Context: an optimization exercise on an open-source flow, tuned for small area. The choices shown serve that exercise and are no tape-out recipe. In this exercise RTL edits were held to simulation tests only and were not proved equivalent to the original. Some runs may be left out. An edit can pass the tests and still lose a function that they never use.

<file path="design/flow/config.mk">
export PLATFORM = sky130hd
export DESIGN_NAME = Display_Top
export DESIGN_NICKNAME = Display_Top
export VERILOG_FILES = /design/flow/design.v
export SDC_FILE = /design/flow/constraint.sdc
export NUM_CORES = 4
export LEC_CHECK = 0
export CAP_MARGIN = 20
export CORE_MARGIN = 2
export CORE_UTILIZATION = 60
export CTS_BUF_LIST = sky130_fd_sc_hd__clkbuf_8
export PLACE_DENSITY = 0.75
export SLEW_MARGIN = 20
export SYNTH_MEMORY_MAX_BITS = 16384
</file>
<file path="design/flow/constraint.sdc">
create_clock -name core_clock -period 15.0 [get_ports {iClk}]
set_input_delay 3.0000 -clock core_clock [delete_from_list [all_inputs] [get_ports {iClk}]]
set_output_delay 3.0000 -clock core_clock [all_outputs]
set_load 0.01 [all_outputs]
</file>
<file path="design/flow/design.v">
module Font_Rom (
    input  logic [4:0] g,         
    input  logic [3:0] r,         
    input  logic [2:0] col,       
    output logic       is_main,   
    output logic       is_text    
);
    logic [7:0] m, v;   
    always_comb begin
        case ({g, r})
            9'd3: {v, m} = 16'h3C00;
            9'd4: {v, m} = 16'h7E3C;
            9'd5: {v, m} = 16'h7E42;
            9'd6: {v, m} = 16'h4242;
            9'd7: {v, m} = 16'h4242;
            9'd8: {v, m} = 16'h4242;
            9'd9: {v, m} = 16'h4242;
            9'd10: {v, m} = 16'h7E42;
            9'd11: {v, m} = 16'h7E3C;
            9'd12: {v, m} = 16'h3C00;
            9'd19: {v, m} = 16'h0800;
            9'd20: {v, m} = 16'h1808;
            9'd21: {v, m} = 16'h3818;
            9'd22: {v, m} = 16'h3828;
            9'd23: {v, m} = 16'h2808;
            9'd24: {v, m} = 16'h0808;
            9'd25: {v, m} = 16'h0808;
            9'd26: {v, m} = 16'h3E08;
            9'd27: {v, m} = 16'h3E3E;
            9'd28: {v, m} = 16'h3E00;
            9'd35: {v, m} = 16'h3C00;
            9'd36: {v, m} = 16'h7E3C;
            9'd37: {v, m} = 16'h7E42;
            9'd38: {v, m} = 16'h4E02;
            9'd39: {v, m} = 16'h3E0C;
            9'd40: {v, m} = 16'h7C30;
            9'd41: {v, m} = 16'h7240;
            9'd42: {v, m} = 16'h7E42;
            9'd43: {v, m} = 16'h7E7E;
            9'd44: {v, m} = 16'h7E00;
            9'd51: {v, m} = 16'h3C00;
            9'd52: {v, m} = 16'h7E3C;
            9'd53: {v, m} = 16'h7E42;
            9'd54: {v, m} = 16'h5E02;
            9'd55: {v, m} = 16'h1E1C;
            9'd56: {v, m} = 16'h1E02;
            9'd57: {v, m} = 16'h4202;
            9'd58: {v, m} = 16'h7E42;
            9'd59: {v, m} = 16'h7E3C;
            9'd60: {v, m} = 16'h3C00;
            9'd67: {v, m} = 16'h0400;
            9'd68: {v, m} = 16'h0C04;
            9'd69: {v, m} = 16'h1C0C;
            9'd70: {v, m} = 16'h3C14;
            9'd71: {v, m} = 16'h7424;
            9'd72: {v, m} = 16'h7E44;
            9'd73: {v, m} = 16'h7E7E;
            9'd74: {v, m} = 16'h7E04;
            9'd75: {v, m} = 16'h0404;
            9'd76: {v, m} = 16'h0400;
            9'd83: {v, m} = 16'h7E00;
            9'd84: {v, m} = 16'h7E7E;
            9'd85: {v, m} = 16'h7E40;
            9'd86: {v, m} = 16'h7C40;
            9'd87: {v, m} = 16'h7E7C;
            9'd88: {v, m} = 16'h7E02;
            9'd89: {v, m} = 16'h4202;
            9'd90: {v, m} = 16'h7E42;
            9'd91: {v, m} = 16'h7E3C;
            9'd92: {v, m} = 16'h3C00;
            9'd99: {v, m} = 16'h3C00;
            9'd100: {v, m} = 16'h7C3C;
            9'd101: {v, m} = 16'h7C40;
            9'd102: {v, m} = 16'h7C40;
            9'd103: {v, m} = 16'h7E7C;
            9'd104: {v, m} = 16'h7E42;
            9'd105: {v, m} = 16'h4242;
            9'd106: {v, m} = 16'h7E42;
            9'd107: {v, m} = 16'h7E3C;
            9'd108: {v, m} = 16'h3C00;
            9'd115: {v, m} = 16'h7E00;
            9'd116: {v, m} = 16'h7E7E;
            9'd117: {v, m} = 16'h7E02;
            9'd118: {v, m} = 16'h0E04;
            9'd119: {v, m} = 16'h1C08;
            9'd120: {v, m} = 16'h1810;
            9'd121: {v, m} = 16'h1010;
            9'd122: {v, m} = 16'h1010;
            9'd123: {v, m} = 16'h1010;
            9'd124: {v, m} = 16'h1000;
            9'd131: {v, m} = 16'h3C00;
            9'd132: {v, m} = 16'h7E3C;
            9'd133: {v, m} = 16'h7E42;
            9'd134: {v, m} = 16'h7E42;
            9'd135: {v, m} = 16'h7E3C;
            9'd136: {v, m} = 16'h7E42;
            9'd137: {v, m} = 16'h4242;
            9'd138: {v, m} = 16'h7E42;
            9'd139: {v, m} = 16'h7E3C;
            9'd140: {v, m} = 16'h3C00;
            9'd147: {v, m} = 16'h3C00;
            9'd148: {v, m} = 16'h7E3C;
            9'd149: {v, m} = 16'h7E42;
            9'd150: {v, m} = 16'h7E42;
            9'd151: {v, m} = 16'h7E3E;
            9'd152: {v, m} = 16'h3E02;
            9'd153: {v, m} = 16'h4202;
            9'd154: {v, m} = 16'h7E42;
            9'd155: {v, m} = 16'h7E3C;
            9'd156: {v, m} = 16'h3C00;
            9'd165: {v, m} = 16'h1800;
            9'd166: {v, m} = 16'h1818;
            9'd167: {v, m} = 16'h1818;
            9'd168: {v, m} = 16'h1800;
            9'd169: {v, m} = 16'h1818;
            9'd170: {v, m} = 16'h1818;
            9'd171: {v, m} = 16'h1800;
            9'd243: {v, m} = 16'h3C00;
            9'd244: {v, m} = 16'h7E3C;
            9'd245: {v, m} = 16'h7E42;
            9'd246: {v, m} = 16'h4602;
            9'd247: {v, m} = 16'h0E04;
            9'd248: {v, m} = 16'h0C08;
            9'd249: {v, m} = 16'h0800;
            9'd250: {v, m} = 16'h0800;
            9'd251: {v, m} = 16'h0808;
            9'd252: {v, m} = 16'h0800;
            9'd259: {v, m} = 16'h7C00;
            9'd260: {v, m} = 16'h7E7C;
            9'd261: {v, m} = 16'h7E42;
            9'd262: {v, m} = 16'h7E42;
            9'd263: {v, m} = 16'h7E7C;
            9'd264: {v, m} = 16'h7C40;
            9'd265: {v, m} = 16'h4040;
            9'd266: {v, m} = 16'h4040;
            9'd267: {v, m} = 16'h4040;
            9'd268: {v, m} = 16'h4000;
            9'd275: {v, m} = 16'h4000;
            9'd276: {v, m} = 16'h4040;
            9'd277: {v, m} = 16'h4040;
            9'd278: {v, m} = 16'h4040;
            9'd279: {v, m} = 16'h4040;
            9'd280: {v, m} = 16'h4040;
            9'd281: {v, m} = 16'h4040;
            9'd282: {v, m} = 16'h7E40;
            9'd283: {v, m} = 16'h7E7E;
            9'd284: {v, m} = 16'h7E00;
            9'd291: {v, m} = 16'h1800;
            9'd292: {v, m} = 16'h3C18;
            9'd293: {v, m} = 16'h7E24;
            9'd294: {v, m} = 16'h6642;
            9'd295: {v, m} = 16'h7E42;
            9'd296: {v, m} = 16'h7E7E;
            9'd297: {v, m} = 16'h7E42;
            9'd298: {v, m} = 16'h4242;
            9'd299: {v, m} = 16'h4242;
            9'd300: {v, m} = 16'h4200;
            9'd307: {v, m} = 16'h8200;
            9'd308: {v, m} = 16'hC682;
            9'd309: {v, m} = 16'hEE44;
            9'd310: {v, m} = 16'h7C28;
            9'd311: {v, m} = 16'h3810;
            9'd312: {v, m} = 16'h1010;
            9'd313: {v, m} = 16'h1010;
            9'd314: {v, m} = 16'h1010;
            9'd315: {v, m} = 16'h1010;
            9'd316: {v, m} = 16'h1000;
            9'd323: {v, m} = 16'h7E00;
            9'd324: {v, m} = 16'h7E7E;
            9'd325: {v, m} = 16'h7E40;
            9'd326: {v, m} = 16'h7C40;
            9'd327: {v, m} = 16'h7C7C;
            9'd328: {v, m} = 16'h7C40;
            9'd329: {v, m} = 16'h4040;
            9'd330: {v, m} = 16'h7E40;
            9'd331: {v, m} = 16'h7E7E;
            9'd332: {v, m} = 16'h7E00;
            9'd339: {v, m} = 16'h7C00;
            9'd340: {v, m} = 16'h7E7C;
            9'd341: {v, m} = 16'h7E42;
            9'd342: {v, m} = 16'h7E42;
            9'd343: {v, m} = 16'h7E7C;
            9'd344: {v, m} = 16'h7E44;
            9'd345: {v, m} = 16'h4642;
            9'd346: {v, m} = 16'h4242;
            9'd347: {v, m} = 16'h4242;
            9'd348: {v, m} = 16'h4200;
            9'd355: {v, m} = 16'h7E00;
            9'd356: {v, m} = 16'h7E7E;
            9'd357: {v, m} = 16'h7E18;
            9'd358: {v, m} = 16'h1818;
            9'd359: {v, m} = 16'h1818;
            9'd360: {v, m} = 16'h1818;
            9'd361: {v, m} = 16'h1818;
            9'd362: {v, m} = 16'h1818;
            9'd363: {v, m} = 16'h1818;
            9'd364: {v, m} = 16'h1800;
            9'd371: {v, m} = 16'h4200;
            9'd372: {v, m} = 16'h4242;
            9'd373: {v, m} = 16'h4242;
            9'd374: {v, m} = 16'h4242;
            9'd375: {v, m} = 16'h4242;
            9'd376: {v, m} = 16'h4242;
            9'd377: {v, m} = 16'h4242;
            9'd378: {v, m} = 16'h7E42;
            9'd379: {v, m} = 16'h7E3C;
            9'd380: {v, m} = 16'h3C00;
            9'd387: {v, m} = 16'h4200;
            9'd388: {v, m} = 16'h6242;
            9'd389: {v, m} = 16'h7262;
            9'd390: {v, m} = 16'h7A52;
            9'd391: {v, m} = 16'h5E4A;
            9'd392: {v, m} = 16'h4E46;
            9'd393: {v, m} = 16'h4642;
            9'd394: {v, m} = 16'h4242;
            9'd395: {v, m} = 16'h4242;
            9'd396: {v, m} = 16'h4200;
            9'd403: {v, m} = 16'h3C00;
            9'd404: {v, m} = 16'h7E3C;
            9'd405: {v, m} = 16'h7E42;
            9'd406: {v, m} = 16'h7E40;
            9'd407: {v, m} = 16'h7E3C;
            9'd408: {v, m} = 16'h7E02;
            9'd409: {v, m} = 16'h4242;
            9'd410: {v, m} = 16'h7E42;
            9'd411: {v, m} = 16'h7E3C;
            9'd412: {v, m} = 16'h3C00;
            9'd419: {v, m} = 16'h3C00;
            9'd420: {v, m} = 16'h7E3C;
            9'd421: {v, m} = 16'h7E42;
            9'd422: {v, m} = 16'h4240;
            9'd423: {v, m} = 16'h4E40;
            9'd424: {v, m} = 16'h4E4E;
            9'd425: {v, m} = 16'h4E42;
            9'd426: {v, m} = 16'h7E42;
            9'd427: {v, m} = 16'h7E3C;
            9'd428: {v, m} = 16'h3C00;
            9'd435: {v, m} = 16'h4200;
            9'd436: {v, m} = 16'h6642;
            9'd437: {v, m} = 16'h7E66;
            9'd438: {v, m} = 16'h7E5A;
            9'd439: {v, m} = 16'h5A42;
            9'd440: {v, m} = 16'h4242;
            9'd441: {v, m} = 16'h4242;
            9'd442: {v, m} = 16'h4242;
            9'd443: {v, m} = 16'h4242;
            9'd444: {v, m} = 16'h4200;
            9'd451: {v, m} = 16'h7800;
            9'd452: {v, m} = 16'h7C78;
            9'd453: {v, m} = 16'h7E44;
            9'd454: {v, m} = 16'h4642;
            9'd455: {v, m} = 16'h4242;
            9'd456: {v, m} = 16'h4242;
            9'd457: {v, m} = 16'h4642;
            9'd458: {v, m} = 16'h7E44;
            9'd459: {v, m} = 16'h7C78;
            9'd460: {v, m} = 16'h7800;
            9'd467: {v, m} = 16'h3C00;
            9'd468: {v, m} = 16'h3C3C;
            9'd469: {v, m} = 16'h3C18;
            9'd470: {v, m} = 16'h1818;
            9'd471: {v, m} = 16'h1818;
            9'd472: {v, m} = 16'h1818;
            9'd473: {v, m} = 16'h1818;
            9'd474: {v, m} = 16'h3C18;
            9'd475: {v, m} = 16'h3C3C;
            9'd476: {v, m} = 16'h3C00;
            9'd483: {v, m} = 16'h3C00;
            9'd484: {v, m} = 16'h7E3C;
            9'd485: {v, m} = 16'h7E42;
            9'd486: {v, m} = 16'h4242;
            9'd487: {v, m} = 16'h4242;
            9'd488: {v, m} = 16'h4242;
            9'd489: {v, m} = 16'h4242;
            9'd490: {v, m} = 16'h7E42;
            9'd491: {v, m} = 16'h7E3C;
            9'd492: {v, m} = 16'h3C00;
            9'd499: {v, m} = 16'h4200;
            9'd500: {v, m} = 16'h4242;
            9'd501: {v, m} = 16'h4242;
            9'd502: {v, m} = 16'h4242;
            9'd503: {v, m} = 16'h4242;
            9'd504: {v, m} = 16'h6642;
            9'd505: {v, m} = 16'h6624;
            9'd506: {v, m} = 16'h3C24;
            9'd507: {v, m} = 16'h3C18;
            9'd508: {v, m} = 16'h1800;
            default: {v, m} = 16'h0000;
        endcase
    end
    wire [9:0] me = {1'b0, m, 1'b0};
    assign is_main = m[3'd7 - col];
    assign is_text = v[3'd7 - col] | me[4'd9 - col] | me[4'd7 - col];
endmodule
`timescale 1ns / 1ps
module Text_Display (
    input  logic [9:0] x,
    input  logic [9:0] y,
    input  logic [3:0] min10, min1,
    input  logic [3:0] sec10, sec1,
    input  logic [2:0] state,
    input  logic       wait_p1,
    input  logic       wait_p2,
    input  logic [1:0] score_p1,
    input  logic [1:0] score_p2,
    output logic       is_text,    
    output logic       is_main     
);
    localparam logic [4:0] G_COL = 5'd10, G_SP = 5'd11, G_Q = 5'd15;
    localparam logic [4:0] G_P = 5'd16, G_L = 5'd17, G_A = 5'd18, G_Y = 5'd19,
                           G_E = 5'd20, G_R = 5'd21, G_T = 5'd22, G_U = 5'd23,
                           G_N = 5'd24, G_S = 5'd25, G_G = 5'd26, G_M = 5'd27,
                           G_D = 5'd28, G_I = 5'd29, G_O = 5'd30, G_V = 5'd31;
    wire row1 = (y[9:5] == 5'd1);
    wire row2 = (y[9:5] == 5'd2);
    wire [6:0] xs = x[9:3];   
    wire in_score  = row1 && (x >= 10'd200) && (x < 10'd280);
    wire in_timer  = row1 && (x[9:4] >= 6'd20) && (x[9:4] < 6'd25);
    wire in_player = row1 && (x[9:4] >= 6'd26) && (x[9:4] < 6'd39);
    wire in_state  = row2 && (x[9:4] >= 6'd20) && (x[9:4] < 6'd31);
    wire [6:0] sx = x[9:3] - 7'd25;           
    wire [2:0] score_cell = sx[3:1];
    wire [3:0] ccell = x[7:4] - 4'd4;          
    wire [3:0] pcell = x[7:4] - 4'd10;        
    logic [4:0] g;
    always_comb begin
        g = G_SP;
        if (in_score) begin
            case (score_cell)
                3'd0: g = {3'b000, score_p1};
                3'd2: g = G_COL;
                3'd4: g = {3'b000, score_p2};
                default: g = G_SP;
            endcase
        end else if (in_timer) begin
            case (ccell[2:0])
                3'd0: g = {1'b0, min10};
                3'd1: g = {1'b0, min1};
                3'd2: g = G_COL;
                3'd3: g = {1'b0, sec10};
                default: g = {1'b0, sec1};
            endcase
        end else if (in_player) begin
            case (pcell)
                4'd0: g = G_P;  4'd1: g = G_L;  4'd2: g = G_A;  4'd3: g = G_Y;
                4'd4: g = G_E;  4'd5: g = G_R;
                4'd7: g = wait_p1 ? 5'd1 : wait_p2 ? 5'd2 : G_SP;
                4'd9: g = G_T;  4'd10: g = G_U; 4'd11: g = G_R; 4'd12: g = G_N;
                default: g = G_SP;
            endcase
        end else if (in_state) begin
            case (state)
                3'd0: case (ccell)   
                    4'd0: g = G_S; 4'd1: g = G_T; 4'd2: g = G_A; 4'd3: g = G_R; 4'd4: g = G_T;
                    4'd6: g = G_G; 4'd7: g = G_A; 4'd8: g = G_M; 4'd9: g = G_E; 4'd10: g = G_Q;
                    default: g = G_SP;
                endcase
                3'd1: case (ccell)   
                    4'd0: g = G_R; 4'd1: g = G_E; 4'd2: g = G_A; 4'd3: g = G_D; 4'd4: g = G_Y;
                    4'd5: g = G_Q;
                    default: g = G_SP;
                endcase
                3'd2: case (ccell)   
                    4'd0: g = G_R; 4'd1: g = G_U; 4'd2: g = G_N; 4'd3: g = G_N; 4'd4: g = G_I;
                    4'd5: g = G_N; 4'd6: g = G_G;
                    default: g = G_SP;
                endcase
                3'd3: case (ccell)   
                    4'd0: g = G_P; 4'd1: g = G_A; 4'd2: g = G_U; 4'd3: g = G_S; 4'd4: g = G_E;
                    default: g = G_SP;
                endcase
                3'd4: case (ccell)   
                    4'd0: g = G_T; 4'd1: g = G_I; 4'd2: g = G_M; 4'd3: g = G_E;
                    4'd5: g = G_O; 4'd6: g = G_V; 4'd7: g = G_E; 4'd8: g = G_R;
                    default: g = G_SP;
                endcase
                3'd5: case (ccell)   
                    4'd0: g = G_G; 4'd1: g = G_A; 4'd2: g = G_M; 4'd3: g = G_E;
                    4'd5: g = G_E; 4'd6: g = G_N; 4'd7: g = G_D;
                    default: g = G_SP;
                endcase
                3'd6: case (ccell)   
                    4'd0: g = G_R; 4'd1: g = G_E; 4'd2: g = G_S; 4'd3: g = G_T;
                    4'd4: g = G_A; 4'd5: g = G_R; 4'd6: g = G_T;
                    default: g = G_SP;
                endcase
                default: g = G_SP;
            endcase
        end
    end
    wire [2:0] col = x[3:1] ^ {in_score, 2'b00};
    Font_Rom U_FONT (.g(g), .r(y[4:1]), .col(col), .is_main(is_main), .is_text(is_text));
endmodule
`timescale 1ns / 1ps
module Game_Piece_Display (
    input  logic       iClk,
    input  logic       iRst,
    input  logic [9:0] iX,
    input  logic [9:0] iY,
    input  logic [5:0] iP1_Pos,
    input  logic [5:0] iP2_Pos,
    output logic       oIs_P1,
    output logic       oIs_P2
);
    function automatic logic [10:0] sub10(input logic [9:0] a, input logic [9:0] b);
        logic c;
        c = 1'b1;
        for (int i = 0; i < 10; i++) begin
            sub10[i] = a[i] ^ ~b[i] ^ c;
            c = (a[i] & ~b[i]) | (c & (a[i] | ~b[i]));
        end
        sub10[10] = ~c;
    endfunction
    function automatic logic in_win(input logic [10:0] d, input logic [10:0] lo,
                                    input logic [10:0] hi);
        in_win = ((d ^ 11'h400) >= (lo ^ 11'h400)) && ((d ^ 11'h400) <= (hi ^ 11'h400));
    endfunction
    function automatic logic hit1(input logic [10:0] d, input logic [9:0] p, input logic close);
        if (!close)          hit1 = (p >= 10'd10) && in_win(d, 11'h7F6, 11'd10);
        else if (p >= 10'd8) hit1 = (p >= 10'd18) && in_win(d, 11'h7EE, 11'd2);
        else                 hit1 = in_win(d, 11'd1006, 11'd1023);
    endfunction
    function automatic logic hit2(input logic [10:0] d, input logic [9:0] p, input logic close);
        if (!close) hit2 = (p >= 10'd10) && in_win(d, 11'h7F6, 11'd10);
        else        hit2 = (p >= 10'd2) && in_win(d, -11'd2, 11'd18);
    endfunction
    logic [5:0] speed_cnt;
    wire move_tick = (speed_cnt == 6'd51);
    always_ff @(posedge iClk) begin
        if (iRst) speed_cnt <= 6'd0;
        else      speed_cnt <= move_tick ? 6'd1 : speed_cnt + 6'd1;
    end
    logic [9:0] p1_x, p1_y, p2_x, p2_y;
    Piece_Motion_Ctrl U_P1_MOTION (
        .iClk(iClk), .iRst(iRst), .iTick(move_tick), .iTarget_Pos(iP1_Pos),
        .oDraw_X(p1_x), .oDraw_Y(p1_y)
    );
    Piece_Motion_Ctrl U_P2_MOTION (
        .iClk(iClk), .iRst(iRst), .iTick(move_tick), .iTarget_Pos(iP2_Pos),
        .oDraw_X(p2_x), .oDraw_Y(p2_y)
    );
    wire [10:0] dx = sub10(p1_x, p2_x);
    wire [10:0] dy = sub10(p1_y, p2_y);
    wire close = in_win(dx, 11'h7FC, 11'd4) && in_win(dy, 11'h7FC, 11'd4);
    assign oIs_P1 = hit1(sub10(iX, p1_x), p1_x, close) && hit1(sub10(iY, p1_y), p1_y, close);
    assign oIs_P2 = hit2(sub10(iX, p2_x), p2_x, close) && hit2(sub10(iY, p2_y), p2_y, close);
endmodule
module Piece_Motion_Ctrl (
    input  logic       iClk,
    input  logic       iRst,
    input  logic       iTick,
    input  logic [5:0] iTarget_Pos,
    output logic [9:0] oDraw_X,
    output logic [9:0] oDraw_Y
);
    function automatic logic [10:0] sub10(input logic [9:0] a, input logic [9:0] b);
        logic c;
        c = 1'b1;
        for (int i = 0; i < 10; i++) begin
            sub10[i] = a[i] ^ ~b[i] ^ c;
            c = (a[i] & ~b[i]) | (c & (a[i] | ~b[i]));
        end
        sub10[10] = ~c;
    endfunction
    function automatic logic [9:0] step10(input logic [9:0] a, input logic up);
        logic t;
        t = 1'b1;
        for (int i = 0; i < 10; i++) begin
            step10[i] = a[i] ^ t;
            t = t & (a[i] ~^ up);
        end
    endfunction
    function automatic logic [5:0] step6(input logic [5:0] a, input logic up);
        logic t;
        t = 1'b1;
        for (int i = 0; i < 6; i++) begin
            step6[i] = a[i] ^ t;
            t = t & (a[i] ~^ up);
        end
    endfunction
    function automatic logic [19:0] get_coord(input logic [5:0] pos);
        logic [9:0] x, y;
        x[0] = (pos[5] & ~pos[4] & ~pos[3]) | (~pos[5] & ~pos[4] & pos[3] & pos[1]) | (~pos[5] & pos[4] & ~pos[3] & ~pos[2]) | (~pos[5] & pos[4] & pos[3] & pos[2]) | (~pos[5] & ~pos[4] & pos[3] & ~pos[2]) | (~pos[5] & pos[3] & pos[1] & pos[0]) | (~pos[5] & ~pos[4] & pos[3] & ~pos[0]) | (pos[5] & ~pos[4] & ~pos[2] & ~pos[1] & ~pos[0]) | (~pos[4] & ~pos[3] & pos[2] & pos[1] & pos[0]);
        x[1] = (~pos[5] & pos[4] & ~pos[2]) | (pos[5] & ~pos[4] & ~pos[3] & pos[2]) | (~pos[5] & pos[4] & ~pos[3] & pos[0]) | (~pos[5] & ~pos[4] & pos[3] & pos[2] & pos[0]) | (~pos[5] & pos[4] & ~pos[3] & pos[1]) | (pos[5] & ~pos[4] & ~pos[3] & pos[1] & pos[0]) | (~pos[5] & ~pos[4] & pos[3] & pos[2] & pos[1]) | (pos[5] & ~pos[4] & pos[3] & ~pos[2] & ~pos[1] & ~pos[0]);
        x[2] = (~pos[5] & pos[4] & ~pos[3] & pos[2] & pos[0]) | (~pos[5] & pos[4] & pos[3] & ~pos[2] & ~pos[1]) | (~pos[5] & ~pos[3] & pos[2] & pos[1] & ~pos[0]) | (~pos[5] & pos[4] & pos[3] & ~pos[2] & ~pos[0]) | (pos[5] & ~pos[4] & ~pos[3] & ~pos[2] & pos[1] & ~pos[0]) | (~pos[5] & ~pos[4] & pos[3] & pos[2] & ~pos[1] & pos[0]);
        x[3] = (~pos[5] & ~pos[3] & ~pos[2]) | (pos[5] & ~pos[4] & ~pos[3] & pos[2]) | (~pos[5] & ~pos[3] & ~pos[1] & ~pos[0]) | (~pos[4] & ~pos[3] & ~pos[2] & pos[1]) | (~pos[5] & ~pos[4] & pos[2] & ~pos[1] & pos[0]) | (~pos[5] & ~pos[4] & pos[3] & pos[2] & pos[1]) | (pos[5] & ~pos[4] & pos[3] & ~pos[2] & ~pos[1] & ~pos[0]);
        x[4] = (~pos[5] & ~pos[4] & ~pos[1]) | (~pos[5] & ~pos[4] & ~pos[2]) | (pos[5] & ~pos[4] & ~pos[3] & pos[2]) | (~pos[4] & ~pos[3] & pos[1] & pos[0]) | (~pos[5] & ~pos[3] & pos[2] & ~pos[1] & ~pos[0]) | (~pos[5] & pos[3] & ~pos[2] & pos[1] & pos[0]) | (~pos[4] & pos[3] & ~pos[2] & ~pos[1] & ~pos[0]);
        x[5] = (~pos[5] & ~pos[4] & pos[3] & ~pos[2]) | (~pos[5] & pos[4] & ~pos[3] & pos[2]) | (~pos[5] & pos[3] & ~pos[2] & ~pos[1]) | (~pos[5] & pos[3] & ~pos[2] & ~pos[0]) | (~pos[5] & ~pos[4] & pos[3] & ~pos[1] & ~pos[0]) | (~pos[5] & ~pos[3] & pos[2] & pos[1] & pos[0]) | (pos[5] & ~pos[4] & ~pos[3] & ~pos[2] & pos[1] & ~pos[0]);
        x[6] = (~pos[5] & pos[4] & pos[2] & pos[0]) | (~pos[5] & ~pos[4] & ~pos[3] & ~pos[2]) | (~pos[5] & pos[4] & pos[3] & ~pos[0]) | (~pos[5] & pos[2] & ~pos[1] & pos[0]) | (~pos[4] & ~pos[3] & ~pos[2] & ~pos[0]) | (~pos[5] & ~pos[4] & ~pos[3] & ~pos[1]) | (~pos[5] & pos[4] & pos[2] & pos[1]) | (~pos[5] & pos[4] & pos[3] & ~pos[1]) | (~pos[4] & ~pos[3] & ~pos[2] & ~pos[1]);
        x[7] = (~pos[5] & pos[3] & pos[2] & ~pos[1]) | (~pos[5] & ~pos[4] & pos[3] & ~pos[2]) | (~pos[5] & pos[4] & pos[3] & pos[2]) | (pos[5] & ~pos[4] & ~pos[3] & ~pos[2] & ~pos[1]) | (~pos[5] & ~pos[4] & ~pos[3] & pos[2] & pos[1]) | (~pos[5] & pos[3] & ~pos[2] & pos[1] & pos[0]) | (pos[5] & ~pos[4] & ~pos[3] & ~pos[2] & ~pos[0]);
        x[8] = (~pos[5] & pos[4]) | (~pos[5] & pos[3] & pos[2] & pos[1]) | (pos[5] & ~pos[4] & ~pos[3] & ~pos[2] & ~pos[1]) | (pos[5] & ~pos[4] & ~pos[3] & ~pos[2] & ~pos[0]);
        x[9] = (pos[5] & ~pos[4] & ~pos[3] & pos[2]) | (pos[5] & ~pos[4] & ~pos[3] & pos[1] & pos[0]) | (pos[5] & ~pos[4] & pos[3] & ~pos[2] & ~pos[1] & ~pos[0]);
        y[0] = 1'b0;
        y[1] = 1'b0;
        y[2] = (~pos[5] & ~pos[2] & ~pos[0]) | (~pos[5] & pos[3] & ~pos[0]) | (~pos[4] & ~pos[3] & ~pos[1] & ~pos[0]) | (~pos[5] & pos[4] & pos[1] & ~pos[0]) | (~pos[4] & ~pos[2] & ~pos[1] & ~pos[0]) | (~pos[5] & ~pos[4] & pos[3] & pos[2] & ~pos[1]) | (~pos[5] & pos[4] & pos[3] & ~pos[2] & pos[1]) | (pos[5] & ~pos[4] & ~pos[3] & pos[2] & ~pos[0]);
        y[3] = (~pos[5] & pos[2] & ~pos[1]) | (~pos[5] & ~pos[4] & pos[2]) | (pos[5] & ~pos[4] & ~pos[3] & ~pos[2]) | (~pos[5] & pos[4] & ~pos[2] & pos[1]) | (~pos[4] & ~pos[2] & ~pos[1] & ~pos[0]) | (~pos[4] & ~pos[3] & ~pos[1] & ~pos[0]) | (~pos[4] & ~pos[3] & ~pos[2] & ~pos[1]) | (~pos[5] & ~pos[3] & pos[2] & ~pos[0]) | (pos[5] & ~pos[4] & ~pos[3] & pos[1] & pos[0]) | (~pos[5] & pos[3] & ~pos[2] & pos[1] & pos[0]) | (~pos[5] & pos[4] & pos[3] & ~pos[2] & pos[0]);
        y[4] = (~pos[4] & ~pos[3] & pos[1] & ~pos[0]) | (~pos[5] & pos[4] & ~pos[1] & ~pos[0]) | (~pos[5] & pos[3] & pos[1] & ~pos[0]) | (~pos[5] & pos[4] & ~pos[2] & pos[1] & pos[0]) | (~pos[5] & ~pos[4] & pos[3] & pos[2] & ~pos[1]) | (pos[5] & ~pos[4] & ~pos[3] & ~pos[2] & pos[0]) | (~pos[5] & ~pos[3] & pos[2] & ~pos[1] & pos[0]) | (~pos[5] & ~pos[3] & ~pos[2] & ~pos[1] & ~pos[0]) | (~pos[5] & ~pos[4] & ~pos[3] & pos[2] & pos[1]) | (pos[5] & ~pos[4] & pos[3] & ~pos[2] & ~pos[1] & ~pos[0]);
        y[5] = (~pos[4] & ~pos[3] & ~pos[2] & pos[1]) | (~pos[5] & ~pos[3] & pos[2] & pos[0]) | (~pos[5] & pos[4] & ~pos[3] & ~pos[1]) | (~pos[4] & ~pos[3] & pos[1] & ~pos[0]) | (~pos[5] & pos[4] & pos[3] & pos[2] & pos[1]) | (pos[5] & ~pos[4] & ~pos[3] & ~pos[1] & pos[0]) | (~pos[5] & ~pos[3] & pos[1] & pos[0]) | (~pos[5] & pos[4] & ~pos[2] & ~pos[1] & ~pos[0]) | (~pos[5] & ~pos[4] & ~pos[2] & pos[1] & ~pos[0]) | (~pos[5] & ~pos[4] & pos[3] & ~pos[2] & ~pos[1] & pos[0]);
        y[6] = (~pos[5] & ~pos[4] & pos[3] & pos[2] & ~pos[1]) | (~pos[5] & pos[4] & pos[3] & ~pos[2] & pos[1]) | (~pos[5] & pos[4] & pos[2] & pos[1] & pos[0]) | (~pos[5] & pos[3] & pos[2] & ~pos[1] & ~pos[0]) | (~pos[5] & ~pos[4] & pos[3] & pos[2] & ~pos[0]) | (~pos[5] & ~pos[4] & pos[3] & ~pos[1] & pos[0]) | (pos[5] & ~pos[4] & ~pos[3] & pos[2] & ~pos[1] & pos[0]) | (~pos[5] & ~pos[4] & ~pos[3] & ~pos[2] & ~pos[1] & ~pos[0]) | (~pos[5] & pos[4] & ~pos[3] & ~pos[2] & ~pos[1] & pos[0]) | (pos[5] & ~pos[4] & pos[3] & ~pos[2] & ~pos[1] & ~pos[0]) | (~pos[5] & ~pos[4] & ~pos[3] & ~pos[2] & pos[1] & pos[0]);
        y[7] = (~pos[5] & ~pos[4] & pos[2] & ~pos[0]) | (~pos[5] & pos[4] & ~pos[2] & pos[1]) | (~pos[4] & ~pos[2] & ~pos[1] & ~pos[0]) | (pos[5] & ~pos[4] & ~pos[3] & ~pos[2]) | (~pos[5] & ~pos[3] & pos[2] & ~pos[1]) | (~pos[4] & ~pos[3] & ~pos[1] & ~pos[0]) | (~pos[5] & ~pos[4] & ~pos[3] & pos[2]) | (~pos[5] & ~pos[4] & pos[2] & ~pos[1]) | (~pos[5] & ~pos[3] & pos[2] & ~pos[0]) | (~pos[5] & pos[2] & ~pos[1] & ~pos[0]);
        y[8] = (~pos[4] & ~pos[3] & pos[2]) | (~pos[5] & pos[4] & ~pos[3]) | (~pos[4] & ~pos[3] & pos[1]) | (~pos[5] & pos[3] & ~pos[2] & ~pos[1]) | (~pos[4] & ~pos[3] & pos[0]) | (~pos[5] & pos[4] & pos[2] & pos[0]) | (~pos[5] & ~pos[4] & pos[3] & ~pos[2]) | (pos[5] & ~pos[4] & ~pos[3]) | (~pos[5] & pos[4] & pos[2] & pos[1]) | (~pos[5] & pos[2] & pos[1] & pos[0]);
        y[9] = 1'b0;
        get_coord = {x, y};
    endfunction
    function automatic logic is_special_move(input logic [5:0] from, input logic [5:0] to);
        is_special_move = (from == 6'd3 && to == 6'd10) || (from == 6'd8 && to == 6'd17) ||
                          (from == 6'd23 && to == 6'd30) || (from == 6'd11 && to == 6'd0) ||
                          (from == 6'd35 && to == 6'd32) || (from == 6'd26 && to == 6'd14);
    endfunction
    localparam logic [1:0] IDLE = 2'd0, CALC_NEXT = 2'd1, SLIDING = 2'd2;
    logic [1:0] state;
    logic [5:0] curr_pos;
    logic [9:0] curr_x;
    logic [8:0] curr_y;   
    assign oDraw_X = curr_x;
    assign oDraw_Y = {1'b0, curr_y};
    logic [9:0] dest_x, dest_y;
    assign {dest_x, dest_y} = get_coord(curr_pos);
    wire [10:0] ddx = sub10(curr_x, dest_x);
    wire [10:0] ddy = sub10({1'b0, curr_y}, dest_y);
    wire x_lt = ddx[10];
    wire y_lt = ddy[10];
    wire x_eq = (ddx == 11'd0);
    wire y_eq = (ddy == 11'd0);
    wire x_near = (ddx[10:1] == 10'd0) || (ddx == 11'h7FF);
    wire y_near = (ddy[10:1] == 10'd0) || (ddy == 11'h7FF);
    logic pos_lt;
    always_comb begin
        pos_lt = 1'b0;
        for (int i = 0; i < 6; i++)
            pos_lt = (~curr_pos[i] & iTarget_Pos[i]) | (pos_lt & ~(curr_pos[i] ^ iTarget_Pos[i]));
    end
    wire at_target = (curr_pos == iTarget_Pos);
    wire [9:0] y_step = step10({1'b0, curr_y}, y_lt);
    always_ff @(posedge iClk) begin
        if (iRst) begin
            state    <= IDLE;
            curr_pos <= 6'd0;
            curr_x   <= 10'd88;
            curr_y   <= 9'd220;
        end else begin
            case (state)
                IDLE: if (!at_target) state <= CALC_NEXT;
                CALC_NEXT: begin
                    if (is_special_move(curr_pos, iTarget_Pos)) curr_pos <= iTarget_Pos;
                    else if (!at_target)                        curr_pos <= step6(curr_pos, pos_lt);
                    state <= SLIDING;
                end
                SLIDING: if (iTick) begin
                    if (!x_eq) curr_x <= step10(curr_x, x_lt);
                    if (!y_eq) curr_y <= y_step[8:0];
                    if (x_near && y_near) state <= at_target ? IDLE : CALC_NEXT;
                end
                default: ;
            endcase
        end
    end
endmodule
`timescale 1ns / 1ps
module Display_Top (
    input  logic       iClk,
    input  logic       iRst,
    input  logic [9:0] iX_Pixel,
    input  logic [9:0] iY_Pixel,
    input  logic       iDE,
    input  logic [3:0] iCam_R,
    input  logic [3:0] iCam_G,
    input  logic [3:0] iCam_B,
    input  logic       iIs_Cam_Region,
    input  logic [11:0] iBg_RGB,
    input  logic [5:0] iP1_Pos,
    input  logic [5:0] iP2_Pos,
    input  logic [3:0] iMin10,
    input  logic [3:0] iMin1,
    input  logic [3:0] iSec10,
    input  logic [3:0] iSec1,
    input  logic [2:0] iGame_State,
    input  logic       iWait_P1,
    input  logic       iWait_P2,
    input  logic [1:0] score_p1,
    input  logic [1:0] score_p2,
    output logic [3:0] oFinal_R,
    output logic [3:0] oFinal_G,
    output logic [3:0] oFinal_B
);
    logic is_text, is_main;
    Text_Display U_TEXT (
        .x       (iX_Pixel),
        .y       (iY_Pixel),
        .min10   (iMin10),
        .min1    (iMin1),
        .sec10   (iSec10),
        .sec1    (iSec1),
        .state   (iGame_State),
        .wait_p1 (iWait_P1),
        .wait_p2 (iWait_P2),
        .score_p1(score_p1),
        .score_p2(score_p2),
        .is_text (is_text),
        .is_main (is_main)
    );
    logic is_p1, is_p2;
    Game_Piece_Display U_PIECE (
        .iClk   (iClk),
        .iRst   (iRst),
        .iX     (iX_Pixel),
        .iY     (iY_Pixel),
        .iP1_Pos(iP1_Pos),
        .iP2_Pos(iP2_Pos),
        .oIs_P1 (is_p1),
        .oIs_P2 (is_p2)
    );
    always_comb begin
        if (!iDE)                 {oFinal_R, oFinal_G, oFinal_B} = 12'h000;
        else if (is_text)         {oFinal_R, oFinal_G, oFinal_B} = is_main ? 12'hfff : 12'h000;
        else if (is_p1)           {oFinal_R, oFinal_G, oFinal_B} = 12'hf00;
        else if (is_p2)           {oFinal_R, oFinal_G, oFinal_B} = 12'h00f;
        else if (iIs_Cam_Region)  {oFinal_R, oFinal_G, oFinal_B} = {iCam_R, iCam_G, iCam_B};
        else                      {oFinal_R, oFinal_G, oFinal_B} = iBg_RGB;
    end
endmodule
</file>
<file path="design/flow/flow/run.sh">
#!/bin/bash
# Own layout flow: the standard layout (standard.sh) with
#  - an area-oriented ABC script in synthesis, and no full/half-adder cell extraction
#    (ADDER_MAP_FILE empty) so that ABC maps all the logic;
#  - the smallest buffer (buf_1) on each port.
# Each step's full output goes to a log file in this folder.
set -euo pipefail
W=$(pwd)
sed "s#@ABC_SCRIPT@#$W/flow/abc_area.script#" flow/abc_proc.tcl > own_synth.tcl
cat synth_recipe.tcl >> own_synth.tcl
bash standard.sh SYNTH_SCRIPT="$W/own_synth.tcl" ADDER_MAP_FILE= \
  "BUFFER_PORTS_ARGS=-buffer_cell sky130_fd_sc_hd__buf_1" finish > layout.log 2>&1
</file>
<file path="design/flow/flow/abc_area.script">
strash
&get -n
&deepsyn -J 20
&put
dch
amap
topo
</file>
<file path="design/flow/flow/abc_proc.tcl">
# Own flow: the standard synthesis (synth_recipe.tcl, appended below) with ORFS's
# delay-oriented ABC mapping replaced by an area-oriented one (deepsyn, then amap). Only the combinational
# logic between the registers is re-mapped; the registers are those of the standard synthesis.
proc abc {args} {
  set kept {}
  set skip 0
  foreach a $args {
    if {$skip} { set skip 0; continue }
    if {$a in {-script -constr -D}} { set skip 1; continue }
    lappend kept $a
  }
  yosys abc -script @ABC_SCRIPT@ {*}$kept
}
</file>
<file path="design/flow/standard.sh">
#!/bin/bash
# synth_recipe.tcl (not shown) runs the flow's synth.tcl, then flattens the netlist and writes it again
# the make line also repeats each setting of config.mk as NAME=value (left out here)
make -C /OpenROAD-flow-scripts/flow DESIGN_CONFIG=/design/flow/config.mk WORK_HOME=/design/flow/orfs CLKGATE_MAP_FILE= SYNTH_SCRIPT=/design/flow/synth_recipe.tcl "${@:-finish}"
</file>
==> notes.md, run 1 <==
pre-CTS setup slack=1.575 ns; comb_multi_in=1360; Remaining DRCs=0; crit-path leading delay family=compound AO/OA/AOI/OAI gates; RD Place Congestion=1.140; GRT busiest layer=met2; adder-cell area share of the yosys netlist=0; met1 usage=0.5636; GRT overflow=0; status=timing/DRC/antenna clean; met2 usage=0.7281; reg2reg end=U_PIECE.U_P1_MOTION.curr_x[7]$_SDFFE_PP0P_; vias in the first global route=12.55k; DIE WIDTH=128.3 um; stages on the worst setup path=34; flop-to-flop setup slack=7.57 ns; Yosys warnings=5; Antenna Nets Post-Route=0; Worst Path Buf+Inv=8; Rows=45; buffer share of cell area=0.04740; root buffer cell=clkbuf_8; Num CTS Buffers=9; f_max=72.78 MHz; Vias=14.03k; Synth area leaders=nor2_1 (18%), dfxtp_1 (13%), clkinv_1 (8.5%), o21ai_0 (6.8%), a21oi_1 (5.4%); worst hold margin=0.4642 ns; max-cap violation count=0; Fin. Hold Viols=0; WP data arrival=10.74 ns; M1 WL=13920 um; initial antenna violation count=1; final clock skew=0.01337 ns; Synth area leader=nor2_1; most frequent cells in the layout=nor2_1 (456), clkinv_1 (211), o21ai_0 (126); Syn Inst Count=1631; initial core utilization=0.6121; WL per Instance=20.02 um; clk sinks=60; CP Data Required Time=12.00 ns; nets@finish=1839; Die Y=128.3 um; CP dominant cell by count=nor2_1; Buffers, non-clock=112; worst hold path type=reg2reg; Synth top area share=0.1846; number of antenna diodes=1; Non-Filler Instances=1947; Clock transition at path regs=0.07 ns; met3 routed wirelength=5292 um; Post-Synth Simple-Gate Area=0.3556; I/O Buffers=96; ClkCell Share=0.01551; die area=0.01646 mm2; Largest regs=U_PIECE.U_P1_MOTION.curr_x: 10 flops, U_PIECE.U_P2_MOTION.curr_x: 10 flops; post-DP HPWL=29190 um; met3 Use GR=0.09766; Placed Instances=1931; largest net degree at the start of global routing=36; dpl cell area=0.01000 mm2; crit end category=primary output; EDFF count, synth=0; fraction of registers with async set/reset=0; crit path max fanout=17; #FFs+latches synth=60; critical path's slowest cell=o21ai_0; CP max stage delay=0.63 ns; top layer in use=met4; inverter count=211; io pins=97; Mapped Area=0.009271 mm2; count of final max-slew check failures=0; CTS tree=built; postcts setup bufs=0; Worst R2R Path Depth=35; Worst Setup SP=iX_Pixel[4]; post-synthesis mux area share=0; top_reg_cell synth=dfxtp_1; Final min period=13.74 ns; CP Class=in2out; hold_sp=U_PIECE.speed_cnt[0]$_SDFF_PP0_; final core utilization=0.6710; WHS Endpoint=U_PIECE.speed_cnt[0]$_SDFF_PP0_; post-cts sizing count=0; commonest non-fill, non-tap cell in the layout=nor2_1; largest family of logic cells by synthesized area=compound AO/OA/AOI/OAI gates; fraction of area in multi-input gates=0.7176; Skew-Pair Late Insertion Delay=0.37 ns; global-route wire length before repair=61970 um; final number of setup-violating endpoints=0; core area=0.01515 mm2; met2 routed WL=16570 um; DRT iter0 DRCs=2119; Post-synth top cells=nor2_1 (456), clkinv_1 (211), o21ai_0 (126); Multi-input gate area=0.007293 mm2; register area=0.001201 mm2; syn_area_per_cell=5.684 um2; Routed WL=38990 um; period utilization=0.9160; xor and xnor area share after synthesis=0; crit path capture=oFinal_B[2]; largest class=multi-input combinational cells; syn nets=1716; Synth cell types=53; reg2reg start=U_PIECE.U_P1_MOTION.curr_pos[3]$_SDFFE_PP0P_; Hold Path Cell Cnt=1; final instance area=0.01016 mm2; overall routing resource usage=0.4616; H-tree levels=3; RSZ-0062 raised after global routing=false; crit start category=primary input; Seq/Total Area, Yosys=0.1296; count leader, synth=nor2_1; Via density=7.205
### Placement view, run 1

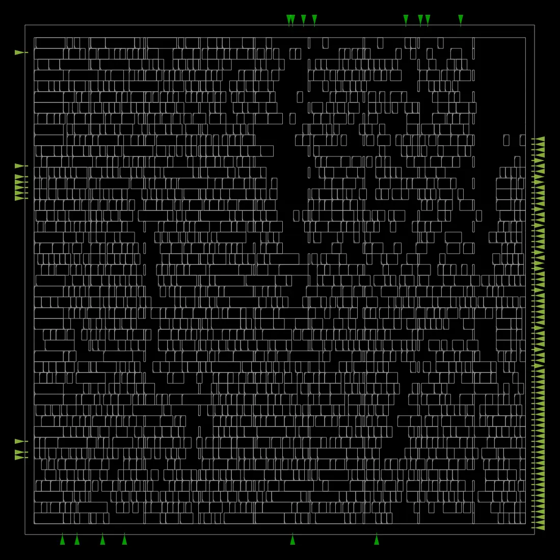
fill count: 1380
tap cells: 188
FF+latch count: 60

### Gate families picked out, run 1

Scale: 3 px per um.
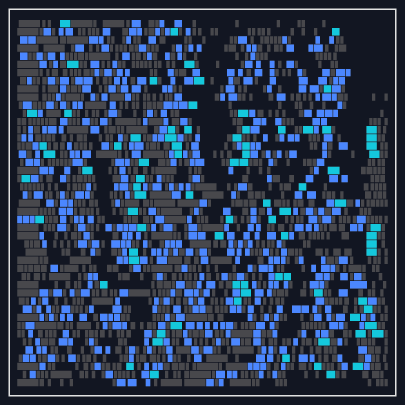
Key: non-inverting ao/oa cells = cyan [cells 83]; aoi and oai cells = blue [cells 503, where spread over the die]

### Cells colored by class, run 1

Scale: 4 px per um.
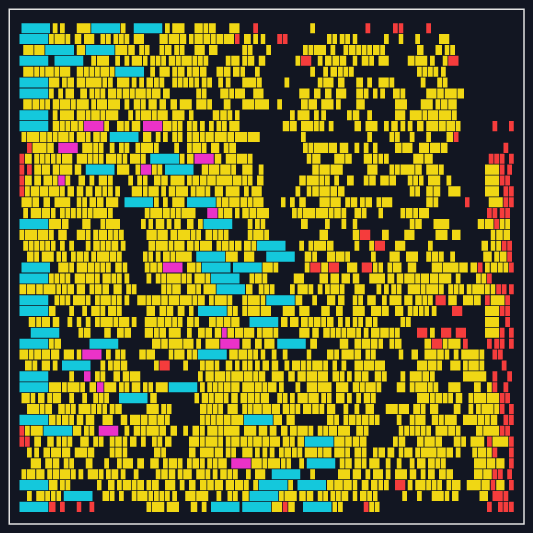
Key: remaining logic cells = yellow [cells 1571]; registers = cyan [cells 60]; clock drivers and dummy loads = magenta [cells 15]; remaining buffers and delay cells = red [cells 112]

### Ports around the boundary, run 1

Scale: 4 px per um. Pins as bars across the die edge, other pins in gray.
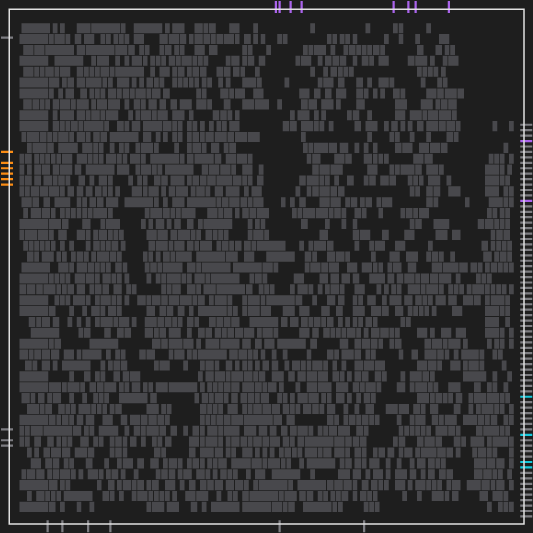
Key: iY_Pixel = purple [pins 10, direction input, edge 8 top, 2 right]; iP2_Pos = orange [pins 6, direction input, edge left]; iSec1 = cyan [pins 4, direction input, edge right]
All pins by edge: 73 right, 10 left, 8 top, 6 bottom.

### Nets reached from selected ports, run 1

Scale: 3 px per um.
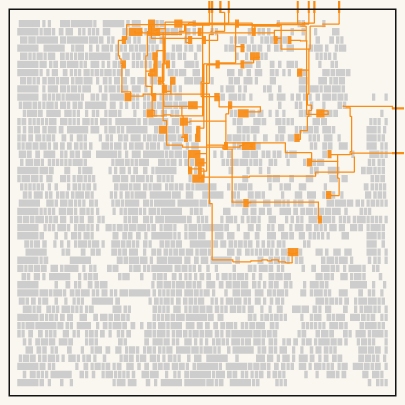

## Run 2: what changed since run 1
--- a/design/flow/config.mk
+++ b/design/flow/config.mk
@@ -5,10 +5,11 @@
 export SDC_FILE = /design/flow/constraint.sdc
 export NUM_CORES = 4
 export LEC_CHECK = 0
-export CAP_MARGIN = 20
+export CAP_MARGIN = 5
 export CORE_MARGIN = 2
 export CORE_UTILIZATION = 60
 export CTS_BUF_LIST = sky130_fd_sc_hd__clkbuf_8
+export CTS_CLUSTER_SIZE = 30
 export PLACE_DENSITY = 0.75
-export SLEW_MARGIN = 20
+export SLEW_MARGIN = 5
 export SYNTH_MEMORY_MAX_BITS = 16384
### Nets reached from selected ports, run 2

Scale: 3 px per um.
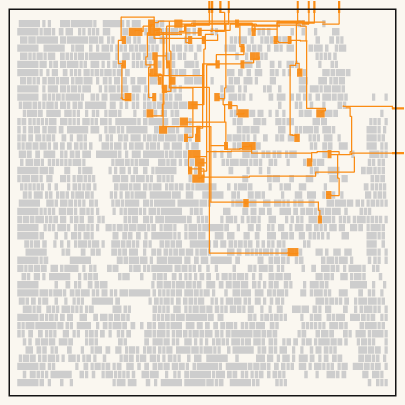
Key: iY_Pixel = orange [direction input, end cells 60, wire 1300 um]

### Cells colored by class, run 2

Scale: 4 px per um.
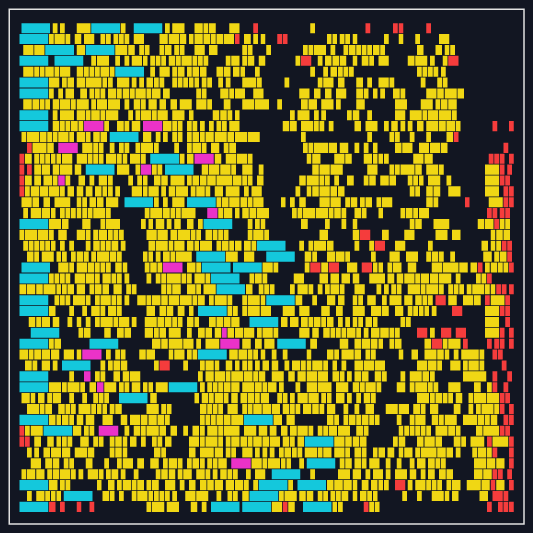
Key: remaining logic cells = yellow [cells 1571]; remaining buffers and delay cells = red [cells 112]; clock drivers and dummy loads = magenta [cells 15]; registers = cyan [cells 60]

### Gate families picked out, run 2

Scale: 3 px per um.
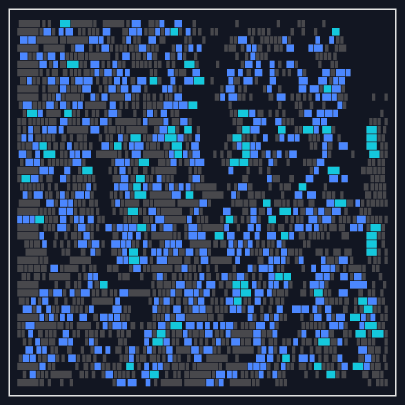
Key: non-inverting ao/oa cells = cyan [cells 83]; aoi and oai cells = blue [cells 503, where spread over the die]

### Ports around the boundary, run 2

Scale: 4 px per um. Pins as bars across the die edge, other pins in gray.
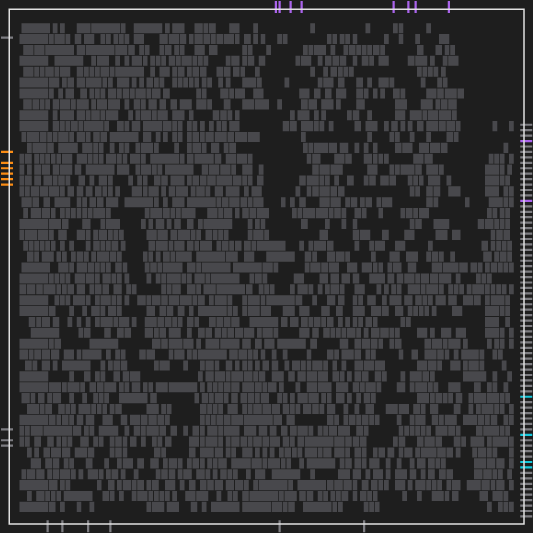
Key: iY_Pixel = purple [pins 10, direction input, edge 8 top, 2 right]; iP2_Pos = orange [pins 6, direction input, edge left]; iSec1 = cyan [pins 4, direction input, edge right]
All pins by edge: 73 right, 10 left, 8 top, 6 bottom.

==> run 2 against run 1 <==
Still clean on timing, DRC and antenna. Worst setup slack better by 0.0096 ns. Cell area hardly changed. First-iteration DRC count is 2.0% higher. Via count is 0.15% higher. Fmax hardly changed. Largest cell class unchanged. Sequential cell count stayed put. Clock skew is 0.0025 ns higher. Area after synthesis stayed put.
==> notes.md, run 2 <==
status=timing/DRC/antenna clean; met1 usage=0.5636; Slew HR=0.1617; commonest non-fill, non-tap cell in the layout=nor2_1; count leader, synth=nor2_1; fraction of area in multi-input gates=0.7176; CP Class=in2out; I/O Buffers=96; post-cts sizing count=0; Worst Path Buf+Inv=8; Mapped Area=0.009271 mm2; CTS tree=built; Synth area leaders=nor2_1 (18%), dfxtp_1 (13%), clkinv_1 (8.5%), o21ai_0 (6.8%), a21oi_1 (5.4%); critical path's slowest cell=o21ai_0; H-tree levels=3; met2 routed WL=16690 um; crit start category=primary input; clk_buf instances=9; buffer share of cell area=0.04740; Skew-Pair Late Insertion Delay=0.37 ns; Vias=14.05k; hold_sp=U_PIECE.speed_cnt[0]$_SDFF_PP0_; worst hold margin=0.4642 ns; Clock transition at path regs=0.07 ns; met2 usage=0.7281; CP max stage delay=0.63 ns; inverter count=211; #FFs+latches synth=60; clk sinks=60; reg2reg end=U_PIECE.U_P1_MOTION.curr_x[7]$_SDFFE_PP0P_; syn_area_per_cell=5.684 um2; GRT overflow=0; core area=0.01515 mm2; Hold Buf Count CTS=0; Die Y=128.3 um; initial antenna violation count=1; CP Data Required Time=12.00 ns; M1 WL=13780 um; largest net degree at the start of global routing=36; Worst R2R Path Depth=35; top_reg_cell synth=dfxtp_1; Placed Instances=1931; WHS Endpoint=U_PIECE.speed_cnt[0]$_SDFF_PP0_; overall routing resource usage=0.4616; comb_multi_in=1360; Via density=7.216; WL per Instance=20.03 um; final clock skew=0.01590 ns; number of antenna diodes=1; Synth area leader=nor2_1; Remaining DRCs=0; register area=0.001201 mm2; xor and xnor area share after synthesis=0; period utilization=0.9154; die area=0.01646 mm2; Non-Filler Instances=1947; top layer in use=met4; met3 Use GR=0.09766; Antenna Nets Post-Route=0; met3 routed wirelength=5393 um; crit path capture=oFinal_B[2]; Rows=45; Post-synth top cells=nor2_1 (456), clkinv_1 (211), o21ai_0 (126); setup TNS=0 ns; f_max=72.83 MHz; PnR worst setup slack=1.269 ns; CP dominant cell by count=nor2_1; Routed WL=38990 um; DIE WIDTH=128.3 um; Hold Path Cell Cnt=1; max-cap violation count=0; largest class=multi-input combinational cells; Worst Setup SP=iX_Pixel[4]; stages on the worst setup path=34; Synth cell types=53; fill count=1380; count of final max-slew check failures=0; FF+latch count=60; Multi-input gate area=0.007292 mm2; nets@finish=1839; Final min period=13.73 ns; Syn Inst Count=1631; post-synthesis mux area share=0; Synth Area in Compound Gates=0.4294; adder-cell area share of the yosys netlist=0; Seq/Total Area, Yosys=0.1296; pre-CTS setup slack=1.575 ns; Fin. Hold Viols=0; WP data arrival=10.73 ns; crit-path leading delay family=compound AO/OA/AOI/OAI gates; flop-to-flop setup slack=7.60 ns; vias in the first global route=12.55k; EDFF count, synth=0; post-DP HPWL=29190 um; ClkCell Share=0.01551; most frequent cells in the layout=nor2_1 (456), clkinv_1 (211), o21ai_0 (126); root buffer cell=clkbuf_8; initial core utilization=0.6121; Buffers, non-clock=112; global-route wire length before repair=61970 um; RD Place Congestion=1.140; Num CTS Buffers=9; crit path max fanout=17; deepest clock path buffer count=2; tap cells=188; postcts setup bufs=0; crit end category=primary output; DRT iter0 DRCs=2161; largest family of logic cells by synthesized area=compound AO/OA/AOI/OAI gates; slew of the pin with the lowest slew margin=1.226 ns; syn nets=1716; reg2reg start=U_PIECE.U_P1_MOTION.curr_pos[3]$_SDFFE_PP0P_; GRT busiest layer=met2; Post-Synth Simple-Gate Area=0.3556; Yosys warnings=5; final instance area=0.01016 mm2; drt pass-1 iters=13; ratio of cells with drive above 1 in the final layout=0.01877; P&R area growth vs syn=9.608%; Largest regs=U_PIECE.U_P1_MOTION.curr_x: 10 flops, U_PIECE.U_P2_MOTION.curr_x: 10 flops; final number of setup-violating endpoints=0; worst hold path type=reg2reg; Seq/total area=0.1182; RSZ-0062 raised after global routing=false; Synth top area share=0.1846; final core utilization=0.6710; io pins=97; dpl cell area=0.01000 mm2; fraction of registers with async set/reset=0
### Placement view, run 2

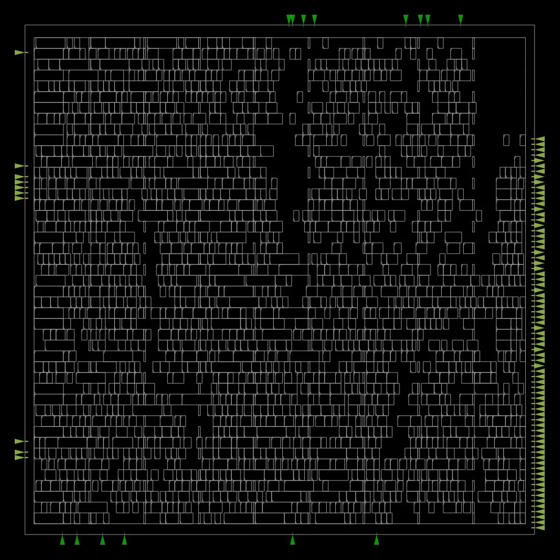

==> run 3: too many edits to list; what changed since run 2 <==
design/flow/design.v: 621 -> 358 lines; modules unchanged: 4
  Font_Rom: edited, 294 -> 31 lines
==> design/flow/flow/abc_area.script (replaced) <==
strash
&get -n
&deepsyn -J 40
&put
dch
amap
topo
==> design/flow/config.mk (replaced) <==
export PLATFORM = sky130hd
export DESIGN_NAME = Display_Top
export DESIGN_NICKNAME = Display_Top
export VERILOG_FILES = /design/flow/design.v
export SDC_FILE = /design/flow/constraint.sdc
export NUM_CORES = 4
export LEC_CHECK = 0
export CAP_MARGIN = 20
export CORE_MARGIN = 2
export CORE_UTILIZATION = 50
export CTS_BUF_LIST = sky130_fd_sc_hd__clkbuf_8
export PLACE_DENSITY = 0.65
export SLEW_MARGIN = 20
### Placement view, run 3

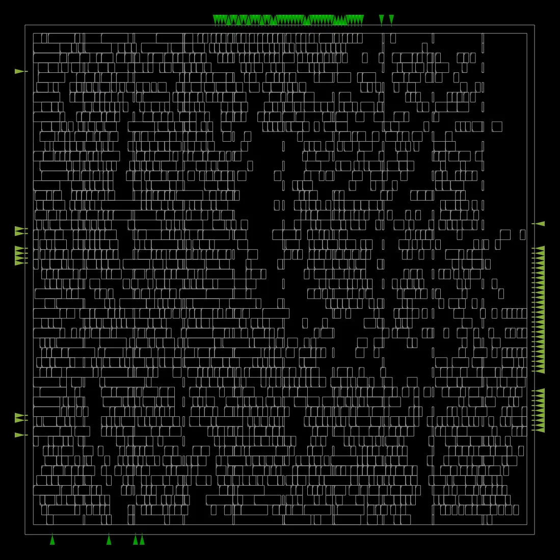
final core utilization: 0.5618
Seq/total area: 0.1151

### Nets reached from selected ports, run 3

Scale: 3 px per um.
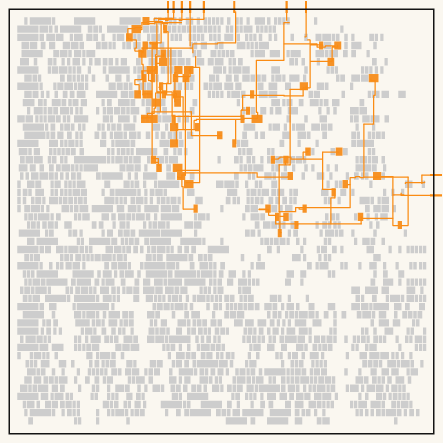
Key: iY_Pixel = orange [direction input, end cells 67, wire 1130 um]

==> run 3 against run 2 <==
Critical path depth unchanged. Final cell count up 3.6%. Global-route usage down 4.2 points. Register-to-register slack better by 0.63 ns. Cell area up 2.7%. Via count up 0.65%. Highest routed layer unchanged. Critical endpoint unchanged. Die area up 21%. Still clean. Worst setup slack worse by 0.54 ns. Core utilization down 11 points.
==> notes.md, run 3 <==
CP max stage delay=0.50 ns; Post-synth top cells=nor2_1 (424), clkinv_1 (236), o21ai_0 (140); fill count=1911; top layer in use=met4; Worst Path Buf+Inv=6; Num CTS Buffers=9; most frequent cells in the layout=nor2_1 (424), clkinv_1 (236), o21ai_0 (139); crit path capture=oFinal_B[2]; postcts setup bufs=0; number of antenna diodes=1; CP Data Required Time=12.00 ns; core area=0.01858 mm2; reg2reg end=U_PIECE.U_P2_MOTION.curr_y[8]$_SDFFE_PP0P_; #FFs+latches synth=60; syn_area_per_cell=5.690 um2; P&R area growth vs syn=11.20%; Routed WL=43320 um; root buffer cell=clkbuf_8; Clock transition at path regs=0.08 ns; Final min period=14.27 ns; vias in the first global route=12.69k; fraction of area in multi-input gates=0.7007; Hold Buf Count CTS=0; Rows=50; H-tree levels=3; reg2reg start=U_PIECE.U_P2_MOTION.curr_pos[2]$_SDFFE_PP0P_; DIE WIDTH=141.0 um; overall routing resource usage=0.4195; RSZ-0062 raised after global routing=false; deepest clock path buffer count=2; clk sinks=60; die area=0.01989 mm2; worst hold path type=reg2reg; I/O Buffers=96; met3 routed wirelength=5061 um; Placed Instances=2001; ClkCell Share=0.02134; WL per Instance=21.47 um; met3 Use GR=0.08288; Hold Path Cell Cnt=1; final clock skew=0.01194 ns; syn nets=1735; clk_buf instances=9; Skew-Pair Late Insertion Delay=0.37 ns; largest class=multi-input combinational cells; EDFF count, synth=0; crit-path leading delay family=compound AO/OA/AOI/OAI gates; tap cells=234; register area=0.001201 mm2; setup TNS=0 ns; nets@finish=1863; Synth top area share=0.1695; flop-to-flop setup slack=8.23 ns; period utilization=0.9512; status=timing/DRC/antenna clean; crit path max fanout=13; dpl cell area=0.01021 mm2; drt pass-1 iters=11; M1 WL=15830 um; Die Y=141.0 um; Buffers, non-clock=117; WHS Endpoint=U_PIECE.speed_cnt[0]$_SDFF_PP0_; FF+latch count=60; Antenna Nets Post-Route=0; crit start category=primary input; Synth area leader=nor2_1; Largest regs=U_PIECE.U_P1_MOTION.curr_x: 10 flops, U_PIECE.U_P2_MOTION.curr_x: 10 flops; Vias=14.14k
### Cells colored by class, run 3

Scale: 3 px per um.
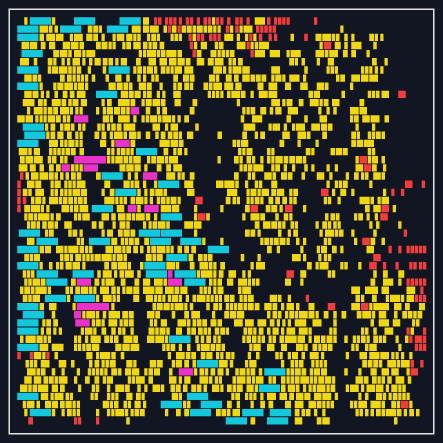
Key: remaining buffers and delay cells = red [cells 117]; remaining logic cells = yellow [cells 1590]; registers = cyan [cells 60]; clock drivers and dummy loads = magenta [cells 16]

### Gate families picked out, run 3

Scale: 3 px per um.
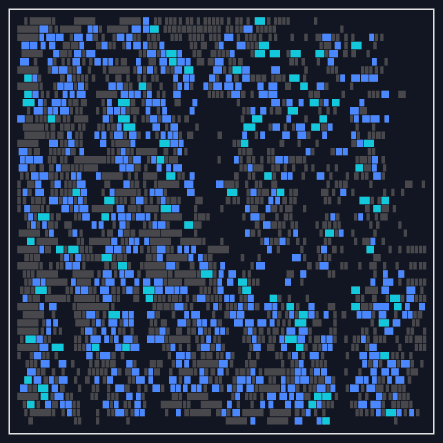
Key: aoi and oai cells = blue [cells 524, where spread over the die]; non-inverting ao/oa cells = cyan [cells 86, where spread over the die]

### Ports around the boundary, run 3

Scale: 3 px per um. Pins as bars across the die edge, other pins in gray.
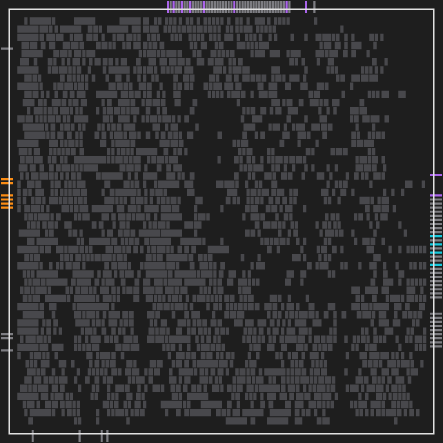

## Run 4: what changed since run 3
--- a/design/flow/config.mk
+++ b/design/flow/config.mk
@@ -5,9 +5,10 @@
 export SDC_FILE = /design/flow/constraint.sdc
 export NUM_CORES = 4
 export LEC_CHECK = 0
-export CAP_MARGIN = 20
+export CAP_MARGIN = 5
 export CORE_MARGIN = 2
 export CORE_UTILIZATION = 50
 export CTS_BUF_LIST = sky130_fd_sc_hd__clkbuf_8
+export CTS_CLUSTER_SIZE = 30
 export PLACE_DENSITY = 0.65
-export SLEW_MARGIN = 20
+export SLEW_MARGIN = 5
### Ports around the boundary, run 4

Scale: 3 px per um. Pins as bars across the die edge, other pins in gray.
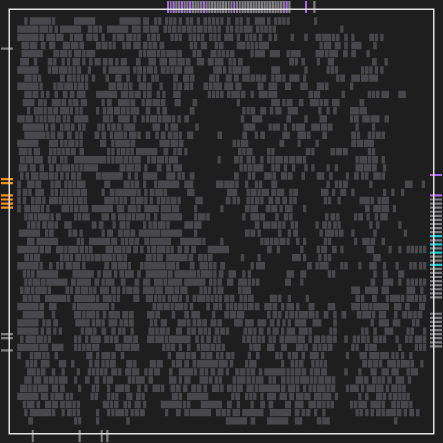
Key: iSec1 = cyan [pins 4, direction input, edge right]; iY_Pixel = purple [pins 10, direction input, edge 8 top, 2 right]; iP2_Pos = orange [pins 6, direction input, edge left]
All pins by edge: 47 top, 36 right, 10 left, 4 bottom.

### Gate families picked out, run 4

Scale: 3 px per um.
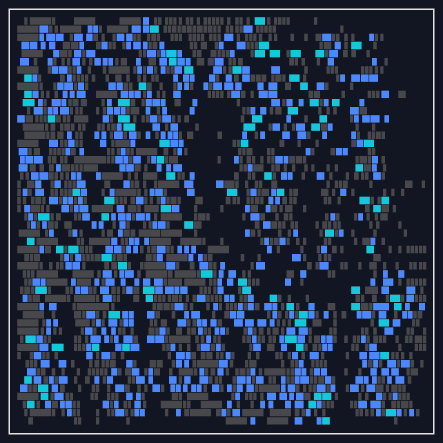
Key: non-inverting ao/oa cells = cyan [cells 86, where spread over the die]; aoi and oai cells = blue [cells 524, where spread over the die]

==> run 4 against run 3 <==
Synthesized cell count stayed put. Clock skew is 0.00082 ns lower. Critical path type unchanged. Non-clock buffer count stayed put. Die area stayed put. Register-to-register slack hardly changed.
==> notes.md, run 4 <==
count leader, synth=nor2_1; Synth cell types=60; max-cap violation count=0; largest class=multi-input combinational cells; CP Class=in2out; largest net degree at the start of global routing=44; Num CTS Buffers=9; hold_sp=U_PIECE.speed_cnt[0]$_SDFF_PP0_; RSZ-0062 raised after global routing=false; CP max stage delay=0.50 ns; comb_multi_in=1354; crit-path leading delay family=compound AO/OA/AOI/OAI gates; Multi-input gate area=0.007313 mm2; WP data arrival=11.29 ns; largest family of logic cells by synthesized area=compound AO/OA/AOI/OAI gates; FF+latch count=60; met1 usage=0.5064; Vias=14.10k; M1 WL=15990 um; met2 usage=0.6899; crit end category=primary output; slew of the pin with the lowest slew margin=1.310 ns; buffer share of cell area=0.04975; Mapped Area=0.009388 mm2; GRT busiest layer=met2; Synth area leader=nor2_1; met3 routed wirelength=4728 um; clk_buf instances=9; postcts setup bufs=0; drt pass-1 iters=7; Worst Setup SP=iX_Pixel[5]; deepest clock path buffer count=2; flop-to-flop setup slack=8.24 ns; Via density=6.986; CP Data Required Time=12.00 ns; Clock transition at path regs=0.08 ns; DIE WIDTH=141.0 um; inverter count=236; Non-Filler Instances=2018; Skew-Pair Late Insertion Delay=0.36 ns; Fin. Hold Viols=0; pre-CTS setup slack=0.9740 ns; Synth Area in Compound Gates=0.4413; ClkCell Share=0.02134; Slew HR=0.1043; GRT overflow=0; initial core utilization=0.5053; period utilization=0.9527; Remaining DRCs=0; crit start category=primary input; top layer in use=met4; Die Y=141.0 um; setup TNS=0 ns; count of final max-slew check failures=0; xor and xnor area share after synthesis=0; PnR worst setup slack=0.7093 ns; status=timing/DRC/antenna clean; Synth area leaders=nor2_1 (17%), dfxtp_1 (13%), clkinv_1 (9.4%), o21ai_0 (7.5%), nand2_1 (5.5%); reg2reg start=U_PIECE.U_P2_MOTION.curr_pos[2]$_SDFFE_PP0P_; ratio of cells with drive above 1 in the final layout=0.02243; adder-cell area share of the yosys netlist=0; syn nets=1735; Synth top area share=0.1695; root buffer cell=clkbuf_8; P&R area growth vs syn=11.18%; Post-synth top cells=nor2_1 (424), clkinv_1 (236), o21ai_0 (140); Rows=50; global-route wire length before repair=67160 um; reg2reg end=U_PIECE.U_P2_MOTION.curr_y[8]$_SDFFE_PP0P_; initial antenna violation count=1; CTS tree=built; commonest non-fill, non-tap cell in the layout=nor2_1; dpl cell area=0.01021 mm2; io pins=97; clk sinks=60; final core utilization=0.5618; Placed Instances=2001; f_max=69.98 MHz; crit path capture=oFinal_B[2]; final instance area=0.01044 mm2; critical path's slowest cell=or4_1; Seq/total area=0.1151; I/O Buffers=96; Buffers, non-clock=117; Worst R2R Path Depth=22; H-tree levels=3; nets@finish=1863; post-synthesis mux area share=0; Hold Buf Count CTS=0; WHS Endpoint=U_PIECE.speed_cnt[0]$_SDFF_PP0_; stages on the worst setup path=34; Seq/Total Area, Yosys=0.1279; vias in the first global route=12.69k; Routed WL=43210 um; most frequent cells in the layout=nor2_1 (424), clkinv_1 (236), o21ai_0 (139); post-DP HPWL=33570 um; post-cts sizing count=0; crit path max fanout=13; EDFF count, synth=0; number of antenna diodes=1; Largest regs=U_PIECE.U_P1_MOTION.curr_x: 10 flops, U_PIECE.U_P2_MOTION.curr_x: 10 flops; fraction of area in multi-input gates=0.7007; Yosys warnings=5; fraction of registers with async set/reset=0; DRT iter0 DRCs=2106; die area=0.01989 mm2; Worst Path Buf+Inv=6; top_reg_cell synth=dfxtp_1; met2 routed WL=19150 um; worst hold path type=reg2reg; WL per Instance=21.41 um; tap cells=234
### Placement view, run 4

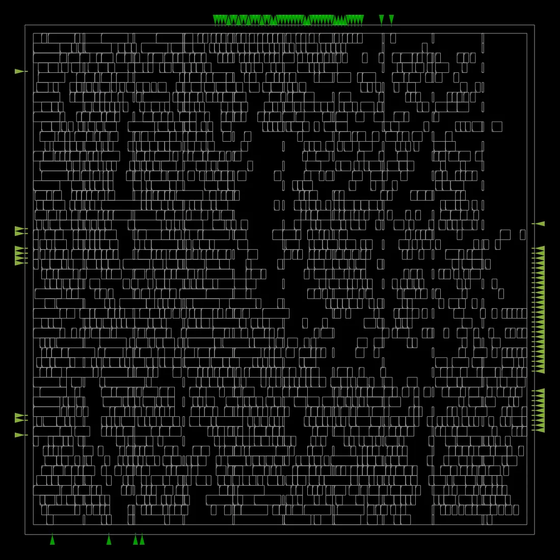
core area: 0.01858 mm2
fill count: 1912

### Nets reached from selected ports, run 4

Scale: 3 px per um.
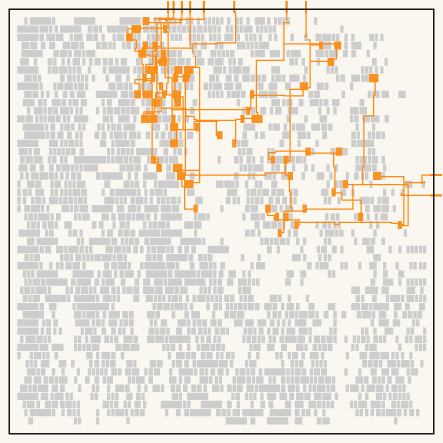
Key: iY_Pixel = orange [direction input, end cells 67, wire 1110 um]

[port drivers added, routing unchanged]
Ports are ideal in the flow. The routed layouts listed here were re-timed in OpenROAD.
Step 1, drivers: a clkbuf_16 drives iClk and a buf_2 each remaining input, both assumed.
Step 2 also shifts input and output timing later by t, the mid clock arrival at the registers, as if the neighbouring blocks saw the same clock.
a / b / c = ideal ports / drivers / drivers and shift; a / b = the first two.
run	t (ns)	setup WS [ns]	hold WS [ns]	latest minus earliest clock arrival (ns)
run 1	0.397	1.260 / 1.236 / 1.236	0.464 / 0.464 / 0.464	0.013 / 0.014
run 2	0.394	1.269 / 1.245 / 1.245	0.464 / 0.464 / 0.464	0.016 / 0.016
run 3	0.401	0.732 / 0.710 / 0.710	0.452 / 0.452 / 0.452	0.012 / 0.012
run 4	0.397	0.709 / 0.687 / 0.687	0.451 / 0.451 / 0.451	0.011 / 0.011
After both steps setup and hold are still met in every run listed.
